Background: an optimization exercise with open tools, aiming at small area. Do not read the settings as production practice.
RTL that was checked went through simulation tests only; none was proved equivalent to the original.
The series may have gaps, and a smaller design here may also do less where the tests do not look.
The RTL of runs 4 to 7 and 9 was laid out without a check of its function.

<file path="flow/design.v">
`timescale 1ns / 1ps
module startup_controller(
	input clk,
	input rst,
	input start,
	input stop,
	output reg mcu_pwr,
	output reg is_sending,
	output reg ready
);
reg is_pulling_low, is_waiting_for_clock, is_waiting_for_bkgd_stable;
reg [15:0] timer;
always @(posedge clk) begin
	if (rst || stop) begin  
		is_pulling_low <= 0;
		is_waiting_for_clock <= 0;
		is_waiting_for_bkgd_stable <= 0;
		is_sending <= 0;
		mcu_pwr <= 0;
		ready <= 1;
	end else if (start) begin
		is_pulling_low <= 1;
		is_sending <= 1;
		timer <= 250;  
		ready <= 0;
	end else if (is_pulling_low) begin
		if (timer == 0) begin
			mcu_pwr <= 1;
			is_pulling_low <= 0;
			is_waiting_for_clock <= 1;
			timer <= 1200;  
		end else begin
			timer <= timer - 1;
		end
	end else if (is_waiting_for_clock) begin
		if (timer == 0) begin
			is_sending <= 0;  
			is_waiting_for_clock <= 0;
			is_waiting_for_bkgd_stable <= 1;
			timer <= 500;  
		end else begin
			timer <= timer - 1;
		end
	end else if (is_waiting_for_bkgd_stable) begin
		if (timer == 0) begin
			is_waiting_for_bkgd_stable <= 0;
			ready <= 1;
		end else begin
			timer <= timer - 1;
		end
	end
end
endmodule
`timescale 1ns / 1ps
module sync_controller(
	input clk,
	input rst,
	input bkgd_in,
	output is_sending,
	input start_sync,
	output [31:0] sync_length,
	output sync_length_is_ready,
	output reg ready,
	output [4:0] debug
);
parameter HIGHTIME = 32'd6500;  
reg [2:0] state;
reg [31:0] sync_count;
assign debug = {2'd0, state};
assign is_sending = state == 1;
assign sync_length = sync_count;
assign sync_length_is_ready = (state != 1) && (state != 4);
always @(posedge clk) begin
	sync_count <= sync_count;
	if (rst) begin
		state <= 0;
		sync_count <= HIGHTIME;  
		ready <= 0;
	end else if (start_sync) begin
		state <= 1;
		sync_count <= HIGHTIME;
		ready <= 0;
	end else if (state == 1) begin
		if (sync_count == 0) begin
			state <= 2;
			sync_count <= 8'h0f;
		end else begin
			sync_count <= sync_count - 1;
		end
	end else if (state == 2) begin
		if (sync_count == 0) begin
			state <= 3;
		end else begin
			sync_count <= sync_count - 1;
		end
	end else if (state == 3) begin
		if (bkgd_in == 0) begin
			state <= 4;
		end
	end else if (state == 4) begin
		if (bkgd_in == 1) begin
			state <= 0;
			ready <= 1;
		end else begin
			sync_count <= sync_count + 1;
		end
	end
end
endmodule
`timescale 1ns / 1ps
module bdc_clk_pulse_generator(
	input clk,
	input rst,
	output bdc_clk_pulse,
	input [31:0] sync_length,
	input set_sync_length
);
reg [15:0] counter;
reg [31:0] target_time;  
reg [31:0] residual;
assign bdc_clk_pulse = counter == 0;
always @(posedge clk) begin
	if (rst) begin
		counter <= 0;
		target_time <= 0;
		residual <= 0;
	end else if (set_sync_length) begin
		target_time <= sync_length;
		residual <= sync_length;
	end else if (counter > residual[31:7]) begin
		counter <= 0;
		residual <= residual[6:0] + target_time;
	end else begin
		counter <= counter + 1;
	end
end
endmodule
`timescale 1ns / 1ps
module bdc_interface(
	input clk,
	input rst,
	output reg is_sending,
	input bkgd_in,
	input tgt_clk_pulse,
	input [7:0] data_in,
	input send_data,
	output reg [7:0] data_out,
	input read_data,
	output ready
);
reg [3:0] state;
reg [7:0] tgt_clk_timer;
reg [7:0] data;
reg [3:0] bitsleft;
assign ready = state == 0 && !read_data && !send_data;
always @(posedge clk) begin
	if (rst) begin
		state <= 0;
		tgt_clk_timer <= 0;
		is_sending <= 0;
	end else if (tgt_clk_timer > 0) begin
		if (tgt_clk_pulse) begin
			tgt_clk_timer <= tgt_clk_timer - 1;
		end
	end else begin
		case (state)
		0: begin
			if (send_data) begin
				state <= 1;
				data <= data_in;
				bitsleft <= 8;
			end else if (read_data) begin
				state <= 3;
				bitsleft <= 8;
			end
		end
		1: begin
			if (bitsleft > 0) begin
				state <= 2;
				is_sending <= 1;
				if (data[7]) begin
					tgt_clk_timer <= 4;
				end else begin
					tgt_clk_timer <= 14;
				end
			end else begin
				state <= 0;
			end
		end
		2: begin
			is_sending <= 0;
			if (data[7]) begin
				tgt_clk_timer <= 14;
			end else begin
				tgt_clk_timer <= 4;
			end
			state <= 1;
			bitsleft <= bitsleft - 1;
			data <= {data[6:0], 1'd0};
		end
		3: begin
			if (bitsleft > 0) begin
				is_sending <= 1;
				tgt_clk_timer <= 3;
				state <= 4;
			end else begin
				data_out <= data;
				state <= 0;
			end
		end
		4: begin
			is_sending <= 0;
			tgt_clk_timer <= 7;
			state <= 5;
		end
		5: begin
			data <= {data[6:0], bkgd_in};
			bitsleft <= bitsleft - 1;
			tgt_clk_timer <= 6;
			state <= 3;
		end
		endcase
	end
end
endmodule
`timescale 1ns / 1ps
module bdm(
	input clk,
	input rst,
	input bkgd_in,
	output bkgd_out,
	output bkgd_is_high_z,
	output mcu_pwr,
	output mcu_vpp,
	input do_read,
	input do_write,
	input do_start_mcu,
	input do_stop_mcu,
	input do_delay,
	input do_echo_test,
	input do_enable_vpp,
	input do_disable_vpp,
	input do_echo_sync_value,
	input do_resync,
	input [7:0] data_in,
	output [7:0] data_out,
	output ready,
	output reg valid,
	output [3:0] debug
);
reg [7:0] echo_data;
wire [31:0] sync_count;
wire sync_is_sending;
wire [4:0] sync_debug;
reg sync_start;
wire sync_ready;
wire startup_start;
reg startup_stop;
wire startup_is_sending, startup_ready;
wire bdc_is_sending, bdc_ready;
wire [7:0] bdc_data_out;
wire bdc_read_data, bdc_send_data;
wire hold_commands_in_reset;
assign hold_commands_in_reset = 1'd0;  
wire bdc_clk_pulse;
reg [3:0] state;
reg [7:0] delay_counter;
startup_controller startup_controller(
	.clk(clk),
	.rst(rst || hold_commands_in_reset),
	.start(startup_start),
	.stop(startup_stop),
	.mcu_pwr(mcu_pwr),
	.is_sending(startup_is_sending),
	.ready(startup_ready)
);
sync_controller sync_controller(
	.clk(clk),
	.rst(rst || hold_commands_in_reset || do_stop_mcu || do_resync),
	.bkgd_in(bkgd_in),
	.is_sending(sync_is_sending),
	.start_sync(sync_start),
	.sync_length(sync_count),
	.sync_length_is_ready(),
	.ready(sync_ready),
	.debug(sync_debug)
);
reg set_bdc_pulse_gen;
bdc_clk_pulse_generator bdc_clk_pulse_generator(
	.clk(clk),
	.rst(rst || hold_commands_in_reset),
	.bdc_clk_pulse(bdc_clk_pulse),
	.sync_length(sync_count),
	.set_sync_length(set_bdc_pulse_gen)
);
bdc_interface bdc_interface(
	.clk(clk),
	.rst(rst || hold_commands_in_reset),
	.is_sending(bdc_is_sending),
	.bkgd_in(bkgd_in),
	.tgt_clk_pulse(bdc_clk_pulse),
	.data_in(data_in),
	.send_data(bdc_send_data),
	.data_out(bdc_data_out),
	.read_data(bdc_read_data),
	.ready(bdc_ready)
);
assign debug = sync_debug; 
assign bkgd_out = 1'd0;
assign bkgd_is_high_z =
	(state == 1 && startup_is_sending) ? 1'd0 :
	(state == 2 && sync_is_sending) ? 1'd0 :
	(state == 3 && bdc_is_sending) ? 1'd0 :
	(state == 4 && bdc_is_sending) ? 1'd0 :
	1'd1;
assign startup_start = state == 0 && do_start_mcu;
assign bdc_read_data = state == 0 && do_read;
assign bdc_send_data = state == 0 && do_write;
assign data_out =
	state == 5 ? echo_data :
	state == 7 ? sync_count[15:8] :
	state == 8 ? sync_count[7:0] :
	bdc_data_out;
assign ready = state == 0 && !do_start_mcu && !do_stop_mcu && !do_read && !do_write && !do_delay && !do_echo_test && !do_echo_sync_value && !do_resync;
reg vpp_enabled;
assign mcu_vpp = vpp_enabled;
always @(posedge clk) begin
	startup_stop <= 0;
	sync_start <= 0;
	set_bdc_pulse_gen <= 0;
	valid <= 0;
	if (rst) begin
		state <= 0;
		vpp_enabled <= 0;
	end else if (state == 0) begin
		if (do_start_mcu) begin
			state <= 1;
		end else if (do_stop_mcu) begin
			startup_stop <= 1;
		end else if (do_read) begin
			state <= 3;
		end else if (do_write) begin
			state <= 4;
		end else if (do_delay) begin
			state <= 6;
			delay_counter <= {data_in, 4'd0};
		end else if (do_echo_test) begin
			state <= 5;
			echo_data <= data_in;
			valid <= 1;
		end else if (do_enable_vpp) begin
			vpp_enabled <= 1;
		end else if (do_disable_vpp) begin
			vpp_enabled <= 0;
		end else if (do_echo_sync_value) begin
			state <= 7;
			valid <= 1;
		end else if (do_resync) begin
			state <= 2;
			sync_start <= 1;
		end
	end else if (state == 1) begin
		if (startup_ready) begin
			state <= 2;
			sync_start <= 1;
		end
	end else if (state == 2) begin
		if (sync_ready) begin
			set_bdc_pulse_gen <= 1;
			state <= 0;
		end
	end else if (state == 3) begin
		if (bdc_ready) begin
			state <= 0;
			valid <= 1;
		end
	end else if (state == 4) begin
		if (bdc_ready) begin
			state <= 0;
		end
	end else if (state == 6) begin
		if (delay_counter == 0) begin
			state <= 0;
		end else begin
			delay_counter <= delay_counter - 1;
		end
	end else if (state == 5) begin
		state <= 0;
	end else if (state == 7) begin
		state <= 8;
		valid <= 1;
	end else if (state == 8) begin
		state <= 0;
	end
end
endmodule
</file>
<file path="flow/run.sh">
#!/bin/bash
# synth_recipe.tcl (not shown) runs the flow's synth.tcl, then flattens the netlist and writes it again
# the make line also repeats each setting of config.mk as NAME=value (left out here)
make -C /OpenROAD-flow-scripts/flow DESIGN_CONFIG=/design/flow/config.mk WORK_HOME=/design/flow/orfs CLKGATE_MAP_FILE= SYNTH_SCRIPT=/design/flow/synth_recipe.tcl finish
</file>
<file path="flow/config.mk">
export PLATFORM = sky130hd
export DESIGN_NAME = bdm
export DESIGN_NICKNAME = bdm
export VERILOG_FILES = /design/flow/design.v
export SDC_FILE = /design/flow/constraint.sdc
export NUM_CORES = 4
export LEC_CHECK = 0
export CAP_MARGIN = 20
export CORE_MARGIN = 2
export CORE_UTILIZATION = 40
export SLEW_MARGIN = 20
</file>
<file path="flow/constraint.sdc">
create_clock -name core_clock -period 5.0 [get_ports {clk}]
set_input_delay 1.0000 -clock core_clock [delete_from_list [all_inputs] [get_ports {clk}]]
set_output_delay 1.0000 -clock core_clock [all_outputs]
set_load 0.01 [all_outputs]
</file>
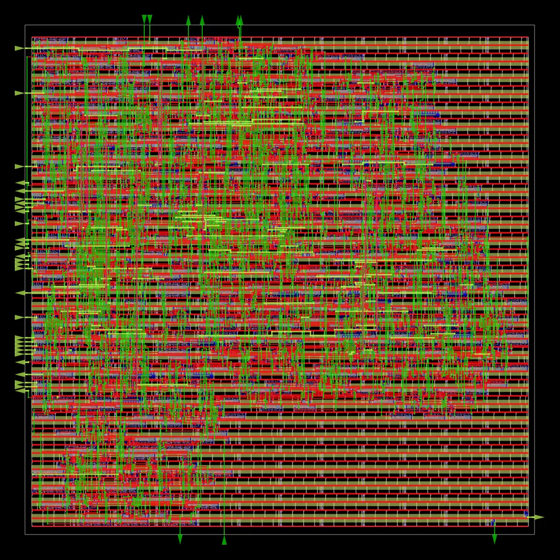
*Signal routing as the flow saved it, run 1*
Routed wire per std cell: 17.14 µm
overall routing resource usage: 20.12%
routed length on met1: 13.30 mm
met3 WL post-DR: 1.132 mm
total routed wirelength: 28.18 mm

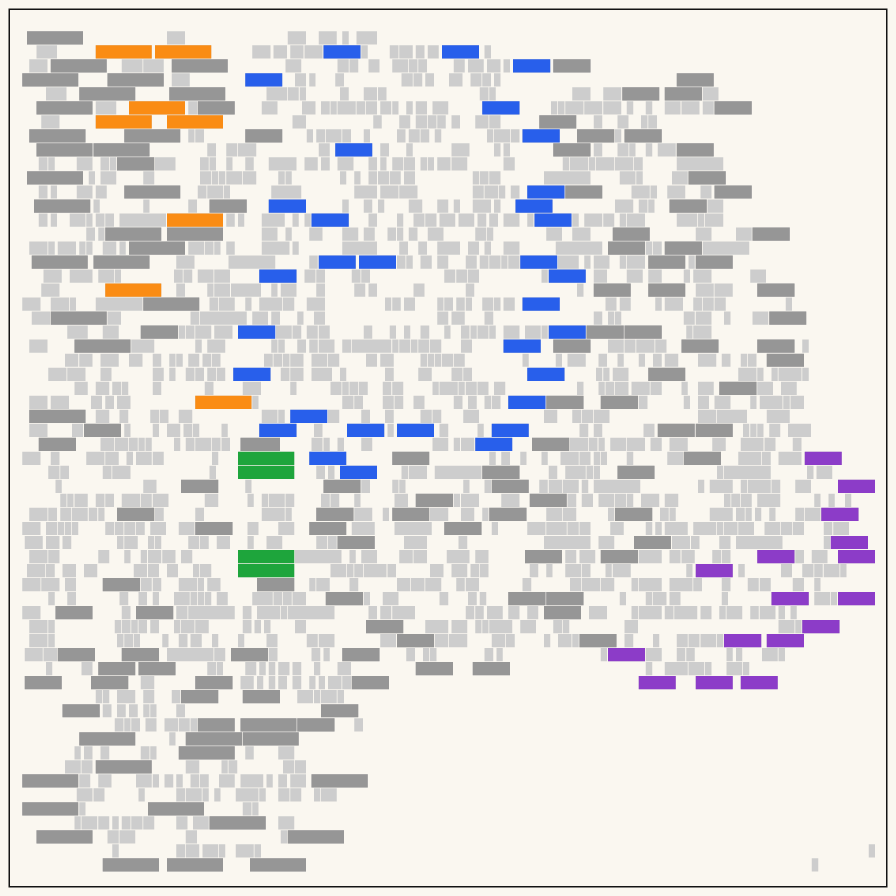
*Sequential cells coloured by netlist name, run 1*
[bdc_clk_pulse_generator.counter] purple | flops: 16
[sync_controller.sync_count] blue | flops: 32
[bdc_interface.bitsleft] green | flops: 4
[bdc_interface.data_out] orange | flops: 8 | where: upper left
not coloured: 135
register share of the cell area: 36.38%
FF/Latch Area: 4425 µm²

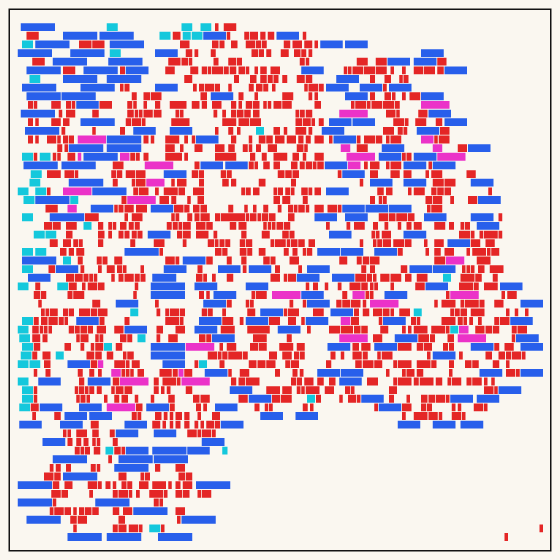
*Placed cells, one colour a class, run 1*
[combinational and other logic] red | cells: 1025
[clock drivers and dummy loads] magenta | cells: 32
[remaining buffers and delay cells] cyan | cells: 51
[sequential cells] blue | cells: 195
final instance area: 12170 µm²
Core ar.: 27030 µm²

==> run notes, run 1 <==
* GP Congestion at 0.8909
* TritonCTS clock tree: yes
* Async SR Flop Fraction at 0%
* TritonCTS buffer count at 17
* Status: timing/DRC/antenna clean
* Hold Path Class: flip-flop to flip-flop
* HPWL after DPL at 20.38 mm
* CTS H-tree lvls at 4
* Critical R2R Launch: sync_controller.sync_count[11]
* Final setup margin at 937.6 ps
* Data required, critical path at 4000 ps
* Largest family of logic cells by synthesized area: simple AND/OR/NAND/NOR gates
* XOR/XNOR Fraction of Synth Area at 5.009%
* Max Slew Vio Count at 0
* Resize count post-CTS at 0
* Area fraction in compound gates after synthesis at 16.63%
* Mapped cell area at 11020 µm²
* Sink Count at 195
* Crit path max-delay family: buffers and inverters
* Grt ovf at 0
* Root Driver: clkbuf_16
* Clk_skew at 17.46 ps
* FF-to-FF End: sync_controller.sync_count[3]
* Reg2reg setup slack at 1660 ps
* Final Critical Period at 4062 ps
* Total negative setup slack at 0 ps
* Clock buffer depth at 2
* RSZ-0062 raised after global routing: false
* FF+latch count, synth at 195
* Synth Instances at 1297
* Post-CTS Setup Inserts at 0
* Initial core utilization at 40.76%
* # fillers at 2670
* Hold slack at 447.0 ps
* Cts hold-fix bufs at 0
* Synth Warn # at 5
* Vias in the first global route at 8745
* Cell depth of the worst flop-to-flop path at 7
* Share of the synthesized area in the top cell type at 25.99%
* First-pass GRT wire length at 46.41 mm
* Rel. slew slack at 38.21%
==> run 1: routing by layer <==
| layer | part of all wire [%] | wire, µm | vias to the layer above | GRT usage [%] |
|---|---|---|---|---|
| met5 | 0 | 0 | - | 0 |
| met4 | 2.0 | 558 | 0 | 6.652 |
| met3 | 4.0 | 1132 | 31 | 3.488 |
| met2 | 47 | 13180 | 214 | 32.85 |
| met1 | 47 | 13300 | 4417 | 27.04 |
| li1 | - | - | 4704 | - |
==> run 1: through the flow <==
step                util [%]  instances  instance area, µm²
finish                 45.01       1644               12170
global route           45.01       1644               12170
CTS                    45.01       1644               12170
detailed placement     42.92       1612               11600
global placement       42.92       1612               11600
floorplan                  -       1298               11020
==> run 1: area by class of cell <==
| class | count | area, µm² | area share, % |
|---|---|---|---|
| Multi-Input combinational cell | 976 | 6095 | 50.10 |
| Sequential cell | 195 | 4425 | 36.38 |
| Timing Repair Buffer | 51 | 467.9 | 3.847 |
| Tap cell | 341 | 426.7 | 3.507 |
| Clock buffer | 17 | 425.4 | 3.497 |
| Inverter | 49 | 183.9 | 1.512 |
| Clock inverter | 15 | 141.4 | 1.162 |
==> run 1: synthesized netlist by cell type, types with 9 or more instances <==
cell type	count
or2_2	11
xor2_1	32
xnor2_1	31
o21ai_0	62
edfxtp_1	52
nand2b_1	12
and3_1	17
a21oi_1	88
nor2_1	157
dfxtp_1	143
or4_1	11
nor4_1	28
buf_2	12
clkbuf_1	56
a211oi_1	12
inv_1	48
mux2_2	9
a22o_1	9
or3_1	29
mux2i_1	44
nor3_1	36
a21o_1	10
nand3_1	52
nor4b_1	9
a31oi_1	20
nand4_1	29
nand2_1	110
ha_1	32
==> run 1: how the worst max path moves through the flow <==
stage | endpoint | start | slack [ps] | cells past startpoint
2_1_floorplan | ready | do_start_mcu | 1940 | 4
3_3_place_gp | ready | do_start_mcu | 930 | 6
3_5_place_dp | ready | do_start_mcu | 940 | 6
4_1_cts | ready | do_start_mcu | 920 | 6
5_1_grt | ready | do_start_mcu | 790 | 6
6_report | ready | do_start_mcu | 940 | 6
==> run 2: a larger rewrite; changed files in full <==
==> flow/design.v <==
module sync_controller(
	input clk,
	input rst,
	input bkgd_in,
	input start_sync,
	output [19:0] sync_length,
	output reg ready,
	output reg [2:0] state
);
localparam HIGHTIME = 20'd6500;
localparam S_IDLE = 3'd0;
localparam S_SENDING_SYNC = 3'd1;
localparam S_WAITING_FOR_SETTLE = 3'd2;
localparam S_WAITING_FOR_PULL_LOW = 3'd3;
localparam S_COUNTING_SYNC = 3'd4;
reg [19:0] sync_count;
assign sync_length = sync_count;
wire down_zero = sync_count[12:0] == 13'd0;
always @(posedge clk) begin
	if (rst) begin
		state <= S_IDLE;
		sync_count <= HIGHTIME;
		ready <= 0;
	end else if (start_sync) begin
		state <= S_SENDING_SYNC;
		sync_count <= HIGHTIME;
		ready <= 0;
	end else begin
		case (state)
		S_SENDING_SYNC:
			if (down_zero) begin
				state <= S_WAITING_FOR_SETTLE;
				sync_count[12:0] <= 13'h0f;
			end else
				sync_count[12:0] <= sync_count[12:0] - 1'd1;
		S_WAITING_FOR_SETTLE:
			if (down_zero)
				state <= S_WAITING_FOR_PULL_LOW;
			else
				sync_count[12:0] <= sync_count[12:0] - 1'd1;
		S_WAITING_FOR_PULL_LOW:
			if (!bkgd_in)
				state <= S_COUNTING_SYNC;
		S_COUNTING_SYNC:
			if (bkgd_in) begin
				state <= S_IDLE;
				ready <= 1;
			end else
				sync_count <= sync_count + 1'd1;
		default: ;
		endcase
	end
end
endmodule
module bdc_clk_pulse_generator(
	input clk,
	input rst,
	output bdc_clk_pulse,
	input [19:0] sync_length,
	input set_sync_length
);
reg [13:0] counter;
reg [19:0] target_time;  
reg [6:0] frac;
reg carry;
assign bdc_clk_pulse = counter == 0;
wire [13:0] whole = target_time[19:7] + carry;
always @(posedge clk) begin
	if (rst) begin
		counter <= 0;
		target_time <= 0;
		frac <= 0;
		carry <= 0;
	end else if (set_sync_length) begin
		target_time <= sync_length;
		frac <= sync_length[6:0];
		carry <= 0;
	end else if (counter > whole) begin
		counter <= 0;
		{carry, frac} <= frac + target_time[6:0];
	end else begin
		counter <= counter + 1'd1;
	end
end
endmodule
module bdm(
	input clk,
	input rst,
	input bkgd_in,
	output bkgd_out,
	output bkgd_is_high_z,
	output mcu_pwr,
	output mcu_vpp,
	input do_read,
	input do_write,
	input do_start_mcu,
	input do_stop_mcu,
	input do_delay,
	input do_echo_test,
	input do_enable_vpp,
	input do_disable_vpp,
	input do_echo_sync_value,
	input do_resync,
	input [7:0] data_in,
	output [7:0] data_out,
	output ready,
	output reg valid,
	output [3:0] debug
);
localparam ST_IDLE        = 4'd0;
localparam ST_BOOT_SEND   = 4'd1;   
localparam ST_BOOT_STABLE = 4'd2;   
localparam ST_SYNC_START  = 4'd3;   
localparam ST_SYNCING     = 4'd4;
localparam ST_W_SEND      = 4'd5;
localparam ST_W_WAIT      = 4'd6;   
localparam ST_R_RX        = 4'd7;
localparam ST_R_REPLY     = 4'd8;   
localparam ST_R_BIT       = 4'd9;
localparam ST_R_DONE      = 4'd10;
localparam ST_ONE         = 4'd11;  
localparam ST_DELAY       = 4'd12;
localparam ST_ESYNC_HI    = 4'd13;
localparam ST_ESYNC_LO    = 4'd14;
reg [3:0] state;
reg [10:0] timer;
reg [7:0] data;
reg set_bdc_pulse_gen;
reg stop_pending;
reg pwr;
reg vpp_enabled;
wire [19:0] sync_count;
wire [2:0] sync_state;
wire sync_ready;
wire bdc_clk_pulse;
sync_controller sync_controller(
	.clk(clk),
	.rst(rst || do_stop_mcu || do_resync),
	.bkgd_in(bkgd_in),
	.start_sync(state == ST_SYNC_START),
	.sync_length(sync_count),
	.ready(sync_ready),
	.state(sync_state)
);
bdc_clk_pulse_generator bdc_clk_pulse_generator(
	.clk(clk),
	.rst(rst),
	.bdc_clk_pulse(bdc_clk_pulse),
	.sync_length(sync_count),
	.set_sync_length(set_bdc_pulse_gen)
);
assign debug = {1'b0, sync_state};
assign bkgd_out = 1'd0;
assign mcu_pwr = pwr;
assign mcu_vpp = vpp_enabled;
wire sync_sending = sync_state == 3'd1;
assign bkgd_is_high_z = !(state == ST_BOOT_SEND || state == ST_W_WAIT || state == ST_R_REPLY ||
	((state == ST_SYNC_START || state == ST_SYNCING) && sync_sending));
assign ready = state == ST_IDLE && !do_start_mcu && !do_stop_mcu && !do_read && !do_write &&
	!do_delay && !do_echo_test && !do_echo_sync_value && !do_resync;
assign data_out =
	state == ST_ESYNC_HI ? sync_count[15:8] :
	state == ST_ESYNC_LO ? sync_count[7:0] :
	data;
wire timer_zero = timer == 11'd0;
wire tclk_zero = timer[3:0] == 4'd0;
wire bits_left = |timer[7:4];
wire [10:0] timer_dec = timer - 1'd1;
always @(posedge clk) begin
	set_bdc_pulse_gen <= 0;
	stop_pending <= 0;
	valid <= 0;
	if (rst) begin
		state <= ST_IDLE;
		vpp_enabled <= 0;
		pwr <= 0;
	end else begin
		if (stop_pending)
			pwr <= 0;
		case (state)
		ST_IDLE:
			if (do_start_mcu) begin
				state <= ST_BOOT_SEND;
				timer <= 11'd1451;
			end else if (do_stop_mcu) begin
				stop_pending <= 1;
			end else if (do_read) begin
				state <= ST_R_RX;
				timer <= 11'd128;
			end else if (do_write) begin
				state <= ST_W_SEND;
				timer <= 11'd128;
				data <= data_in;
			end else if (do_delay) begin
				state <= ST_DELAY;
				timer <= {3'd0, data_in[3:0], 4'd0};
			end else if (do_echo_test) begin
				state <= ST_ONE;
				data <= data_in;
				valid <= 1;
			end else if (do_enable_vpp) begin
				vpp_enabled <= 1;
			end else if (do_disable_vpp) begin
				vpp_enabled <= 0;
			end else if (do_echo_sync_value) begin
				state <= ST_ESYNC_HI;
				valid <= 1;
			end else if (do_resync) begin
				state <= ST_SYNC_START;
			end
		ST_BOOT_SEND: begin
			if (timer == 11'd1201)
				pwr <= 1;
			if (timer_zero) begin
				state <= ST_BOOT_STABLE;
				timer <= 11'd501;
			end else
				timer <= timer_dec;
		end
		ST_BOOT_STABLE:
			if (timer_zero)
				state <= ST_SYNC_START;
			else
				timer <= timer_dec;
		ST_SYNC_START, ST_SYNCING:
			if (sync_ready) begin
				set_bdc_pulse_gen <= 1;
				state <= ST_IDLE;
			end else
				state <= ST_SYNCING;
		ST_W_SEND, ST_W_WAIT, ST_R_RX, ST_R_REPLY, ST_R_BIT:
			if (!tclk_zero) begin
				if (bdc_clk_pulse)
					timer <= timer_dec;
			end else case (state)
			ST_W_SEND:
				if (bits_left) begin
					state <= ST_W_WAIT;
					timer <= {timer_dec[10:4], data[7] ? 4'd4 : 4'd14};
				end else
					state <= ST_ONE;
			ST_W_WAIT: begin
				state <= ST_W_SEND;
				timer[3:0] <= data[7] ? 4'd14 : 4'd4;
				data <= {data[6:0], 1'd0};
			end
			ST_R_RX:
				if (bits_left) begin
					state <= ST_R_REPLY;
					timer <= {timer_dec[10:4], 4'd3};
				end else
					state <= ST_R_DONE;
			ST_R_REPLY: begin
				state <= ST_R_BIT;
				timer[3:0] <= 4'd7;
			end
			default: begin  
				state <= ST_R_RX;
				timer[3:0] <= 4'd6;
				data <= {data[6:0], bkgd_in};
			end
			endcase
		ST_R_DONE: begin
			state <= ST_IDLE;
			valid <= 1;
		end
		ST_DELAY:
			if (timer_zero)
				state <= ST_IDLE;
			else
				timer <= timer_dec;
		ST_ESYNC_HI: begin
			state <= ST_ESYNC_LO;
			valid <= 1;
		end
		default:  
			state <= ST_IDLE;
		endcase
	end
end
endmodule
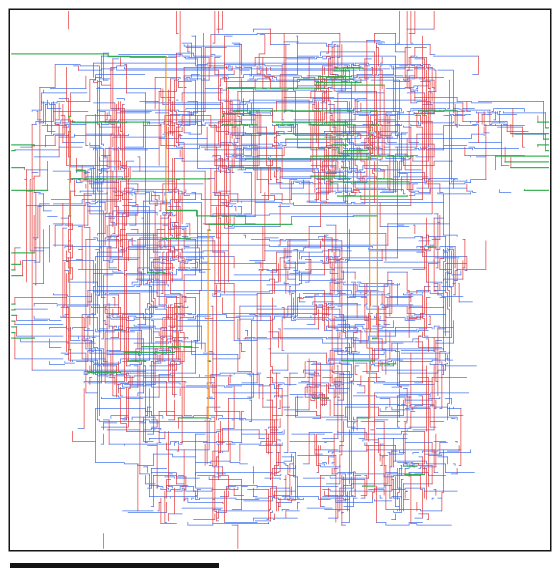
*Signal wires by layer, run 2*
Bar = 50 µm.
[metal 4] orange | wire length: 260 µm
[metal 3] green | wire length: 695 µm
[metal 2] red | wire length: 7420 µm
[metal 1] blue | wire length: 8410 µm
Routed wire per std cell: 16.94 µm
Vias: 5677
overall routing resource usage: 20.70%
total routed wirelength: 16.79 mm

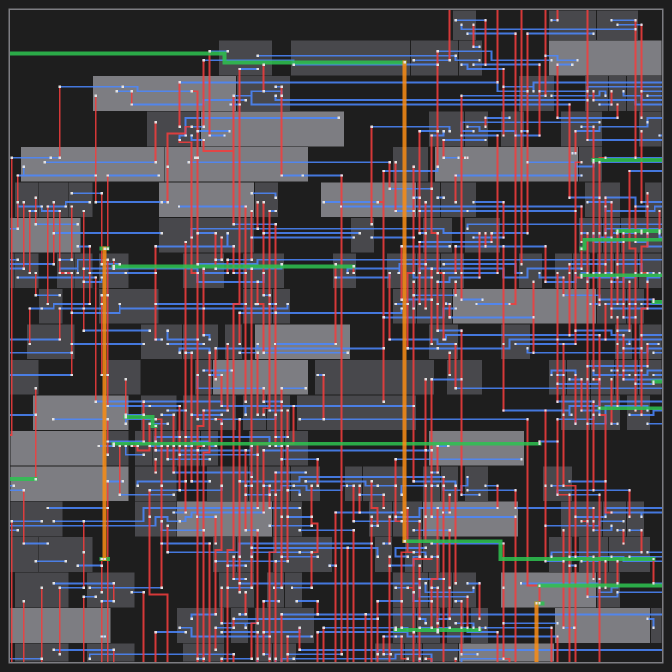
*Close-up of the layout, run 2*
Region (7, 72) to (57, 122) µm. Cells in grey, sequential cells in the stronger grey; small squares are vias.
[metal 1] blue
[metal 3] green
[metal 4] orange
[metal 2] red
most frequent: a21oi_1 (19), nand2_1 (17), o21ai_0 (14)
sequential cells in the window: 22
cells with their middle in the window: 166
netlist names of flops here include: data (7), sync_controller.sync_count (5), sync_controller.state (3)

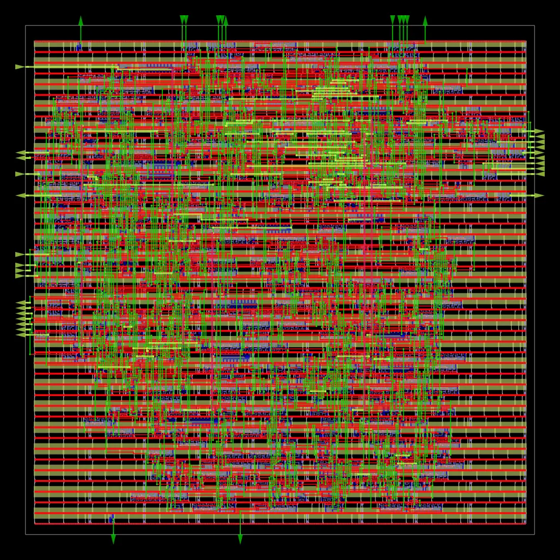
*Signal routing as the flow saved it, run 2*
met3 WL post-DR: 694 µm
routed length on met1: 8.411 mm
met2 wire length: 7.423 mm
DR top layer: met4

==> run notes, run 2 <==
* Cell depth of the worst flop-to-flop path at 7 (unchanged)
* CTS H-tree lvls at 3 (was 4)
* TritonCTS clock tree: yes (unchanged)
* Hold Path Class: flip-flop to flip-flop (unchanged)
* Cts hold-fix bufs at 0 (unchanged)
* GP Congestion at 0.9491 (was 0.8909)
* Vias in the first global route at 5353 (was 8745)
* Data required, critical path at 4000 ps (about the same)
* TritonCTS buffer count at 9 (was 17)
* Sink Count at 94 (was 195)
* HPWL after DPL at 12.38 mm (was 20.38 mm)
* Die height at 129.2 µm (was 170.0 µm)
* Initial core utilization at 41.07% (was 40.76%)
* Grt ovf at 0 (unchanged)
* Post-CTS Setup Inserts at 0 (unchanged)
* Post-synth top cells: nor2_1, dfxtp_1, a21oi_1 (was nor2_1, dfxtp_1, nand2_1)
* Final Critical Period at 4143 ps (was 4062 ps)
* Status: timing/DRC/antenna clean (unchanged)
* Synth Instances at 762 (was 1297)
* Resize count post-CTS at 0 (unchanged)
* Share of the synthesized area in the top cell type at 23.96% (was 25.99%)
* Mapped cell area at 6266 µm² (was 11020 µm²)
* Hold slack at 476.6 ps (was 447.0 ps)
* Async SR Flop Fraction at 0% (unchanged)
* Synth Warn # at 3 (was 5)
* Root Driver: clkbuf_16 (unchanged)
* Clock buffer depth at 2 (unchanged)
* Clk_skew at 4.651 ps (was 17.46 ps)
* Max Slew Vio Count at 0 (unchanged)
* First-pass GRT wire length at 27.71 mm (was 46.41 mm)
* FF+latch count, synth at 94 (was 195)
==> run 2: changes by cell type after synthesis, moves of 23 or more <==
cell      previous run  this run
nand2_1            110        63
clkbuf_1            56        19
o21ai_0             62        31
dfxtp_1            143        75
nor2_1             157        97
inv_1               48        19
nand3_1             52        29
edfxtp_1            52        19
==> run 2: worst max-delay path, stage by stage (launching register included) <==
cell and delay (ps):
dfxtp_1 730, inv_1 400, nor2_1 230, nand3_1 490
a21oi_1 370, clkdlybuf4s50_1 570
==> run 2: final timing paths <==
kind	end	slack, ps	from
worst min-delay path	bdc_clk_pulse_generator.target_time[2]	480	bdc_clk_pulse_generator.target_time[2]
worst min register to register	bdc_clk_pulse_generator.target_time[2]	480	bdc_clk_pulse_generator.target_time[2]
worst max register to register	timer[6]	1480	state[3]
worst max-delay path	data_out[7]	860	state[0]
==> run 2: area by class of cell <==
class                      count  area (µm²)
clock inverter                 6       66.31
multi-input combinational    607        3911
timing repair buffer          43       412.9
fill                        1521        8207
clock buffer                  10       250.2
tap                          211       264.0
sequential                    94        2072
inverter                      20       75.07
==> run 2: per-layer routing <==
layer | global-route usage (%) | routed length [µm]
met3 | 2.353 | 694
met1 | 29.94 | 8411
met2 | 32.63 | 7423
met5 | 0 | 0
met4 | 5.818 | 260
==> run 2: per-stage QoR <==
stage | cell area [µm²] | setup slack [ps] | utilization [%] | cells
3_3_place_gp | 6735 | 902.4 | 44.14 | 975
2_1_floorplan | 6270 | 1961 | - | 763
3_5_place_dp | 6735 | 902.9 | 44.14 | 975
4_1_cts | 7052 | 866.6 | 46.22 | 991
6_report | 7052 | 856.9 | 46.22 | 991
5_1_grt | 7052 | 606.5 | 46.22 | 991
==> run 2: cells by family after synthesis <==
family	after synthesis	synth area share, %
simple gates	316	25.62
compound gates	186	19.53
mux	31	5.112
flops	94	33.07
buf+inv	62	4.573
fa+ha+maj	31	6.310
other cells	1	0.05985
xor+xnor	41	5.731
==> run 3: changes to the inputs <==
--- a/flow/config.mk
+++ b/flow/config.mk
@@ -5,6 +5,7 @@
 export SDC_FILE = /design/flow/constraint.sdc
 export NUM_CORES = 4
 export LEC_CHECK = 0
+export ABC_AREA = 1
 export CAP_MARGIN = 20
 export CORE_MARGIN = 2
 export CORE_UTILIZATION = 40
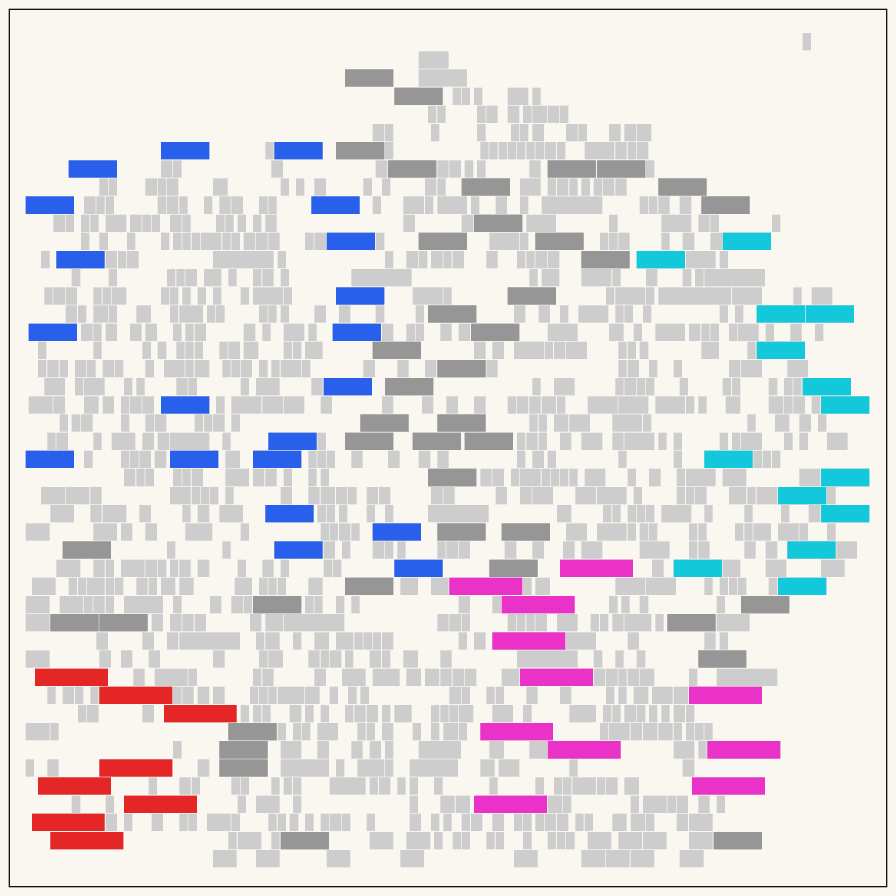
*Sequential cells coloured by netlist name, run 3*
FF/Latch Area: 2072 µm²
register share of the cell area: 28.34%
utilization after layout: 46.19%

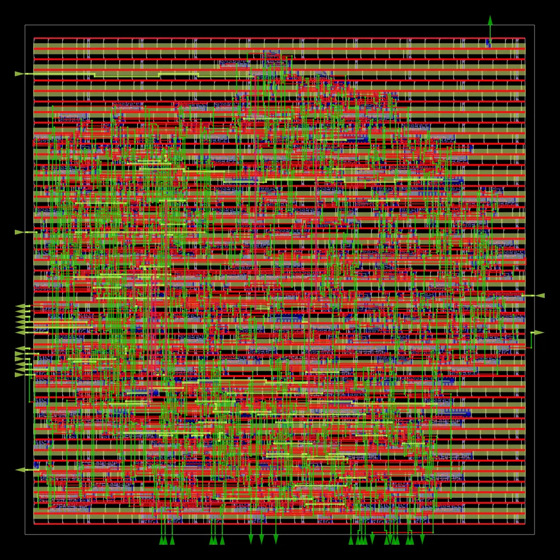
*Signal routing as the flow saved it, run 3*
met2 wire length: 7.400 mm
overall routing resource usage: 20.53%
Vias: 6082
routed length on met1: 8.797 mm
met3 WL post-DR: 792 µm

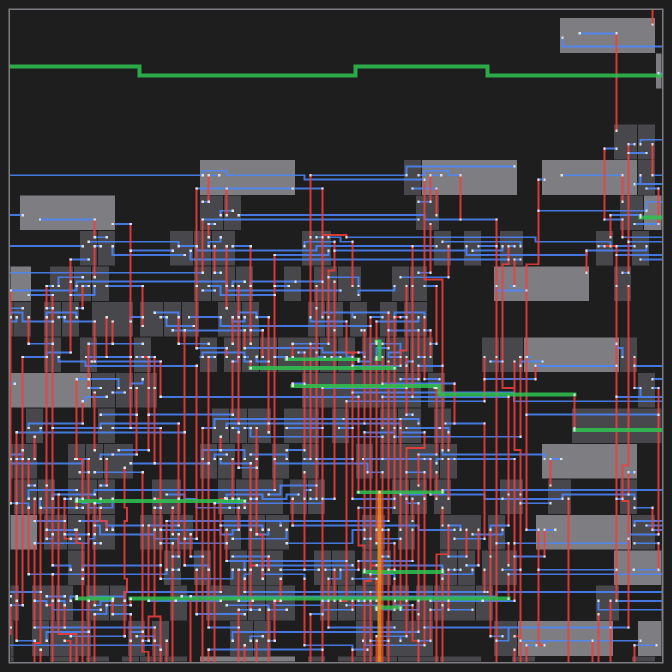
*Close-up of the layout, run 3*
Region (8, 73) to (58, 123) µm. Cells in grey, sequential cells in the stronger grey; small squares are vias.

==> run notes, run 3 <==
* Status: timing/DRC/antenna clean (unchanged)
* # fillers at 1671 (was 1521)
* Resize count post-CTS at 0 (unchanged)
* Core ar. at 15830 µm² (was 15260 µm²)
* CTS H-tree lvls at 3 (unchanged)
* Post-synth top cells: nand2_1, inv_1, nor2_1 (was nor2_1, dfxtp_1, a21oi_1)
* CP startpoint: do_start_mcu (was state[0])
* Max Slew Vio Count at 0 (unchanged)
* Mapped cell area at 6476 µm² (was 6266 µm²)
* Most frequent cell after synthesis: nand2_1 (was nor2_1)
* Synth Warn # at 3 (unchanged)
* Grt ovf at 0 (unchanged)
* Cell depth of the worst flop-to-flop path at 16 (was 7)
* FF-to-FF End: bdc_clk_pulse_generator.frac[3] (was timer[6])
* First-pass GRT wire length at 28.95 mm (was 27.71 mm)
* Sink Count at 94 (unchanged)
* Rel. slew slack at 31.79% (was 38.51%)
* Final Critical Period at 3883 ps (was 4143 ps)
* TritonCTS buffer count at 9 (unchanged)
* Async SR Flop Fraction at 0% (unchanged)
* Crit path cell chain: clkdlybuf4s50_1, nor2_1, nand2_1, nor2_1, nand2_1, nor4_1, clkdlybuf4s50_1 (was inv_1, nor2_1, nand3_1, a21oi_1, clkdlybuf4s50_1)
* Share of the synthesized area in the top cell type at 23.18% (was 23.96%)
* Total routed wirelength at 17.26 mm (was 16.79 mm)
* Max incr delay on CP at 570 ps (was 730 ps)
* TritonCTS clock tree: yes (unchanged)
* Data required, critical path at 4000 ps (about the same)
* HPWL after DPL at 13.18 mm (was 12.38 mm)
* Total negative setup slack at 0 ps (unchanged)
* Sink of the worst hold path: set_bdc_pulse_gen (was bdc_clk_pulse_generator.target_time[2])
* Buffers & Inverters on Critical Path at 2 (unchanged)
* Hold Path Class: flip-flop to flip-flop (unchanged)
* Synth Instances at 963 (was 762)
* Die height at 131.2 µm (was 129.2 µm)
* Clk_skew at 7.918 ps (was 4.651 ps)
* Crit path max-delay family: buffers and inverters (unchanged)
* Critical R2R Launch: bdc_clk_pulse_generator.carry (was state[3])
* Cts hold-fix bufs at 0 (unchanged)
* Post-CTS Setup Inserts at 0 (unchanged)
* RSZ-0062 raised after global routing: false (unchanged)
* Clock buffer depth at 2 (unchanged)
* Drt drc at 0 (unchanged)
* Root Driver: clkbuf_16 (unchanged)
* Top Registers: bdc_clk_pulse_generator.target_time (20), sync_controller.sync_count (20), bdc_clk_pulse_generator.counter (14) (unchanged)
* Buffers on Ports at 36 (unchanged)
* CP max stage cell: clkdlybuf4s50_1 (was dfxtp_1)
* Routed wire per std cell at 14.28 µm (was 16.94 µm)
[run 3: changes by cell type after synthesis, moves of 9 or more]
cell      change
nor2b_1       -9
nand2_1     +178
mux2i_1      -23
a21oi_1      +11
and3_1       -16
nand2b_1     -11
o21ai_0      +36
nand3_1      +43
inv_1        +91
[run 3: final cells by class]
class	count	area, µm²	share of cell area [%]
inverter	120	450.4	6.161
timing repair buffer	42	405.4	5.545
clock inverter	5	57.56	0.7873
sequential	94	2072	28.34
tap	216	270.3	3.697
clock buffer	11	252.7	3.457
multi-input combinational	721	3802	52.01
[run 3: stage by stage]
step	hold slack [ps]	area (µm²)	instances	worst slack, ps
2_1_floorplan	419.1	6480	964	2147
3_3_place_gp	431.2	7000	1193	1137
3_5_place_dp	429.5	7000	1193	1124
4_1_cts	438.7	7311	1209	1110
5_1_grt	483.7	7311	1209	929.0
6_report	438.4	7311	1209	1117
[run 3: logic make-up after synthesis]
family	share of synthesized area, %
fa+ha+maj	6.105
xor+xnor	5.139
compound gates	12.91
other cells	0.05790
simple gates	34.35
buf+inv	9.447
flops	31.99
[run 3: worst reg2reg max path, delay by kind of cell, from the launching register on]
kind | cells | cell delay (ps)
flip-flops | 1 | 330
AO/OA/AOI/OAI | 1 | 70
adder cells (fa/ha/maj) | 3 | 730
AND/OR/NAND/NOR | 10 | 1610
XOR/XNOR | 1 | 160
buffers and inverters | 1 | 50
[run 3: worst max-delay path by stage]
stage	endpoint	slack (ps)	depth (start not counted)
floorplan	ready	2150	5
global placement	ready	1140	7
detailed placement	ready	1120	7
CTS	ready	1110	7
global route	ready	930	7
finish	ready	1120	7
[run 3: routing by layer]
layer / vias up / track usage (%) / wire (µm)
li1: 3202 / - / -
met1: 2728 / 29.77 / 8797
met2: 135 / 31.20 / 7400
met3: 17 / 4.090 / 792
met4: 0 / 5.193 / 273
met5: - / 0 / 0
==> run 4: changes to the inputs <==
--- a/flow/design.v
+++ b/flow/design.v
@@ -7,37 +7,40 @@
 	output reg ready,
 	output reg [2:0] state
 );
-localparam HIGHTIME = 20'd6500;
 localparam S_IDLE = 3'd0;
 localparam S_SENDING_SYNC = 3'd1;
 localparam S_WAITING_FOR_SETTLE = 3'd2;
 localparam S_WAITING_FOR_PULL_LOW = 3'd3;
 localparam S_COUNTING_SYNC = 3'd4;
-reg [19:0] sync_count;
-assign sync_length = sync_count;
-wire down_zero = sync_count[12:0] == 13'd0;
+reg [19:0] cnt;
+wire inverted = state == S_SENDING_SYNC || state == S_WAITING_FOR_SETTLE ||
+	(state == S_IDLE && !ready);
+assign sync_length = {cnt[19:13] & {7{!inverted}}, cnt[12:0] ^ {13{inverted}}};
+wire down_zero = &cnt[12:0];
+wire [19:0] cnt_inc = cnt + 1'd1;
 always @(posedge clk) begin
 	if (rst) begin
 		state <= S_IDLE;
-		sync_count <= HIGHTIME;
+		cnt <= ~20'd6500;
 		ready <= 0;
 	end else if (start_sync) begin
 		state <= S_SENDING_SYNC;
-		sync_count <= HIGHTIME;
+		cnt <= ~20'd6500;
 		ready <= 0;
 	end else begin
 		case (state)
 		S_SENDING_SYNC:
 			if (down_zero) begin
 				state <= S_WAITING_FOR_SETTLE;
-				sync_count[12:0] <= 13'h0f;
-			end else
-				sync_count[12:0] <= sync_count[12:0] - 1'd1;
+				cnt[12:0] <= ~13'h0f;
+			end else
+				cnt <= cnt_inc;
 		S_WAITING_FOR_SETTLE:
-			if (down_zero)
+			if (down_zero) begin
 				state <= S_WAITING_FOR_PULL_LOW;
-			else
-				sync_count[12:0] <= sync_count[12:0] - 1'd1;
+				cnt <= 20'd0;
+			end else
+				cnt <= cnt_inc;
 		S_WAITING_FOR_PULL_LOW:
 			if (!bkgd_in)
 				state <= S_COUNTING_SYNC;
@@ -46,7 +49,7 @@
 				state <= S_IDLE;
 				ready <= 1;
 			end else
-				sync_count <= sync_count + 1'd1;
+				cnt <= cnt_inc;
 		default: ;
 		endcase
 	end
@@ -63,20 +66,28 @@
 reg [19:0] target_time;  
 reg [6:0] frac;
 reg carry;
+reg stall;
 assign bdc_clk_pulse = counter == 0;
-wire [13:0] whole = target_time[19:7] + carry;
+wire at_end = counter > target_time[19:7];
 always @(posedge clk) begin
 	if (rst) begin
 		counter <= 0;
 		target_time <= 0;
 		frac <= 0;
 		carry <= 0;
+		stall <= 0;
 	end else if (set_sync_length) begin
 		target_time <= sync_length;
 		frac <= sync_length[6:0];
 		carry <= 0;
-	end else if (counter > whole) begin
+		stall <= 0;
+		if (stall)
+			counter <= counter + 1'd1;
+	end else if (at_end && carry && !stall) begin
+		stall <= 1;
+	end else if (at_end) begin
 		counter <= 0;
+		stall <= 0;
 		{carry, frac} <= frac + target_time[6:0];
 	end else begin
 		counter <= counter + 1'd1;
--- a/flow/config.mk
+++ b/flow/config.mk
@@ -5,7 +5,6 @@
 export SDC_FILE = /design/flow/constraint.sdc
 export NUM_CORES = 4
 export LEC_CHECK = 0
-export ABC_AREA = 1
 export CAP_MARGIN = 20
 export CORE_MARGIN = 2
 export CORE_UTILIZATION = 40
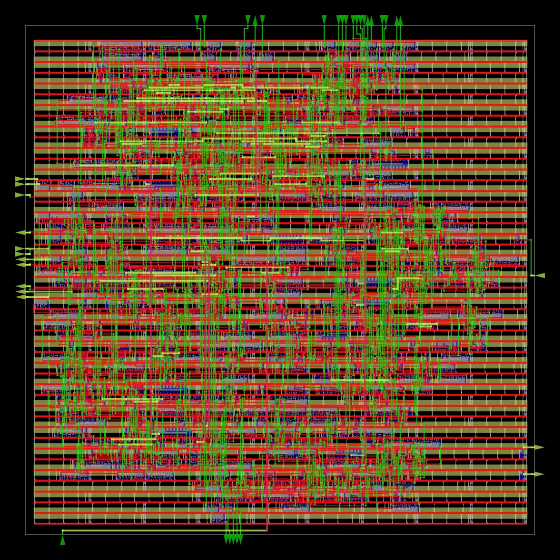
*Signal routing as the flow saved it, run 4*
overall routing resource usage: 20.71%
met3 WL post-DR: 771 µm

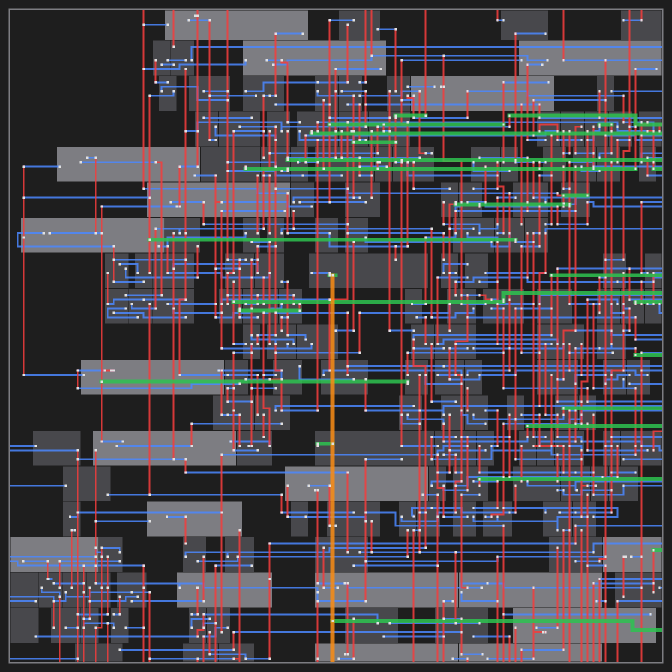
*Close-up of the layout, run 4*
Region (7, 72) to (57, 122) µm. Cells in grey, sequential cells in the stronger grey; small squares are vias.
[metal 2] red
[metal 1] blue
[metal 4] orange
[metal 3] green
netlist names of flops here include: timer (9), data (6), sync_controller.state (2)
cells with their middle in the window: 161
most frequent: edfxtp_1 (15), a21oi_1 (14), nor2_1 (13)
sequential cells in the window: 18

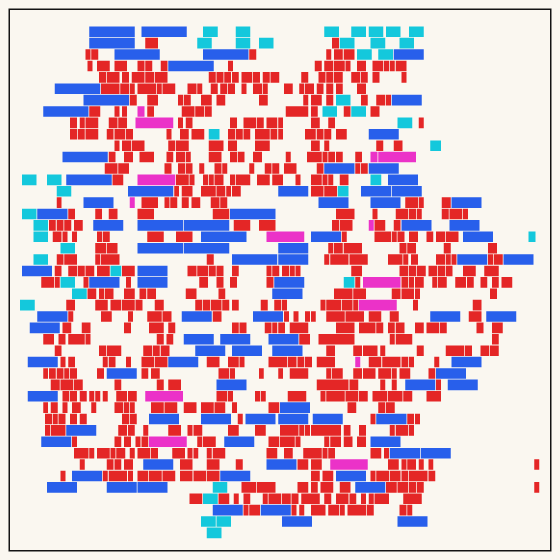
*Placed cells, one colour a class, run 4*
[clock drivers and dummy loads] magenta | cells: 14
[combinational and other logic] red | cells: 631
[sequential cells] blue | cells: 95
[remaining buffers and delay cells] cyan | cells: 42
utilization after layout: 45.54%
register share of the cell area: 30.11%
Std-Cell Rows: 45
Core ar.: 15260 µm²
final instance area: 6948 µm²

==> run notes, run 4 <==
* Met2 wire length at 7.574 mm (was 7.400 mm)
* GP Congestion at 0.8977 (was 0.9473)
* Synth Warn # at 3 (unchanged)
* Routed length on met1 at 8.136 mm (was 8.797 mm)
* Async SR Flop Fraction at 0% (unchanged)
* RSZ-0062 raised after global routing: false (unchanged)
* DR top layer: met4 (unchanged)
* Post-synth top cells: dfxtp_1, nor2_1, a21oi_1 (was nand2_1, inv_1, nor2_1)
* Mapped cell area at 6246 µm² (was 6476 µm²)
* Data required, critical path at 4000 ps (about the same)
* Most frequent cell after synthesis: dfxtp_1 (was nand2_1)
* Max Slew Vio Count at 0 (unchanged)
* HPWL after DPL at 12.41 mm (was 13.18 mm)
* Final Critical Period at 4144 ps (was 3883 ps)
* Top Registers: bdc_clk_pulse_generator.target_time (20), sync_controller.cnt (20), bdc_clk_pulse_generator.counter (14) (was bdc_clk_pulse_generator.target_time (20), sync_controller.sync_count (20), bdc_clk_pulse_generator.counter (14))
* FF+latch count, synth at 95 (was 94)
* Rel. slew slack at 28.81% (was 31.79%)
* Die height at 129.0 µm (was 131.2 µm)
* Root Driver: clkbuf_16 (unchanged)
* Drt drc at 0 (unchanged)
* Vias at 5799 (was 6082)
* CTS H-tree lvls at 3 (unchanged)
* Routed wire per std cell at 16.95 µm (was 14.28 µm)
* Pre-CTS setup slack at 885.3 ps (was 1124 ps)
* FF/Latch Area at 2092 µm² (was 2072 µm²)
* Initial core utilization at 40.93% (was 40.92%)
* Hold Path Class: flip-flop to flip-flop (unchanged)
* Status: timing/DRC/antenna clean (unchanged)
* TritonCTS clock tree: yes (unchanged)
* Resize count post-CTS at 0 (unchanged)
* Total routed wirelength at 16.84 mm (was 17.26 mm)
* Sink Count at 95 (was 94)
-- run 4: cell types whose count changed in the layout (fill, tap and decap cells not counted), moves of 12 or more --
cell,before,now
xnor2_1,7,21
nand3_1,72,38
xor2_1,31,5
or3_1,0,12
a211oi_1,1,15
o21ai_0,67,32
nor2_1,100,69
inv_1,110,32
nand2b_1,0,14
and3_1,0,13
o21ai_1,1,20
a21oi_1,77,61
nand2_1,241,54
-- run 4: final cells by class --
type	count	share of cell area (%)
clock buffers	12	3.404
flip-flops and latches	95	30.11
inverters	33	1.783
multi-input cells	598	55.00
clock inverters	2	0.1441
repair buffers	42	5.763
well taps	211	3.800
-- run 4: cells by family after synthesis --
| group | after synthesis | synth area share (%) |
|---|---|---|
| compound gates | 225 | 23.64 |
| xor+xnor | 26 | 3.646 |
| fa+ha+maj | 26 | 5.329 |
| buf+inv | 83 | 5.469 |
| flops | 95 | 33.49 |
| mux | 18 | 3.045 |
| other cells | 1 | 0.06004 |
| simple gates | 301 | 25.32 |
-- run 4: path summary, 6_finish.rpt --
path                                                  end                               startpoint  slack [ps]  cells past startpoint
setup reg to reg                                 timer[4]                                 state[1]        1740                      5
setup / recovery                                    ready                             do_start_mcu         860                      6
hold reg to reg   bdc_clk_pulse_generator.target_time[15]  bdc_clk_pulse_generator.target_time[15]         470                      2
hold / removal    bdc_clk_pulse_generator.target_time[15]  bdc_clk_pulse_generator.target_time[15]         470                      2
-- run 4: layer usage --
metal | track usage (%) | vias to the layer above
met2 | 32.09 | 151
met1 | 29.83 | 2760
met3 | 2.204 | 20
met5 | 0 | -
met4 | 7.609 | 0
li1 | - | 2868
-- run 4: through the flow --
| step | instances | util, % | hold WS (ps) |
|---|---|---|---|
| after detailed placement | 979 | 43.89 | 462.7 |
| final | 993 | 45.54 | 472.4 |
| after global placement | 979 | 43.89 | 457.6 |
| after CTS | 993 | 45.50 | 472.7 |
| after global routing | 993 | 45.54 | 496.1 |
| after floorplan | 776 | - | 441.1 |
-- run 4: critical path, cell delays in order --
cell             delay (ps)
clkdlybuf4s50_1         510
nor3_1                  220
nand2_1                 170
nor4_1                  440
nor3b_1                 240
clkdlybuf4s50_1         570
==> run 5: changes to the inputs <==
--- a/flow/config.mk
+++ b/flow/config.mk
@@ -8,4 +8,5 @@
 export CAP_MARGIN = 20
 export CORE_MARGIN = 2
 export CORE_UTILIZATION = 40
+export CTS_BUF_LIST = sky130_fd_sc_hd__clkbuf_8
 export SLEW_MARGIN = 20
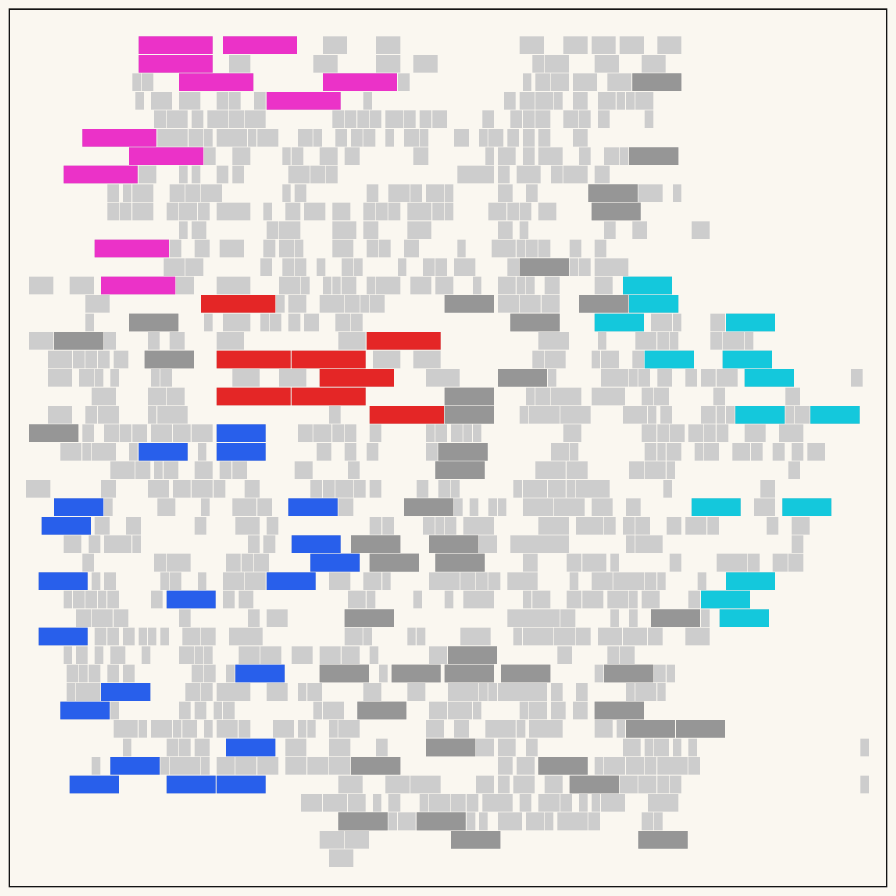
*Sequential cells coloured by netlist name, run 5*
utilization after layout: 44.87%
register share of the cell area: 30.56%
FF/Latch Area: 2092 µm²

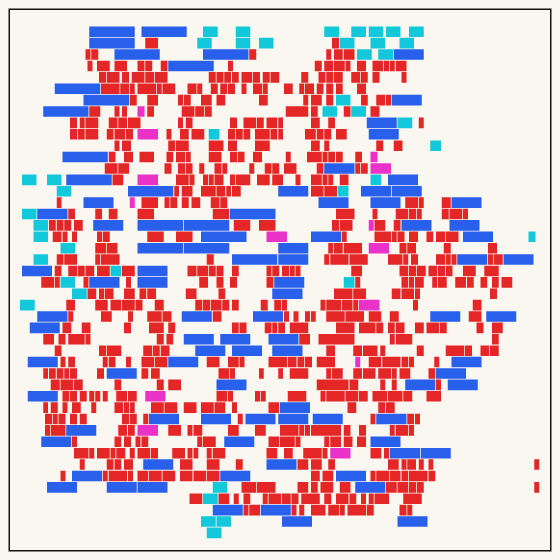
*Placed cells, one colour a class, run 5*
[clock drivers and dummy loads] magenta | cells: 14
[combinational and other logic] red | cells: 631
[remaining buffers and delay cells] cyan | cells: 42
[sequential cells] blue | cells: 95
final instance area: 6847 µm²

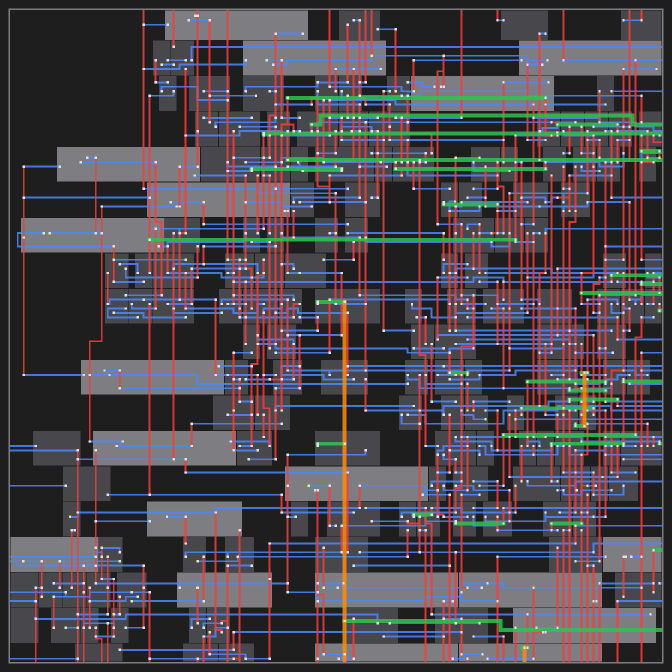
*Close-up of the layout, run 5*
Region (7, 72) to (57, 122) µm. Cells in grey, sequential cells in the stronger grey; small squares are vias.

==> run notes, run 5 <==
* TritonCTS clock tree: yes (unchanged)
* Status: timing/DRC/antenna clean (unchanged)
* Buffers on Ports at 36 (unchanged)
* Overall routing resource usage at 20.64% (was 20.71%)
* Post-CTS Setup Inserts at 0 (unchanged)
* Post-synth top cells: dfxtp_1, nor2_1, a21oi_1 (unchanged)
* CP startpoint: do_start_mcu (unchanged)
* Async SR Flop Fraction at 0% (unchanged)
* CTS H-tree lvls at 3 (unchanged)
* Synth Warn # at 3 (unchanged)
* Vias at 5807 (was 5799)
* Critical R2R Launch: state[1] (unchanged)
* Hold_sp: bdc_clk_pulse_generator.target_time[13] (was bdc_clk_pulse_generator.target_time[15])
* Routed wire per std cell at 16.91 µm (was 16.95 µm)
* Grt ovf at 0 (unchanged)
* Commonest non-fill, non-tap cell in the layout: dfxtp_1 (unchanged)
* Root Driver: clkbuf_8 (was clkbuf_16)
* HPWL after DPL at 12.41 mm (unchanged)
* GP Congestion at 0.8977 (unchanged)
* Most frequent cell after synthesis: dfxtp_1 (unchanged)
* First-pass GRT wire length at 27.43 mm (was 27.51 mm)
* Core ar. at 15260 µm² (unchanged)
* Die height at 129.0 µm (unchanged)
* Mapped cell area at 6246 µm² (unchanged)
* # fillers at 1508 (was 1490)
* Clock buffer depth at 2 (unchanged)
* Dominant synthesized flop cell: dfxtp_1 (unchanged)
* Share of the synthesized area in the top cell type at 24.36% (unchanged)
* RSZ-0062 raised after global routing: false (unchanged)
* Rel. slew slack at 27.25% (was 28.81%)
* Data required, critical path at 4000 ps (about the same)
* TritonCTS buffer count at 9 (unchanged)
* Max Slew Vio Count at 0 (unchanged)
* Drt drc at 0 (unchanged)
* Cts hold-fix bufs at 0 (unchanged)
* FF+latch count, synth at 95 (unchanged)
* Total negative setup slack at 0 ps (unchanged)
* Final Critical Period at 4148 ps (was 4144 ps)
* Resize count post-CTS at 0 (unchanged)
* Total routed wirelength at 16.79 mm (was 16.84 mm)
* Hold Path Class: flip-flop to flip-flop (unchanged)
run 5: cell counts after synthesis:
Identical to the previous run, type by type.
run 5: cell type report:
cell class              instances  area [µm²]  area share, %
clock buffers                   9       123.9          1.809
inverters                      33       123.9          1.809
flip-flops and latches         95        2092          30.56
multi-input cells             598        3821          55.81
well taps                     211       264.0          3.856
repair buffers                 42       400.4          5.848
clock inverters                 5       21.27         0.3107
run 5: through the flow:
step | hold WS, ps | std cells | area, µm² | setup WS, ps | utilization [%]
2_1_floorplan | 441.1 | 776 | 6250 | 1966 | -
3_3_place_gp | 457.6 | 979 | 6696 | 891.5 | 43.89
5_1_grt | 500.0 | 993 | 6847 | 617.4 | 44.87
4_1_cts | 476.9 | 993 | 6842 | 870.6 | 44.84
6_report | 473.1 | 993 | 6847 | 851.9 | 44.87
3_5_place_dp | 462.7 | 979 | 6696 | 885.3 | 43.89
run 5: cell families after synthesis:
logic type	count (synthesis)	synth area share, %
AND/OR/NAND/NOR	301	25.32
AO/OA/AOI/OAI	225	23.64
flip-flops	95	33.49
buffers and inverters	83	5.469
adder cells (fa/ha/maj)	26	5.329
XOR/XNOR	26	3.646
multiplexers	18	3.045
other	1	0.06004
run 5: worst max-delay path, cell delays in order:
cell and delay, ps:
clkdlybuf4s50_1 510, nor3_1 220, nand2_1 170, nor4_1 440, nor3b_1 240, clkdlybuf4s50_1 570
run 5: final timing paths:
kind	endpoint	slack, ps	cells after the start
worst max-delay path	ready	850	6
worst min-delay path	bdc_clk_pulse_generator.target_time[13]	470	2
worst max register to register	timer[9]	1710	5
worst min register to register	bdc_clk_pulse_generator.target_time[13]	470	2
run 5: layer usage:
metal  global-route usage (%)  share of wire (%)
met3                    2.495                4.4
met5                        0                  0
met2                    32.12                 45
met4                    7.417                2.1
met1                    29.49                 49
==> run 6: changes to the inputs <==
--- a/flow/config.mk
+++ b/flow/config.mk
@@ -8,5 +8,6 @@
 export CAP_MARGIN = 20
 export CORE_MARGIN = 2
 export CORE_UTILIZATION = 40
-export CTS_BUF_LIST = sky130_fd_sc_hd__clkbuf_8
+export CTS_BUF_LIST = sky130_fd_sc_hd__clkbuf_4 sky130_fd_sc_hd__clkbuf_8
+export CTS_CLUSTER_SIZE = 10
 export SLEW_MARGIN = 20
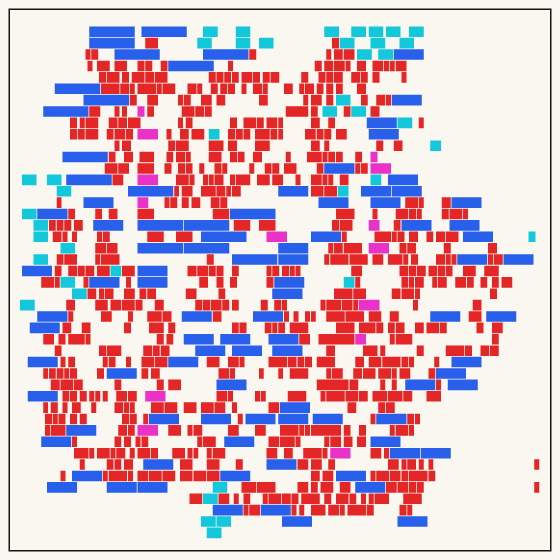
*Placed cells, one colour a class, run 6*
utilization after layout: 44.94%
register share of the cell area: 30.51%
final instance area: 6858 µm²

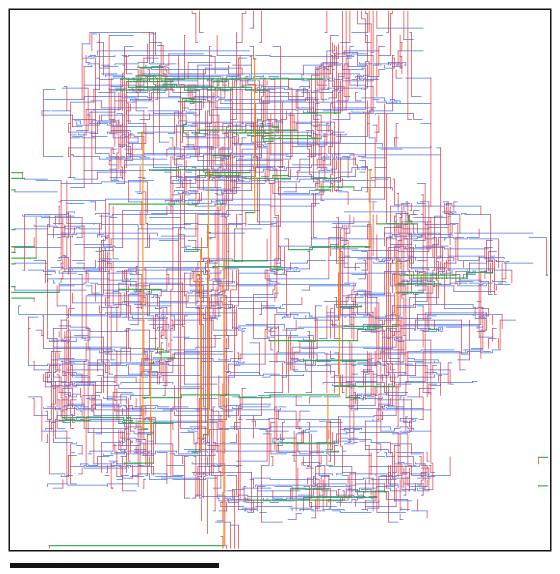
*Signal wires by layer, run 6*
Bar = 50 µm.
[metal 1] blue | wire length: 8030 µm
[metal 2] red | wire length: 7580 µm
[metal 4] orange | wire length: 391 µm
[metal 3] green | wire length: 795 µm
total routed wirelength: 16.80 mm
Vias: 5817
Routed wire per std cell: 16.91 µm

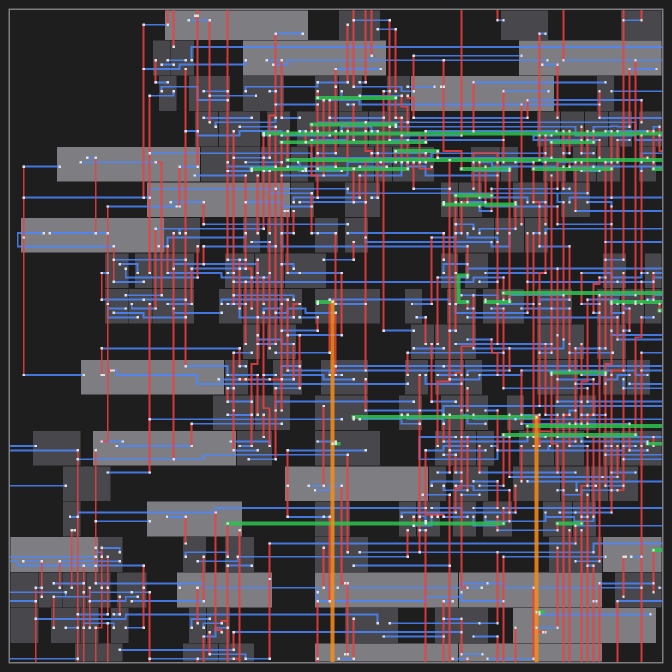
*Close-up of the layout, run 6*
Region (7, 72) to (57, 122) µm. Cells in grey, sequential cells in the stronger grey; small squares are vias.
[metal 2] red
[metal 4] orange
[metal 3] green
[metal 1] blue
most frequent: edfxtp_1 (15), a21oi_1 (14), nor2_1 (13)
sequential cells in the window: 18
netlist names of flops here include: timer (9), data (6), sync_controller.state (2)
cells with their middle in the window: 161

==> run notes, run 6 <==
* Final Critical Period at 4145 ps (was 4148 ps)
* FF/Latch Area at 2092 µm² (unchanged)
* Drt drc at 0 (unchanged)
* RSZ-0062 raised after global routing: false (unchanged)
* Total negative setup slack at 0 ps (unchanged)
* Most frequent cell after synthesis: dfxtp_1 (unchanged)
* Max incr delay on CP at 570 ps (about the same)
* Hold Path Class: flip-flop to flip-flop (unchanged)
* Clock buffer depth at 2 (unchanged)
* Overall routing resource usage at 20.71% (was 20.64%)
* Root Driver: clkbuf_8 (unchanged)
* Commonest non-fill, non-tap cell in the layout: dfxtp_1 (unchanged)
* CP most frequent cell: clkdlybuf4s50_1 (unchanged)
* Crit path cell chain: clkdlybuf4s50_1, nor3_1, nand2_1, nor4_1, nor3b_1, clkdlybuf4s50_1 (unchanged)
* HPWL after DPL at 12.41 mm (unchanged)
* Core ar. at 15260 µm² (unchanged)
* First-pass GRT wire length at 27.46 mm (was 27.43 mm)
* Grt ovf at 0 (unchanged)
* Final setup margin at 854.6 ps (was 851.9 ps)
* CTS H-tree lvls at 3 (unchanged)
* WHS Path Cells at 2 (unchanged)
* Status: timing/DRC/antenna clean (unchanged)
* Post-CTS Setup Inserts at 0 (unchanged)
* Max Slew Vio Count at 0 (unchanged)
* Cell depth of the worst flop-to-flop path at 5 (unchanged)
* GP Congestion at 0.8977 (unchanged)
* CP max stage cell: clkdlybuf4s50_1 (unchanged)
* Top Registers: bdc_clk_pulse_generator.target_time (20), sync_controller.cnt (20), bdc_clk_pulse_generator.counter (14) (unchanged)
* Vias in the first global route at 5330 (was 5296)
* # fillers at 1508 (unchanged)
* Pre-CTS setup slack at 885.3 ps (unchanged)
* Clk_skew at 14.49 ps (was 15.84 ps)
==> run 6: final timing paths <==
check	from	end	slack, ps
hold / removal	bdc_clk_pulse_generator.target_time[13]	bdc_clk_pulse_generator.target_time[13]	480
setup / recovery	do_start_mcu	ready	850
setup reg to reg	state[1]	timer[9]	1750
hold reg to reg	bdc_clk_pulse_generator.target_time[13]	bdc_clk_pulse_generator.target_time[13]	480
==> run 6: worst max-delay path, delay by kind of cell <==
kind                   cells  cell delay, ps
and+or+nand+nor            4            1070
buffers and inverters      2            1080
==> run 6: cell families after synthesis <==
logic type                 after synthesis  share of synthesized area [%]
xor gates and xnor gates                26                          3.646
buffers and inverters                   83                          5.469
DFF                                     95                          33.49
AOI/OAI and AO/OA                      225                          23.64
muxes                                   18                          3.045
adders and majority gates               26                          5.329
and+or+nand+nor                        301                          25.32
other                                    1                        0.06004
==> run 6: cell type report <==
cell class / instances / area share (%)
inverter: 33 / 1.806
multi-input combinational: 598 / 55.72
clock inverter: 2 / 0.1460
tap: 211 / 3.850
clock buffer: 12 / 2.135
timing repair buffer: 42 / 5.838
sequential: 95 / 30.51
==> run 6: metrics by stage <==
stage	hold WS [ps]	area (µm²)	util (%)	cells
final	476.2	6858	44.94	993
after global routing	500.0	6858	44.94	993
after CTS	476.8	6853	44.91	993
after detailed placement	462.7	6696	43.89	979
after global placement	457.6	6696	43.89	979
after floorplan	441.1	6250	-	776
==> run 6: per-layer routing <==
layer  global-route usage (%)  vias to the layer above  share of wire (%)
met1                    29.29                     2741                 48
met3                    2.911                       27                4.7
met5                        0                        -                  0
li1                         -                     2869                  -
met4                    7.992                        0                2.3
met2                    32.03                      180                 45
==> run 7: changes to the inputs <==
==> flow/flow/run.sh (new file) <==
#!/bin/bash
# Own layout flow: the standard flow (standard.sh) with one change to
# synthesis. ABC maps the combinational logic with an area-oriented script
# (abc_area.script) in place of ORFS's delay-oriented abc_speed.script; the
# script copy below differs from ORFS's scripts in that one file only.
# Everything before ABC (registers, their names and cells) and every step after
# synthesis are the standard flow's. Each tool's output goes to a log here and
# under orfs/logs/.
set -euo pipefail
W=$(pwd)
S="$W/orfs_scripts_area"
rm -rf "$S"
cp -r "$FLOW_HOME/scripts" "$S"
cp "$W/flow/abc_area.script" "$S/abc_speed.script"
bash "$W/standard.sh" SCRIPTS_DIR="$S" synth > "$W/run_synth.log" 2>&1
bash "$W/standard.sh" BUFFER_PORTS_ARGS="-buffer_cell sky130_fd_sc_hd__buf_1" finish > "$W/run_layout.log" 2>&1
==> flow/flow/abc_area.script (new file) <==
strash
dc2
dch -f
amap
strash
dch -f
amap
==> flow/standard.sh (new file) <==
#!/bin/bash
# synth_recipe.tcl (not shown) runs the flow's synth.tcl, then flattens the netlist and writes it again
# the make line also repeats each setting of config.mk as NAME=value (left out here)
make -C /OpenROAD-flow-scripts/flow DESIGN_CONFIG=/design/flow/config.mk WORK_HOME=/design/flow/orfs CLKGATE_MAP_FILE= SYNTH_SCRIPT=/design/flow/synth_recipe.tcl "${@:-finish}"
--- a/flow/config.mk
+++ b/flow/config.mk
@@ -8,6 +8,5 @@
 export CAP_MARGIN = 20
 export CORE_MARGIN = 2
 export CORE_UTILIZATION = 40
-export CTS_BUF_LIST = sky130_fd_sc_hd__clkbuf_4 sky130_fd_sc_hd__clkbuf_8
-export CTS_CLUSTER_SIZE = 10
+export CTS_BUF_LIST = sky130_fd_sc_hd__clkbuf_8
 export SLEW_MARGIN = 20
removed: flow/run.sh
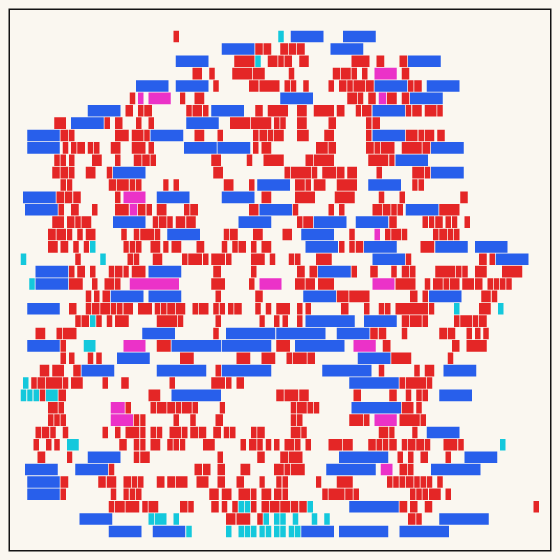
*Placed cells, one colour a class, run 7*
[remaining buffers and delay cells] cyan | cells: 40
[clock drivers and dummy loads] magenta | cells: 16
[sequential cells] blue | cells: 95
[combinational and other logic] red | cells: 601
final instance area: 5821 µm²
utilization after layout: 45.75%
register share of the cell area: 35.94%

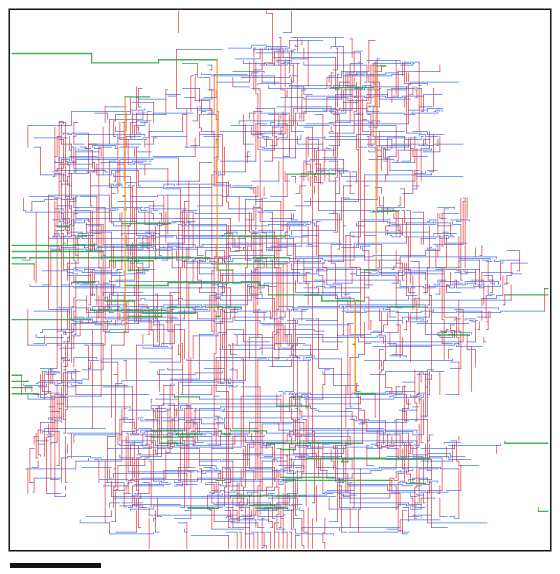
*Signal wires by layer, run 7*
Bar = 20 µm.
Vias: 5090
total routed wirelength: 14.15 mm
Routed wire per std cell: 15.32 µm
overall routing resource usage: 20.82%

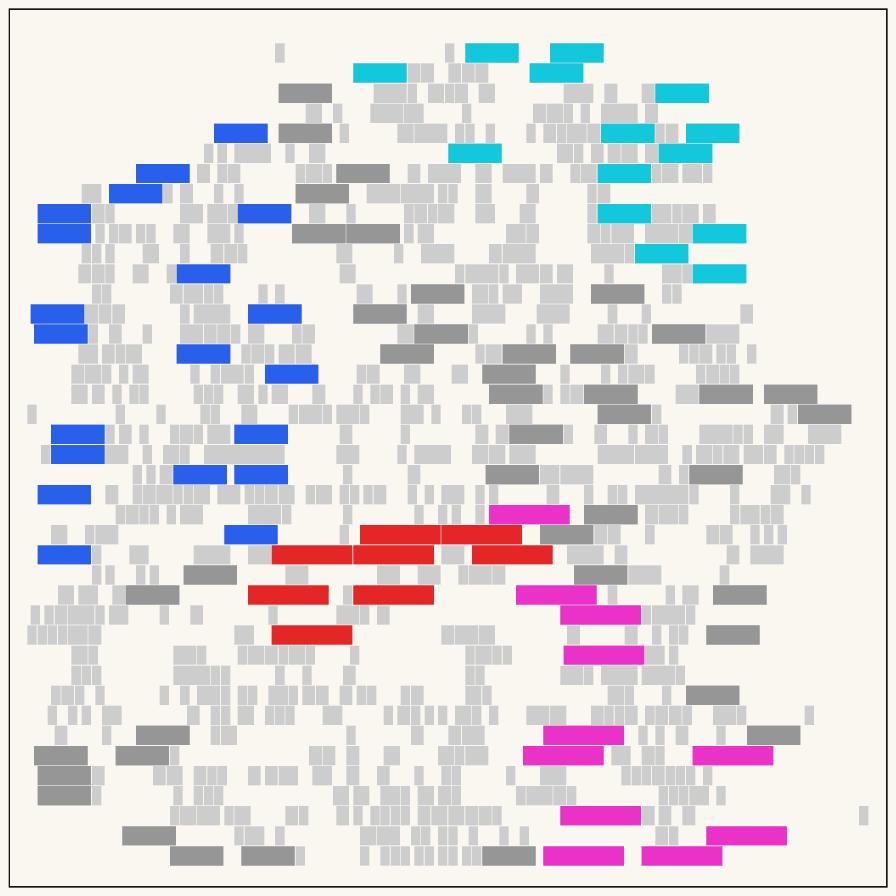
*Sequential cells coloured by netlist name, run 7*
[sync_controller.cnt] blue | flops: 20
[data] red | flops: 8
[timer] magenta | flops: 11
[bdc_clk_pulse_generator.counter] cyan | flops: 14

==> run notes, run 7 <==
* Mux cell area share after synthesis at 0% (was 3.045%)
* Rel. slew slack at 28.40% (was 26.68%)
* HPWL after DPL at 11.06 mm (was 12.41 mm)
* Total negative setup slack at 0 ps (unchanged)
* Clk_skew at 12.80 ps (was 14.49 ps)
* Post-Synth Adder-Cell Area at 6.323% (was 5.329%)
* Core ar. at 12720 µm² (was 15260 µm²)
* FF-to-FF End: timer[10] (was timer[9])
* Share of the synthesized area in the top cell type at 28.90% (was 24.36%)
* Post-CTS Setup Inserts at 0 (unchanged)
* Root Driver: clkbuf_8 (unchanged)
* CP max stage cell: o22ai_1 (was clkdlybuf4s50_1)
* RSZ-0062 raised after global routing: false (unchanged)
* Largest family of logic cells by synthesized area: simple AND/OR/NAND/NOR gates (unchanged)
* TritonCTS clock tree: yes (unchanged)
* Max incr delay on CP at 460 ps (was 570 ps)
* Top Registers: bdc_clk_pulse_generator.target_time (20), sync_controller.cnt (20), bdc_clk_pulse_generator.counter (14) (unchanged)
* Grt ovf at 0 (unchanged)
* Status: timing/DRC/antenna clean (unchanged)
* Area fraction in compound gates after synthesis at 22.30% (was 23.64%)
* Vias in the first global route at 4738 (was 5330)
* XOR/XNOR Fraction of Synth Area at 0% (was 3.646%)
* CTS H-tree lvls at 3 (unchanged)
* Buffers on Ports at 36 (unchanged)
* Resize count post-CTS at 0 (unchanged)
[run 7: cell families (layout without fill, tap and decap cells)]
kind of cell | after synthesis | after routing
compound gates | 182 | 182
fa+ha+maj | 26 | 26
buf+inv | 102 | 156
flops | 95 | 95
other cells | 1 | 2
simple gates | 291 | 291
[run 7: through the flow]
| stage | cells | hold slack (ps) | util (%) |
|---|---|---|---|
| after floorplan | 698 | 429.1 | - |
| after global placement | 908 | 446.3 | 44.28 |
| after detailed placement | 908 | 460.2 | 44.28 |
| after CTS | 924 | 474.0 | 45.75 |
| after global routing | 924 | 500.5 | 45.75 |
| final | 924 | 472.5 | 45.75 |
[run 7: per-layer routing]
layer	routed length [µm]	vias up	track usage, %
met5	0	-	0
met4	163	0	6.771
met1	7147	2377	30.07
met2	6223	118	31.86
met3	619	11	2.944
li1	-	2584	-
[run 7: final cells by class]
class / instances / area (µm²) / share of cell area, %
Multi-Input combinational cell: 501 / 2785 / 47.85
Sequential cell: 95 / 2092 / 35.94
Timing Repair Buffer: 40 / 165.2 / 2.837
Clock buffer: 9 / 123.9 / 2.128
Tap cell: 172 / 215.2 / 3.697
Inverter: 100 / 375.4 / 6.449
Clock inverter: 7 / 63.81 / 1.096
[run 7: worst min path at each step]
stage                                                 startpoint                                     end  cells past startpoint
final                            bdc_clk_pulse_generator.frac[0]         bdc_clk_pulse_generator.frac[0]                      2
after global routing             bdc_clk_pulse_generator.frac[0]         bdc_clk_pulse_generator.frac[0]                      2
after floorplan           bdc_clk_pulse_generator.target_time[5]  bdc_clk_pulse_generator.target_time[5]                      2
after detailed placement         bdc_clk_pulse_generator.frac[0]         bdc_clk_pulse_generator.frac[0]                      2
after global placement           bdc_clk_pulse_generator.frac[0]         bdc_clk_pulse_generator.frac[0]                      2
after CTS                        bdc_clk_pulse_generator.frac[0]         bdc_clk_pulse_generator.frac[0]                      2
[run 7: worst max-delay path, delay by kind of cell, from the launching register on]
| family | cells | cell delay, ps |
|---|---|---|
| compound gates | 3 | 990 |
| buf+inv | 3 | 810 |
| flops | 1 | 380 |
| simple gates | 2 | 400 |
==> run 8: changes to the inputs <==
--- a/flow/design.v
+++ b/flow/design.v
@@ -253,7 +253,7 @@
 			ST_W_WAIT: begin
 				state <= ST_W_SEND;
 				timer[3:0] <= data[7] ? 4'd14 : 4'd4;
-				data <= {data[6:0], 1'd0};
+				data <= {data[6:0], bkgd_in};
 			end
 			ST_R_RX:
 				if (bits_left) begin
==> flow/flow/abc_area.script (replaced) <==
strash
dc2
dch -f
map -a
strash
dch -f
amap
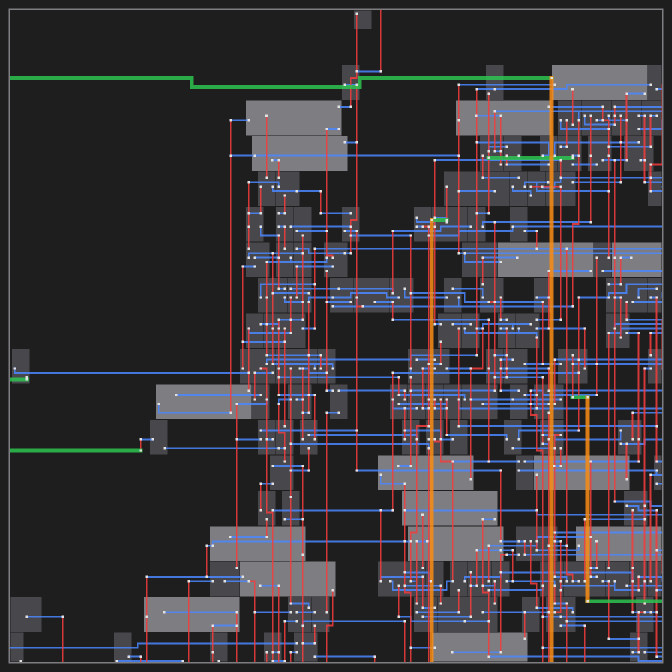
*Close-up of the layout, run 8*
Region (4, 63) to (54, 113) µm. Cells in grey, sequential cells in the stronger grey; small squares are vias.

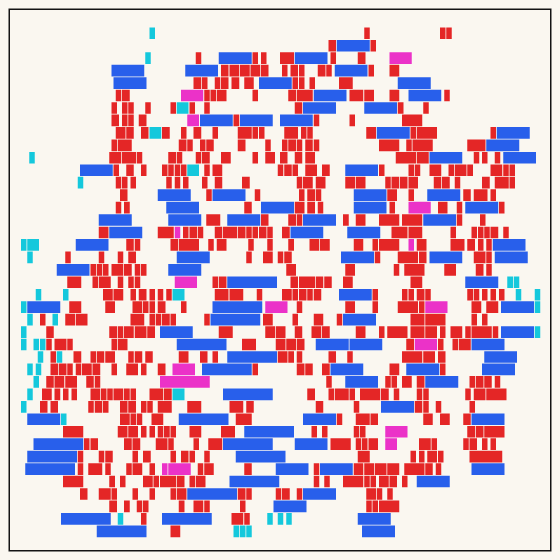
*Placed cells, one colour a class, run 8*
[clock drivers and dummy loads] magenta | cells: 16
[remaining buffers and delay cells] cyan | cells: 42
[sequential cells] blue | cells: 95
[combinational and other logic] red | cells: 583
Core ar.: 12670 µm²
Std-Cell Rows: 41

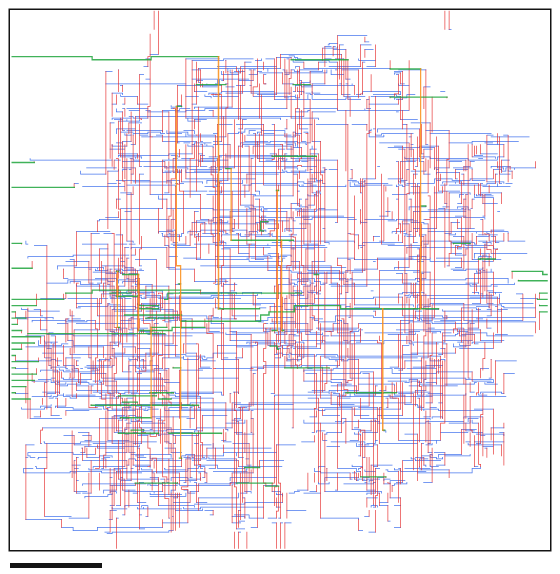
*Signal wires by layer, run 8*
Bar = 20 µm.
Vias: 5049
total routed wirelength: 13.90 mm
Routed wire per std cell: 15.31 µm
overall routing resource usage: 20.74%

==> run notes, run 8 <==
* Critical R2R Launch: bdc_clk_pulse_generator.target_time[15] (was state[1])
* Die height at 118.0 µm (was 118.7 µm)
* Root Driver: clkbuf_8 (unchanged)
* Buffers on Ports at 36 (unchanged)
* HPWL after DPL at 10.85 mm (was 11.06 mm)
* Final Critical Period at 4239 ps (was 3946 ps)
* Met3 WL post-DR at 582 µm (was 619 µm)
* Rel. slew slack at 37.90% (was 28.40%)
* Async SR Flop Fraction at 0% (unchanged)
* Cts hold-fix bufs at 0 (unchanged)
* Busiest metal layer after global routing: met2 (unchanged)
* Dominant synthesized flop cell: dfxtp_1 (unchanged)
* Cell depth of the worst flop-to-flop path at 23 (was 10)
* Drt drc at 0 (unchanged)
* Initial core utilization at 41.00% (was 41.37%)
* Share of the synthesized area in the top cell type at 29.29% (was 28.90%)
* Clock buffer depth at 2 (unchanged)
* Met3 Usage GRT at 3.052% (was 2.944%)
* FF-to-FF End: bdc_clk_pulse_generator.counter[13] (was timer[10])
* Mapped cell area at 5195 µm² (was 5264 µm²)
* FF+latch count, synth at 95 (unchanged)
* Clk_skew at 10.51 ps (was 12.80 ps)
* Top Registers: bdc_clk_pulse_generator.target_time (20), sync_controller.cnt (20), bdc_clk_pulse_generator.counter (14) (unchanged)
* RSZ-0062 raised after global routing: false (unchanged)
* TritonCTS buffer count at 9 (unchanged)
* Synth Warn # at 3 (unchanged)
* DR top layer: met4 (unchanged)
* Grt ovf at 0 (unchanged)
* Most frequent cell after synthesis: nor2_1 (unchanged)
* WHS Path Cells at 2 (unchanged)
* Synth Instances at 679 (was 697)
* First-pass GRT wire length at 23.34 mm (was 23.49 mm)
* Commonest non-fill, non-tap cell in the layout: nor2_1 (unchanged)
* Post-synth top cells: nor2_1, clkinv_1, dfxtp_1 (unchanged)
* Resize count post-CTS at 0 (unchanged)
* Hold_sp: bdc_clk_pulse_generator.target_time[14] (was bdc_clk_pulse_generator.frac[0])
* Status: timing/DRC/antenna clean (unchanged)
* GR Layer Usage met1 at 27.67% (was 30.07%)
* Sink Count at 95 (unchanged)
* Total negative setup slack at 0 ps (unchanged)
* Hold Path Class: flip-flop to flip-flop (unchanged)
* Routed length on met1 at 6.643 mm (was 7.147 mm)
* Hold slack at 474.7 ps (was 472.5 ps)
run 8: changes by cell type after synthesis, sizes merged, moves of 4 or more:
| cell | change |
|---|---|
| and3 | -4 |
| nor2 | -5 |
| clkinv | +5 |
| nor3 | -9 |
| o22ai | +12 |
| o21ai | +4 |
| a32oi | -7 |
| a211oi | +7 |
| nand2 | -14 |
| a21oi | -4 |
run 8: worst max-delay path, cell delays in order (launching register included):
cell,delay (ps)
dfxtp_1,320
clkinv_1,80
ha_1,330
and2_0,180
a221o_1,330
a21oi_1,150
nor2_1,50
a211oi_1,190
nor2_1,70
a2111oi_0,440
a41oi_1,170
nand2_1,130
a21oi_1,130
nor4_1,280
nand2_1,120
nor2_1,140
nand2_1,90
nor2_1,140
clkinv_1,100
nor3_1,220
clkinv_1,120
nor2_1,150
nor2_1,50
a211oi_1,160
run 8: area by class of cell:
| cell class | count | area (µm²) |
|---|---|---|
| fill | 1341 | 6898 |
| clock buffer | 10 | 137.6 |
| clock inverter | 6 | 56.30 |
| tap | 172 | 215.2 |
| sequential | 95 | 2092 |
| inverter | 105 | 394.1 |
| multi-input combinational | 478 | 2698 |
| timing repair buffer | 42 | 180.2 |
run 8: logic make-up after synthesis:
logic type | Yosys count | share of synthesized area (%)
buf+inv | 107 | 7.876
xor+xnor | 2 | 0.3372
compound gates | 195 | 24.16
fa+ha+maj | 26 | 6.407
other cells | 1 | 0.07219
simple gates | 253 | 20.88
flops | 95 | 40.27
run 8: how the worst max path moves through the flow:
stage	from	end	slack (ps)	cells after the start
final	bdc_clk_pulse_generator.target_time[15]	bdc_clk_pulse_generator.counter[13]	760	23
after global placement	bdc_clk_pulse_generator.target_time[15]	bdc_clk_pulse_generator.counter[13]	1050	23
after floorplan	sync_controller.state[0]	data_out[6]	1460	6
after CTS	bdc_clk_pulse_generator.target_time[15]	bdc_clk_pulse_generator.counter[13]	780	23
after global routing	bdc_clk_pulse_generator.target_time[15]	bdc_clk_pulse_generator.counter[13]	180	23
after detailed placement	bdc_clk_pulse_generator.target_time[15]	bdc_clk_pulse_generator.counter[13]	850	23
run 8: through the flow:
step,setup WS [ps],instances,cell area [µm²]
detailed placement,854.7,892,5579
global placement,1052,892,5579
CTS,776.3,908,5773
floorplan,1463,680,5199
finish,760.9,908,5773
global route,183.7,908,5773
==> run 9: changes to the inputs <==
--- a/flow/design.v
+++ b/flow/design.v
@@ -253,7 +253,7 @@
 			ST_W_WAIT: begin
 				state <= ST_W_SEND;
 				timer[3:0] <= data[7] ? 4'd14 : 4'd4;
-				data <= {data[6:0], bkgd_in};
+				data <= {data[6:0], 1'd0};
 			end
 			ST_R_RX:
 				if (bits_left) begin
--- a/flow/flow/run.sh
+++ b/flow/flow/run.sh
@@ -13,4 +13,4 @@
 cp -r "$FLOW_HOME/scripts" "$S"
 cp "$W/flow/abc_area.script" "$S/abc_speed.script"
 bash "$W/standard.sh" SCRIPTS_DIR="$S" synth > "$W/run_synth.log" 2>&1
-bash "$W/standard.sh" BUFFER_PORTS_ARGS="-buffer_cell sky130_fd_sc_hd__buf_1" finish > "$W/run_layout.log" 2>&1
+bash "$W/standard.sh" ${BUFFER_ARGS:-} finish > "$W/run_layout.log" 2>&1
==> flow/flow/abc_area.script (replaced) <==
strash
dc2
dch -f
amap
strash
dch -f
amap
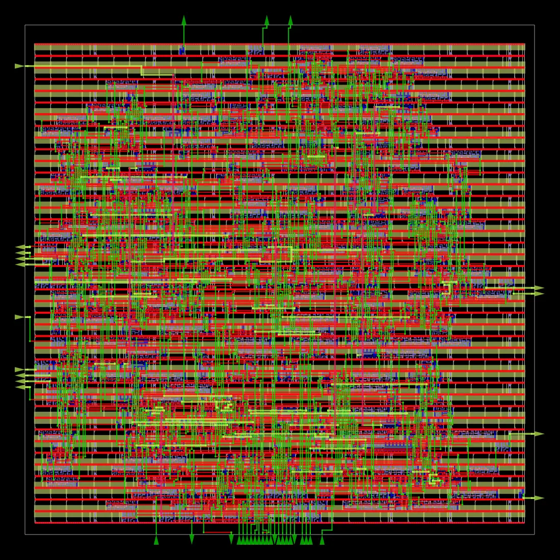
*Signal routing as the flow saved it, run 9*
total routed wirelength: 14.27 mm
Vias: 5108
met3 WL post-DR: 710 µm
overall routing resource usage: 20.77%

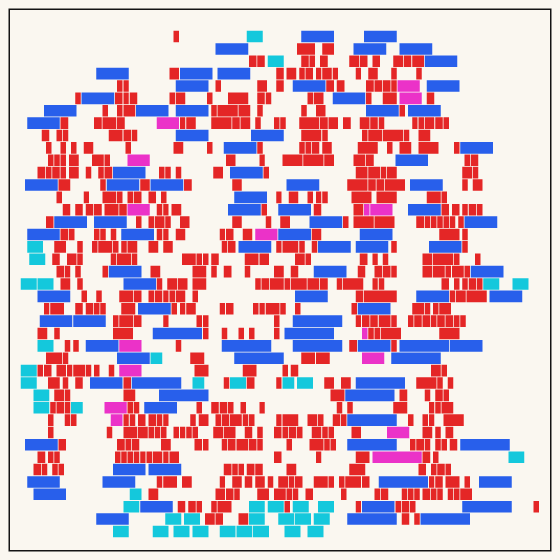
*Placed cells, one colour a class, run 9*
[remaining buffers and delay cells] cyan | cells: 41
[sequential cells] blue | cells: 95
[combinational and other logic] red | cells: 601
[clock drivers and dummy loads] magenta | cells: 16
final instance area: 6081 µm²
utilization after layout: 47.80%
register share of the cell area: 34.40%

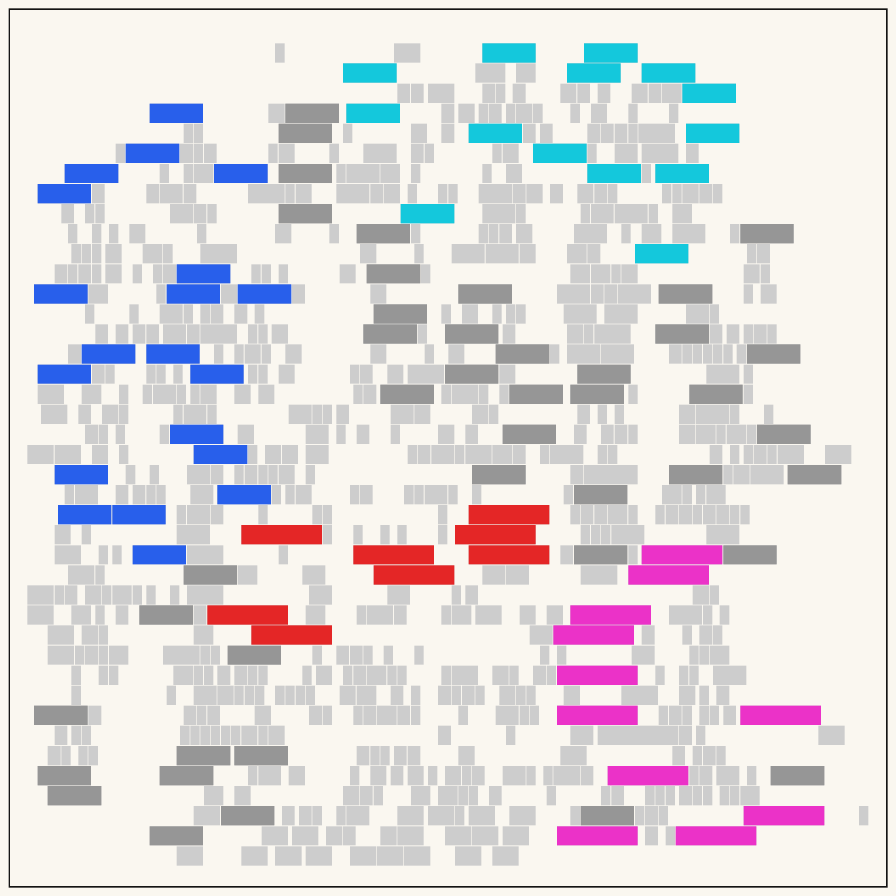
*Sequential cells coloured by netlist name, run 9*
[timer] magenta | flops: 11 | where: lower right
[data] red | flops: 8
[sync_controller.cnt] blue | flops: 20
[bdc_clk_pulse_generator.counter] cyan | flops: 14
not coloured: 42

==> run notes, run 9 <==
* Async SR Flop Fraction at 0% (unchanged)
* TritonCTS buffer count at 9 (unchanged)
* Resize count post-CTS at 0 (unchanged)
* Status: timing/DRC/antenna clean (unchanged)
* TritonCTS clock tree: yes (unchanged)
* FF-to-FF End: bdc_clk_pulse_generator.counter[13] (unchanged)
* Clock buffer depth at 2 (unchanged)
* HPWL after DPL at 11.15 mm (was 10.85 mm)
* Post-DP Area at 5866 µm² (was 5579 µm²)
* Die height at 118.7 µm (was 118.0 µm)
* CP startpoint: sync_controller.state[0] (was bdc_clk_pulse_generator.target_time[15])
* Hold Path Class: flip-flop to flip-flop (unchanged)
* RSZ-0062 raised after global routing: false (unchanged)
* Post-synth top cells: nor2_1, clkinv_1, dfxtp_1 (unchanged)
* Clk_skew at 11.23 ps (was 10.51 ps)
* Routed wire per std cell at 15.43 µm (was 15.31 µm)
* Initial core utilization at 41.37% (was 41.00%)
* Cts hold-fix bufs at 0 (unchanged)
* Mapped cell area at 5264 µm² (was 5195 µm²)
* Buffers on Ports at 36 (unchanged)
* Data required, critical path at 4000 ps (was 5300 ps)
* Synth Warn # at 3 (unchanged)
* Max Slew Vio Count at 0 (unchanged)
* Reg2reg setup slack at 1230 ps (was 760 ps)
* Post-CTS Setup Inserts at 0 (unchanged)
* Commonest non-fill, non-tap cell in the layout: nor2_1 (unchanged)
* GP Congestion at 0.9313 (was 0.9138)
* Std-Cell Rows at 41 (unchanged)
* Final Critical Period at 4249 ps (was 4239 ps)
* CTS H-tree lvls at 3 (unchanged)
* Grt ovf at 0 (unchanged)
* Cell depth of the worst flop-to-flop path at 20 (was 23)
* Root Driver: clkbuf_8 (unchanged)
* Total negative setup slack at 0 ps (unchanged)
* Sink Count at 95 (unchanged)
-- run 9: cell types whose count changed after synthesis, moves of 4 or more --
cell,before,now
nand2_1,54,68
o21ai_0,40,36
nor3_1,32,41
a21oi_1,38,42
a32oi_1,0,7
clkinv_1,105,100
a211oi_1,15,8
nor2_1,124,129
o22ai_1,43,31
and3_1,1,5
-- run 9: cells by family after synthesis --
logic type / Yosys count / share of synthesized area (%)
AND/OR/NAND/NOR: 291 / 24.15
AO/OA/AOI/OAI: 182 / 22.30
buffers and inverters: 102 / 7.416
flip-flops: 95 / 39.74
adder cells (fa/ha/maj): 26 / 6.323
other: 1 / 0.07124
-- run 9: worst min path at each step --
stage,startpoint,to,cells past startpoint,slack (ps)
2_1_floorplan,bdc_clk_pulse_generator.target_time[5],bdc_clk_pulse_generator.target_time[5],2,430
3_3_place_gp,bdc_clk_pulse_generator.frac[0],bdc_clk_pulse_generator.frac[0],2,440
3_5_place_dp,bdc_clk_pulse_generator.frac[0],bdc_clk_pulse_generator.frac[0],2,450
4_1_cts,bdc_clk_pulse_generator.frac[0],bdc_clk_pulse_generator.frac[0],2,460
5_1_grt,bdc_clk_pulse_generator.frac[0],bdc_clk_pulse_generator.frac[0],2,480
6_report,bdc_clk_pulse_generator.frac[0],bdc_clk_pulse_generator.frac[0],2,460
-- run 9: per-stage QoR --
step	setup slack [ps]	hold slack [ps]	util [%]
6_report	751.1	464.1	47.80
5_1_grt	497.2	484.9	47.80
4_1_cts	780.7	465.0	47.76
3_5_place_dp	1037	454.9	46.11
3_3_place_gp	1156	443.7	46.11
2_1_floorplan	1516	429.1	-
-- run 9: layer usage --
layer	GRT usage (%)	wire length, µm
met5	0	0
met2	30.50	5976
met1	30.83	7300
met4	7.589	284
met3	2.799	710
-- run 9: layout make-up --
type / count / area (µm²)
multi-input combinational: 501 / 2790
fill: 1264 / 6641
sequential: 95 / 2092
clock buffer: 12 / 165.2
clock inverter: 4 / 45.04
timing repair buffer: 41 / 397.9
tap: 172 / 215.2
inverter: 100 / 375.4
-- run 9: worst max-delay path, cell delays in order, from the launching register on --
cell,delay [ps]
dfxtp_1,380
or2_0,280
o211ai_1,210
buf_4,230
clkinv_1,340
o22ai_1,360
nand2_1,90
a32oi_1,380
clkdlybuf4s50_1,610
==> run 10: changes to the inputs <==
--- a/flow/design.v
+++ b/flow/design.v
@@ -133,11 +133,10 @@
 localparam ST_DELAY       = 4'd12;
 localparam ST_ESYNC_HI    = 4'd13;
 localparam ST_ESYNC_LO    = 4'd14;
+localparam ST_SET_CLOCK   = 4'd15;  
 reg [3:0] state;
 reg [10:0] timer;
 reg [7:0] data;
-reg set_bdc_pulse_gen;
-reg stop_pending;
 reg pwr;
 reg vpp_enabled;
 wire [19:0] sync_count;
@@ -158,7 +157,7 @@
 	.rst(rst),
 	.bdc_clk_pulse(bdc_clk_pulse),
 	.sync_length(sync_count),
-	.set_sync_length(set_bdc_pulse_gen)
+	.set_sync_length(state == ST_SET_CLOCK)
 );
 assign debug = {1'b0, sync_state};
 assign bkgd_out = 1'd0;
@@ -167,7 +166,7 @@
 wire sync_sending = sync_state == 3'd1;
 assign bkgd_is_high_z = !(state == ST_BOOT_SEND || state == ST_W_WAIT || state == ST_R_REPLY ||
 	((state == ST_SYNC_START || state == ST_SYNCING) && sync_sending));
-assign ready = state == ST_IDLE && !do_start_mcu && !do_stop_mcu && !do_read && !do_write &&
+assign ready = (state == ST_IDLE || state == ST_SET_CLOCK) && !do_start_mcu && !do_stop_mcu && !do_read && !do_write &&
 	!do_delay && !do_echo_test && !do_echo_sync_value && !do_resync;
 assign data_out =
 	state == ST_ESYNC_HI ? sync_count[15:8] :
@@ -178,23 +177,19 @@
 wire bits_left = |timer[7:4];
 wire [10:0] timer_dec = timer - 1'd1;
 always @(posedge clk) begin
-	set_bdc_pulse_gen <= 0;
-	stop_pending <= 0;
 	valid <= 0;
 	if (rst) begin
 		state <= ST_IDLE;
 		vpp_enabled <= 0;
 		pwr <= 0;
 	end else begin
-		if (stop_pending)
+		if (state == ST_IDLE && sync_state == 3'd0 && !sync_ready)
 			pwr <= 0;
 		case (state)
 		ST_IDLE:
 			if (do_start_mcu) begin
 				state <= ST_BOOT_SEND;
 				timer <= 11'd1451;
-			end else if (do_stop_mcu) begin
-				stop_pending <= 1;
 			end else if (do_read) begin
 				state <= ST_R_RX;
 				timer <= 11'd128;
@@ -234,10 +229,9 @@
 			else
 				timer <= timer_dec;
 		ST_SYNC_START, ST_SYNCING:
-			if (sync_ready) begin
-				set_bdc_pulse_gen <= 1;
-				state <= ST_IDLE;
-			end else
+			if (sync_ready)
+				state <= ST_SET_CLOCK;
+			else
 				state <= ST_SYNCING;
 		ST_W_SEND, ST_W_WAIT, ST_R_RX, ST_R_REPLY, ST_R_BIT:
 			if (!tclk_zero) begin
@@ -253,7 +247,7 @@
 			ST_W_WAIT: begin
 				state <= ST_W_SEND;
 				timer[3:0] <= data[7] ? 4'd14 : 4'd4;
-				data <= {data[6:0], 1'd0};
+				data <= {data[6:0], bkgd_in};
 			end
 			ST_R_RX:
 				if (bits_left) begin
==> flow/flow/run.sh (replaced) <==
#!/bin/bash
# Own layout flow: the standard flow (standard.sh) with two changes.
# 1. Synthesis: ABC maps the combinational logic with an area-oriented script
#    (abc_area.script) in place of ORFS's delay-oriented abc_speed.script; the
#    script copy below differs from ORFS's scripts in that one file only.
#    Everything before ABC (registers, their names and cells) is unchanged.
# 2. Placement: the port buffers that buffer_ports adds are buf_1 cells.
# Every other step is the standard flow's. Each tool's output goes to a log
# here (run_synth.log, run_layout.log) and under orfs/logs/.
set -euo pipefail
W=$(pwd)
S="$W/orfs_scripts_area"
rm -rf "$S"
cp -r "$FLOW_HOME/scripts" "$S"
cp "$W/flow/abc_area.script" "$S/abc_speed.script"
bash "$W/standard.sh" SCRIPTS_DIR="$S" synth > "$W/run_synth.log" 2>&1
bash "$W/standard.sh" BUFFER_PORTS_ARGS="-buffer_cell sky130_fd_sc_hd__buf_1" finish > "$W/run_layout.log" 2>&1
==> flow/flow/abc_area.script (replaced) <==
strash
&get -n
&deepsyn -J 200 -T 250
&put
dch -f
amap
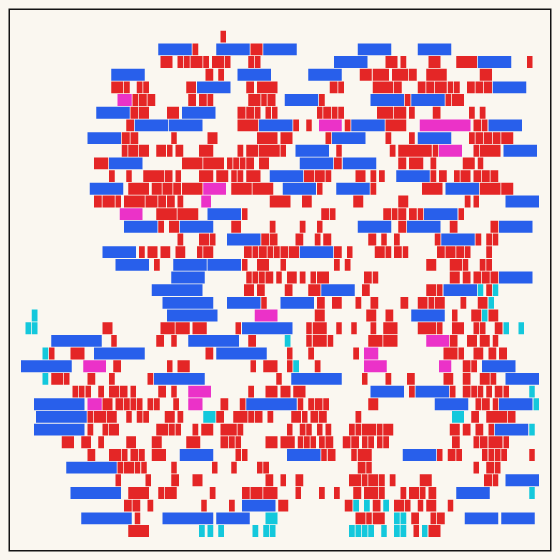
*Placed cells, one colour a class, run 10*
[combinational and other logic] red | cells: 551
[remaining buffers and delay cells] cyan | cells: 39
[clock drivers and dummy loads] magenta | cells: 16
[sequential cells] blue | cells: 93
final instance area: 5567 µm²
Core ar.: 12110 µm²
Std-Cell Rows: 40
register share of the cell area: 36.86%

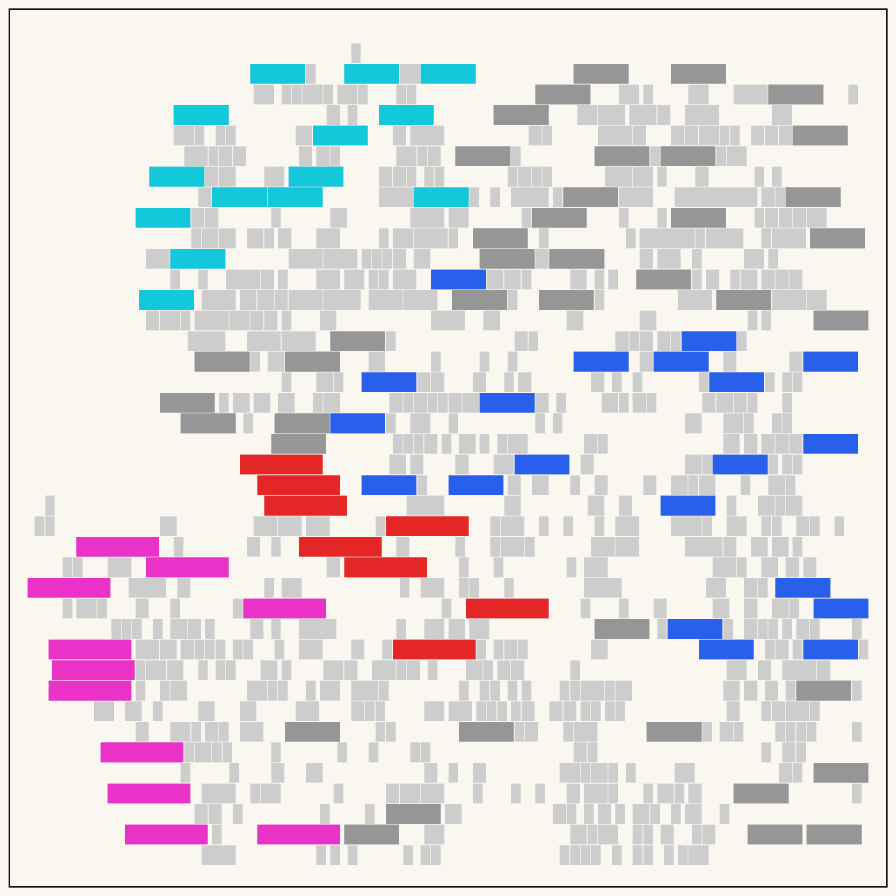
*Sequential cells coloured by netlist name, run 10*
[data] red | flops: 8 | where: centre
[timer] magenta | flops: 11 | where: lower left
[bdc_clk_pulse_generator.counter] cyan | flops: 14
[sync_controller.cnt] blue | flops: 20
not coloured: 40
utilization after layout: 45.96%
FF/Latch Area: 2052 µm²

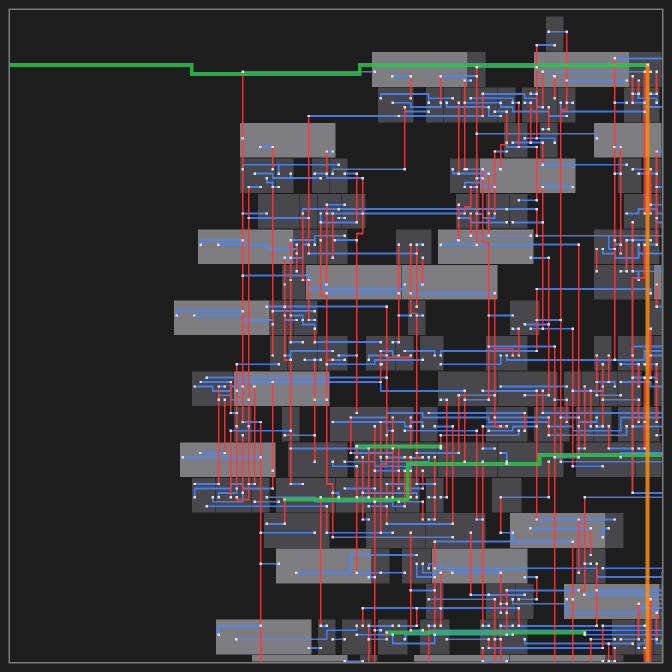
*Close-up of the layout, run 10*
Region (4, 62) to (54, 112) µm. Cells in grey, sequential cells in the stronger grey; small squares are vias.
[metal 1] blue
[metal 2] red
[metal 4] orange
[metal 3] green
netlist names of flops here include: bdc_clk_pulse_generator.counter (12), bdc_clk_pulse_generator.target_time (4)
most frequent: clkinv_1 (18), dfxtp_1 (17), nor2_1 (12)
sequential cells in the window: 17
cells with their middle in the window: 117

==> run notes, run 10 <==
* Vias in the first global route at 4418 (was 4678)
* Grt ovf at 0 (unchanged)
* Synth Instances at 645 (was 697)
* Total negative setup slack at 0 ps (unchanged)
* Cts hold-fix bufs at 0 (unchanged)
* Drt drc at 0 (unchanged)
* Top Registers: bdc_clk_pulse_generator.target_time (20), sync_controller.cnt (20), bdc_clk_pulse_generator.counter (14) (unchanged)
* Buffers on Ports at 36 (unchanged)
* Status: timing/DRC/antenna clean (unchanged)
* Total routed wirelength at 13.47 mm (was 14.27 mm)
* TritonCTS clock tree: yes (unchanged)
* Share of the synthesized area in the top cell type at 29.59% (was 28.90%)
* GP Congestion at 0.9520 (was 0.9313)
* Sink Count at 93 (was 95)
* HPWL after DPL at 10.50 mm (was 11.15 mm)
* Dominant synthesized flop cell: dfxtp_1 (unchanged)
* Data required, critical path at 4000 ps (about the same)
* Rel. slew slack at 51.02% (was 43.72%)
* CP max stage cell: dfxtp_1 (was clkdlybuf4s50_1)
* Root Driver: clkbuf_8 (unchanged)
* Crit path max-delay family: simple AND/OR/NAND/NOR gates (was buffers and inverters)
* WHS Path Cells at 1 (was 2)
* Die height at 115.9 µm (was 118.7 µm)
* FF+latch count, synth at 93 (was 95)
* WP depth at 9 (was 8)
* Most frequent cell after synthesis: nor2_1 (unchanged)
* Area taken by multi-input logic gates at 2554 µm² (was 2790 µm²)
* Commonest non-fill, non-tap cell in the layout: nor2_1 (unchanged)
* Final setup margin at 799.7 ps (was 751.1 ps)
* Vias at 4740 (was 5108)
* Hold Path Class: flip-flop to flip-flop (unchanged)
* Pre-CTS setup slack at 621.1 ps (was 1037 ps)
run 10: cell count changes after synthesis, moves of 6 or more:
cell,previous run,this run
nor2_1,129,105
nor3_1,41,20
nand2_1,68,50
o21ai_0,36,51
a211oi_1,8,15
a21o_1,1,8
a32oi_1,7,1
run 10: through the flow:
| stage | util, % | std cells | hold WS (ps) |
|---|---|---|---|
| 2_1_floorplan | - | 646 | 430.4 |
| 6_report | 45.96 | 867 | 467.3 |
| 3_3_place_gp | 44.29 | 851 | 438.7 |
| 5_1_grt | 45.96 | 867 | 499.0 |
| 3_5_place_dp | 44.29 | 851 | 447.5 |
| 4_1_cts | 45.96 | 867 | 471.9 |
run 10: layer usage:
metal | part of all wire, % | global-route usage (%) | up-vias
met5 | 0 | 0 | -
met4 | 1.8 | 6.349 | 0
met3 | 5.4 | 4.969 | 20
met2 | 43 | 32.24 | 139
met1 | 49 | 30.33 | 2194
li1 | - | - | 2387
run 10: path summary, 6_finish.rpt:
kind                                                from                                      to  slack [ps]
hold / removal    bdc_clk_pulse_generator.target_time[5]  bdc_clk_pulse_generator.target_time[5]         470
hold reg to reg   bdc_clk_pulse_generator.target_time[5]  bdc_clk_pulse_generator.target_time[5]         470
setup / recovery                                state[3]                             data_out[0]         800
setup reg to reg  bdc_clk_pulse_generator.target_time[8]     bdc_clk_pulse_generator.counter[13]        1060
run 10: cell type report:
cell class	count	area share [%]
clock inverters	7	1.416
flip-flops and latches	93	36.86
well taps	168	3.776
multi-input cells	447	45.88
repair buffers	39	2.832
inverters	104	7.013
clock buffers	9	2.225
run 10: kinds of logic after synthesis:
| family | share of synthesized area [%] |
|---|---|
| other | 0.07489 |
| AND/OR/NAND/NOR | 19.32 |
| buffers and inverters | 8.096 |
| AO/OA/AOI/OAI | 24.89 |
| adder cells (fa/ha/maj) | 6.647 |
| flip-flops | 40.98 |
run 10: worst reg2reg max path: cells and delay by family, from the launching register on:
kind | cells | cell delay (ps)
simple gates | 13 | 1840
compound gates | 7 | 1210
flops | 1 | 330
fa+ha+maj | 1 | 330
buf+inv | 2 | 140
==> run 11: changes to the inputs <==
--- a/flow/config.mk
+++ b/flow/config.mk
@@ -5,8 +5,8 @@
 export SDC_FILE = /design/flow/constraint.sdc
 export NUM_CORES = 4
 export LEC_CHECK = 0
-export CAP_MARGIN = 20
+export CAP_MARGIN = 0
 export CORE_MARGIN = 2
 export CORE_UTILIZATION = 40
 export CTS_BUF_LIST = sky130_fd_sc_hd__clkbuf_8
-export SLEW_MARGIN = 20
+export SLEW_MARGIN = 0
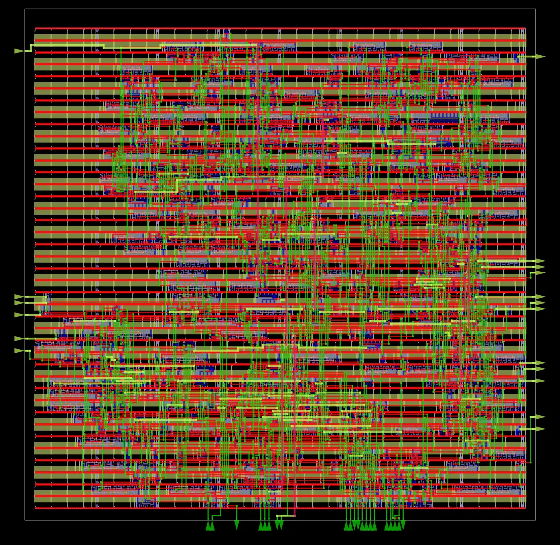
*Signal routing as the flow saved it, run 11*
met3 WL post-DR: 729 µm
Vias: 4740
routed length on met1: 6.668 mm
Routed wire per std cell: 15.54 µm
overall routing resource usage: 21.31%

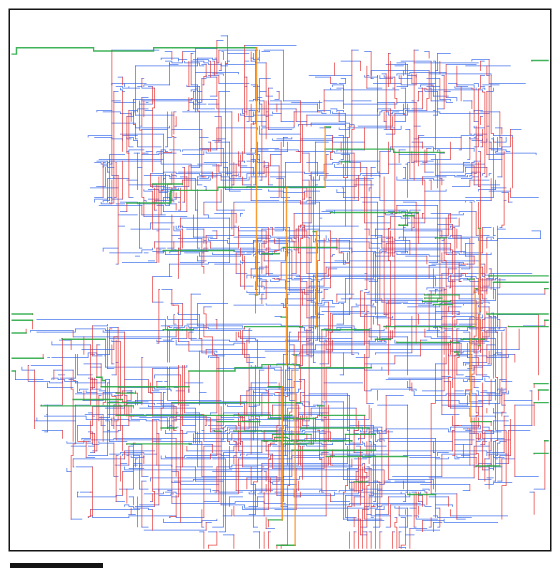
*Signal wires by layer, run 11*
Bar = 20 µm.
[metal 2] red | wire length: 5830 µm
[metal 3] green | wire length: 730 µm
[metal 1] blue | wire length: 6670 µm
[metal 4] orange | wire length: 245 µm
total routed wirelength: 13.47 mm

==> run notes, run 11 <==
* Status: timing/DRC/antenna clean (unchanged)
* TritonCTS clock tree: yes (unchanged)
* Share of the synthesized area in the top cell type at 29.59% (unchanged)
* Commonest non-fill, non-tap cell in the layout: nor2_1 (unchanged)
* HPWL after DPL at 10.50 mm (unchanged)
* Resize count post-CTS at 0 (unchanged)
* Root Driver: clkbuf_8 (unchanged)
* Drt drc at 0 (unchanged)
* CP most frequent cell: clkinv_1 (unchanged)
* Hold Path Class: flip-flop to flip-flop (unchanged)
* CTS H-tree lvls at 3 (unchanged)
* Max incr delay on CP at 560 ps (about the same)
* Hold slack at 467.3 ps (unchanged)
* Crit path max-delay family: simple AND/OR/NAND/NOR gates (unchanged)
* Synth Instances at 645 (unchanged)
* Clock buffer depth at 2 (unchanged)
* Post-CTS Setup Inserts at 0 (unchanged)
* Std-Cell Rows at 40 (unchanged)
* Sink Count at 93 (unchanged)
* Clk_skew at 15.70 ps (unchanged)
* Buffers on Ports at 36 (unchanged)
* Post-synth top cells: nor2_1, clkinv_1, dfxtp_1 (unchanged)
* Mapped cell area at 5007 µm² (unchanged)
* Crit path cell chain: clkinv_1, nor2_1, clkinv_1, nor3_1, clkinv_1, nand2_1, nor2_1, a221oi_1, buf_1 (unchanged)
* Buffers & Inverters on Critical Path at 4 (unchanged)
* Top Registers: bdc_clk_pulse_generator.target_time (20), sync_controller.cnt (20), bdc_clk_pulse_generator.counter (14) (unchanged)
* Grt ovf at 0 (unchanged)
* GP Congestion at 0.9520 (unchanged)
* Core ar. at 12110 µm² (unchanged)
* # fillers at 1244 (unchanged)
* Async SR Flop Fraction at 0% (unchanged)
* Die height at 115.9 µm (unchanged)
* CP max stage cell: dfxtp_1 (unchanged)
* FF+latch count, synth at 93 (unchanged)
* RSZ-0062 raised after global routing: false (unchanged)
* Dominant synthesized flop cell: dfxtp_1 (unchanged)
* Max Slew Vio Count at 0 (unchanged)
* Vias in the first global route at 4418 (unchanged)
* Data required, critical path at 4000 ps (about the same)
* Final Critical Period at 4200 ps (unchanged)
run 11: final timing paths:
| check | slack [ps] | endpoint | cells after the start | start |
|---|---|---|---|---|
| worst max-delay path | 800 | data_out[0] | 9 | state[3] |
| worst min-delay path | 470 | bdc_clk_pulse_generator.target_time[5] | 1 | bdc_clk_pulse_generator.target_time[5] |
| worst max register to register | 1060 | bdc_clk_pulse_generator.counter[13] | 23 | bdc_clk_pulse_generator.target_time[8] |
| worst min register to register | 470 | bdc_clk_pulse_generator.target_time[5] | 1 | bdc_clk_pulse_generator.target_time[5] |
run 11: cell families (layout without fill, tap and decap cells):
group                      after synthesis  after routing  share of synthesized area, %
and+or+nand+nor                        222            222                         19.32
AOI/OAI and AO/OA                      197            197                         24.89
buffers and inverters                  106            159                         8.096
DFF                                     93             93                         40.98
adders and majority gates               26             26                         6.647
other                                    1              2                       0.07489
run 11: area by class of cell:
cell class | instances | area [µm²] | area share [%]
Clock inverter | 7 | 78.83 | 1.416
Multi-Input combinational cell | 447 | 2554 | 45.88
Clock buffer | 9 | 123.9 | 2.225
Timing Repair Buffer | 39 | 157.7 | 2.832
Tap cell | 168 | 210.2 | 3.776
Sequential cell | 93 | 2052 | 36.86
Inverter | 104 | 390.4 | 7.013
run 11: per-layer routing:
layer  vias up  routed length, µm  global-route usage [%]
met5         -                  0                       0
met4         0                244                   6.349
met3        20                729                   4.969
met2       139               5829                   32.24
met1      2194               6668                   30.33
li1       2387                  -                       -
run 11: through the flow:
stage / area [µm²] / cells / setup WS [ps]
6_report: 5567 / 867 / 799.7
3_3_place_gp: 5364 / 851 / 748.3
3_5_place_dp: 5364 / 851 / 621.1
5_1_grt: 5567 / 867 / 494.9
4_1_cts: 5567 / 867 / 849.9
2_1_floorplan: 5011 / 646 / 1221
==> run 12: changes to the inputs <==
--- a/flow/config.mk
+++ b/flow/config.mk
@@ -5,8 +5,10 @@
 export SDC_FILE = /design/flow/constraint.sdc
 export NUM_CORES = 4
 export LEC_CHECK = 0
-export CAP_MARGIN = 0
+export CAP_MARGIN = 20
 export CORE_MARGIN = 2
 export CORE_UTILIZATION = 40
 export CTS_BUF_LIST = sky130_fd_sc_hd__clkbuf_8
-export SLEW_MARGIN = 0
+export CTS_CLUSTER_DIAMETER = 150
+export CTS_CLUSTER_SIZE = 40
+export SLEW_MARGIN = 20
==> run notes, run 12 <==
* Routed length on met1 at 6.668 mm (unchanged)
* DR top layer: met4 (unchanged)
* Post-synth top cells: nor2_1, clkinv_1, dfxtp_1 (unchanged)
* Grt ovf at 0 (unchanged)
* Buffers on Ports at 36 (unchanged)
* Status: timing/DRC/antenna clean (unchanged)
* Overall routing resource usage at 21.31% (unchanged)
* Clock buffer depth at 2 (unchanged)
* Std-Cell Rows at 40 (unchanged)
* Max incr delay on CP at 560 ps (about the same)
* CTS H-tree lvls at 3 (unchanged)
* Final Critical Period at 4200 ps (unchanged)
* FF-to-FF End: bdc_clk_pulse_generator.counter[13] (unchanged)
* Hold_sp: bdc_clk_pulse_generator.target_time[5] (unchanged)
* Busiest metal layer after global routing: met2 (unchanged)
* GP Congestion at 0.9520 (unchanged)
* Met3 WL post-DR at 729 µm (unchanged)
* Critical R2R Launch: bdc_clk_pulse_generator.target_time[8] (unchanged)
* Root Driver: clkbuf_8 (unchanged)
* Commonest non-fill, non-tap cell in the layout: nor2_1 (unchanged)
* GR Layer Usage met1 at 30.33% (unchanged)
* Dominant synthesized flop cell: dfxtp_1 (unchanged)
* Reg2reg setup slack at 1060 ps (about the same)
* Core ar. at 12110 µm² (unchanged)
* First-pass GRT wire length at 22.26 mm (unchanged)
* GR Layer Usage met2 at 32.24% (unchanged)
* TritonCTS buffer count at 9 (unchanged)
* Routed wire per std cell at 15.54 µm (unchanged)
* Buffers & Inverters on Critical Path at 4 (unchanged)
* Initial core utilization at 41.34% (unchanged)
* Die height at 115.9 µm (unchanged)
* Rel. slew slack at 51.02% (unchanged)
* Resize count post-CTS at 0 (unchanged)
* Drt drc at 0 (unchanged)
* FF+latch count, synth at 93 (unchanged)
* Met2 wire length at 5.829 mm (unchanged)
* Share of the synthesized area in the top cell type at 29.59% (unchanged)
* Clk_skew at 15.70 ps (unchanged)
* Met3 Usage GRT at 4.969% (unchanged)
* Hold slack at 467.3 ps (unchanged)
* Max Slew Vio Count at 0 (unchanged)
* Async SR Flop Fraction at 0% (unchanged)
* Total negative setup slack at 0 ps (unchanged)
* RSZ-0062 raised after global routing: false (unchanged)
* Cts hold-fix bufs at 0 (unchanged)
* Most frequent cell after synthesis: nor2_1 (unchanged)
* HPWL after DPL at 10.50 mm (unchanged)
* Sink of the worst hold path: bdc_clk_pulse_generator.target_time[5] (unchanged)
* Vias in the first global route at 4418 (unchanged)
* Sink Count at 93 (unchanged)
* Data required, critical path at 4000 ps (about the same)
* Hold Path Class: flip-flop to flip-flop (unchanged)
* CP max stage cell: dfxtp_1 (unchanged)
* TritonCTS clock tree: yes (unchanged)
* CP most frequent cell: clkinv_1 (unchanged)
* Total routed wirelength at 13.47 mm (unchanged)
* Mapped cell area at 5007 µm² (unchanged)
* Cell depth of the worst flop-to-flop path at 23 (unchanged)
-- run 12: cell counts after synthesis --
Identical to the previous run, type by type.
-- run 12: through the flow --
step           setup slack (ps)  std cells  utilization [%]  instance area (µm²)
6_report                  799.7        867            45.96                 5567
5_1_grt                   494.9        867            45.96                 5567
4_1_cts                   849.9        867            45.96                 5567
3_5_place_dp              621.1        851            44.29                 5364
3_3_place_gp              748.3        851            44.29                 5364
2_1_floorplan              1221        646                -                 5011
-- run 12: cell families (layout without fill, tap and decap cells) --
kind of cell / count (synthesis) / after routing / share of synthesized area, %
DFF: 93 / 93 / 40.98
and+or+nand+nor: 222 / 222 / 19.32
other: 1 / 2 / 0.07489
adders and majority gates: 26 / 26 / 6.647
buffers and inverters: 106 / 159 / 8.096
AOI/OAI and AO/OA: 197 / 197 / 24.89
-- run 12: area by class of cell --
class	count	area, µm²
Clock inverter	7	78.83
Multi-Input combinational cell	447	2554
Inverter	104	390.4
Fill cell	1244	6545
Timing Repair Buffer	39	157.7
Sequential cell	93	2052
Tap cell	168	210.2
Clock buffer	9	123.9
-- run 12: worst register-to-register path: stages (launching register included) --
cell	delay (ps)
dfxtp_1	330
clkinv_1	90
ha_1	330
clkinv_1	50
o21bai_1	60
a21o_1	180
a21oi_1	140
nor2_1	50
nor2_1	80
nor2_1	40
o21a_1	150
a2111oi_0	380
a41oi_1	150
nor2_1	170
nor2_1	90
nor2_1	130
nand3_1	140
nor3_1	280
and3_1	240
and3_1	200
and3_1	190
and3_1	180
nor2_1	50
a211oi_1	150
-- run 12: worst max-delay path by stage --
stage               startpoint                       to  depth (start not counted)
floorplan              bkgd_in  sync_controller.cnt[18]                         17
global placement       bkgd_in  sync_controller.cnt[18]                         18
detailed placement     bkgd_in  sync_controller.cnt[18]                         18
CTS                   state[3]              data_out[1]                          9
global route          state[3]              data_out[3]                          9
finish                state[3]              data_out[0]                          9

-- separate check: timing with driven ports --
The results above use ideal ports. As a check the final layouts listed here were re-extracted and re-timed, cells and wires unchanged. Step 1 (the two cells are an assumption about what drives the block):
set clk [get_ports {clk}]
set_driving_cell -lib_cell sky130_fd_sc_hd__clkbuf_16 $clk
set_driving_cell -lib_cell sky130_fd_sc_hd__buf_2 [delete_from_list [all_inputs] $clk]
Step 2 also shifts input and output timing later by t, the mid clock arrival at the registers, as if the neighbouring blocks saw the same clock. Three values: ideal ports, drivers, drivers and shift; two values: the first two.
| run | t, ns | setup slack, ns | worst data-port slew with drivers (ns) |
|---|---|---|---|
| run 1 | 0.502 | 0.938 / 0.917 / 0.917 | 0.05 |
| run 2 | 0.381 | 0.857 / 0.818 / 0.841 | 0.04 |
| run 3 | 0.394 | 1.117 / 1.093 / 1.093 | 0.05 |
| run 4 | 0.386 | 0.856 / 0.835 / 0.835 | 0.05 |
| run 5 | 0.405 | 0.852 / 0.831 / 0.831 | 0.05 |
| run 6 | 0.408 | 0.855 / 0.834 / 0.834 | 0.05 |
| run 7 | 0.404 | 1.054 / 1.020 / 1.061 | 0.03 |
| run 8 | 0.417 | 0.761 / 0.761 / 0.761 | 0.03 |
| run 9 | 0.401 | 0.751 / 0.718 / 0.981 | 0.05 |
| run 10 | 0.408 | 0.800 / 0.765 / 0.557 | 0.03 |
| run 11 | 0.408 | 0.800 / 0.765 / 0.557 | 0.03 |
| run 12 | 0.408 | 0.800 / 0.765 / 0.557 | 0.03 |
After both steps every run listed still meets setup and hold.
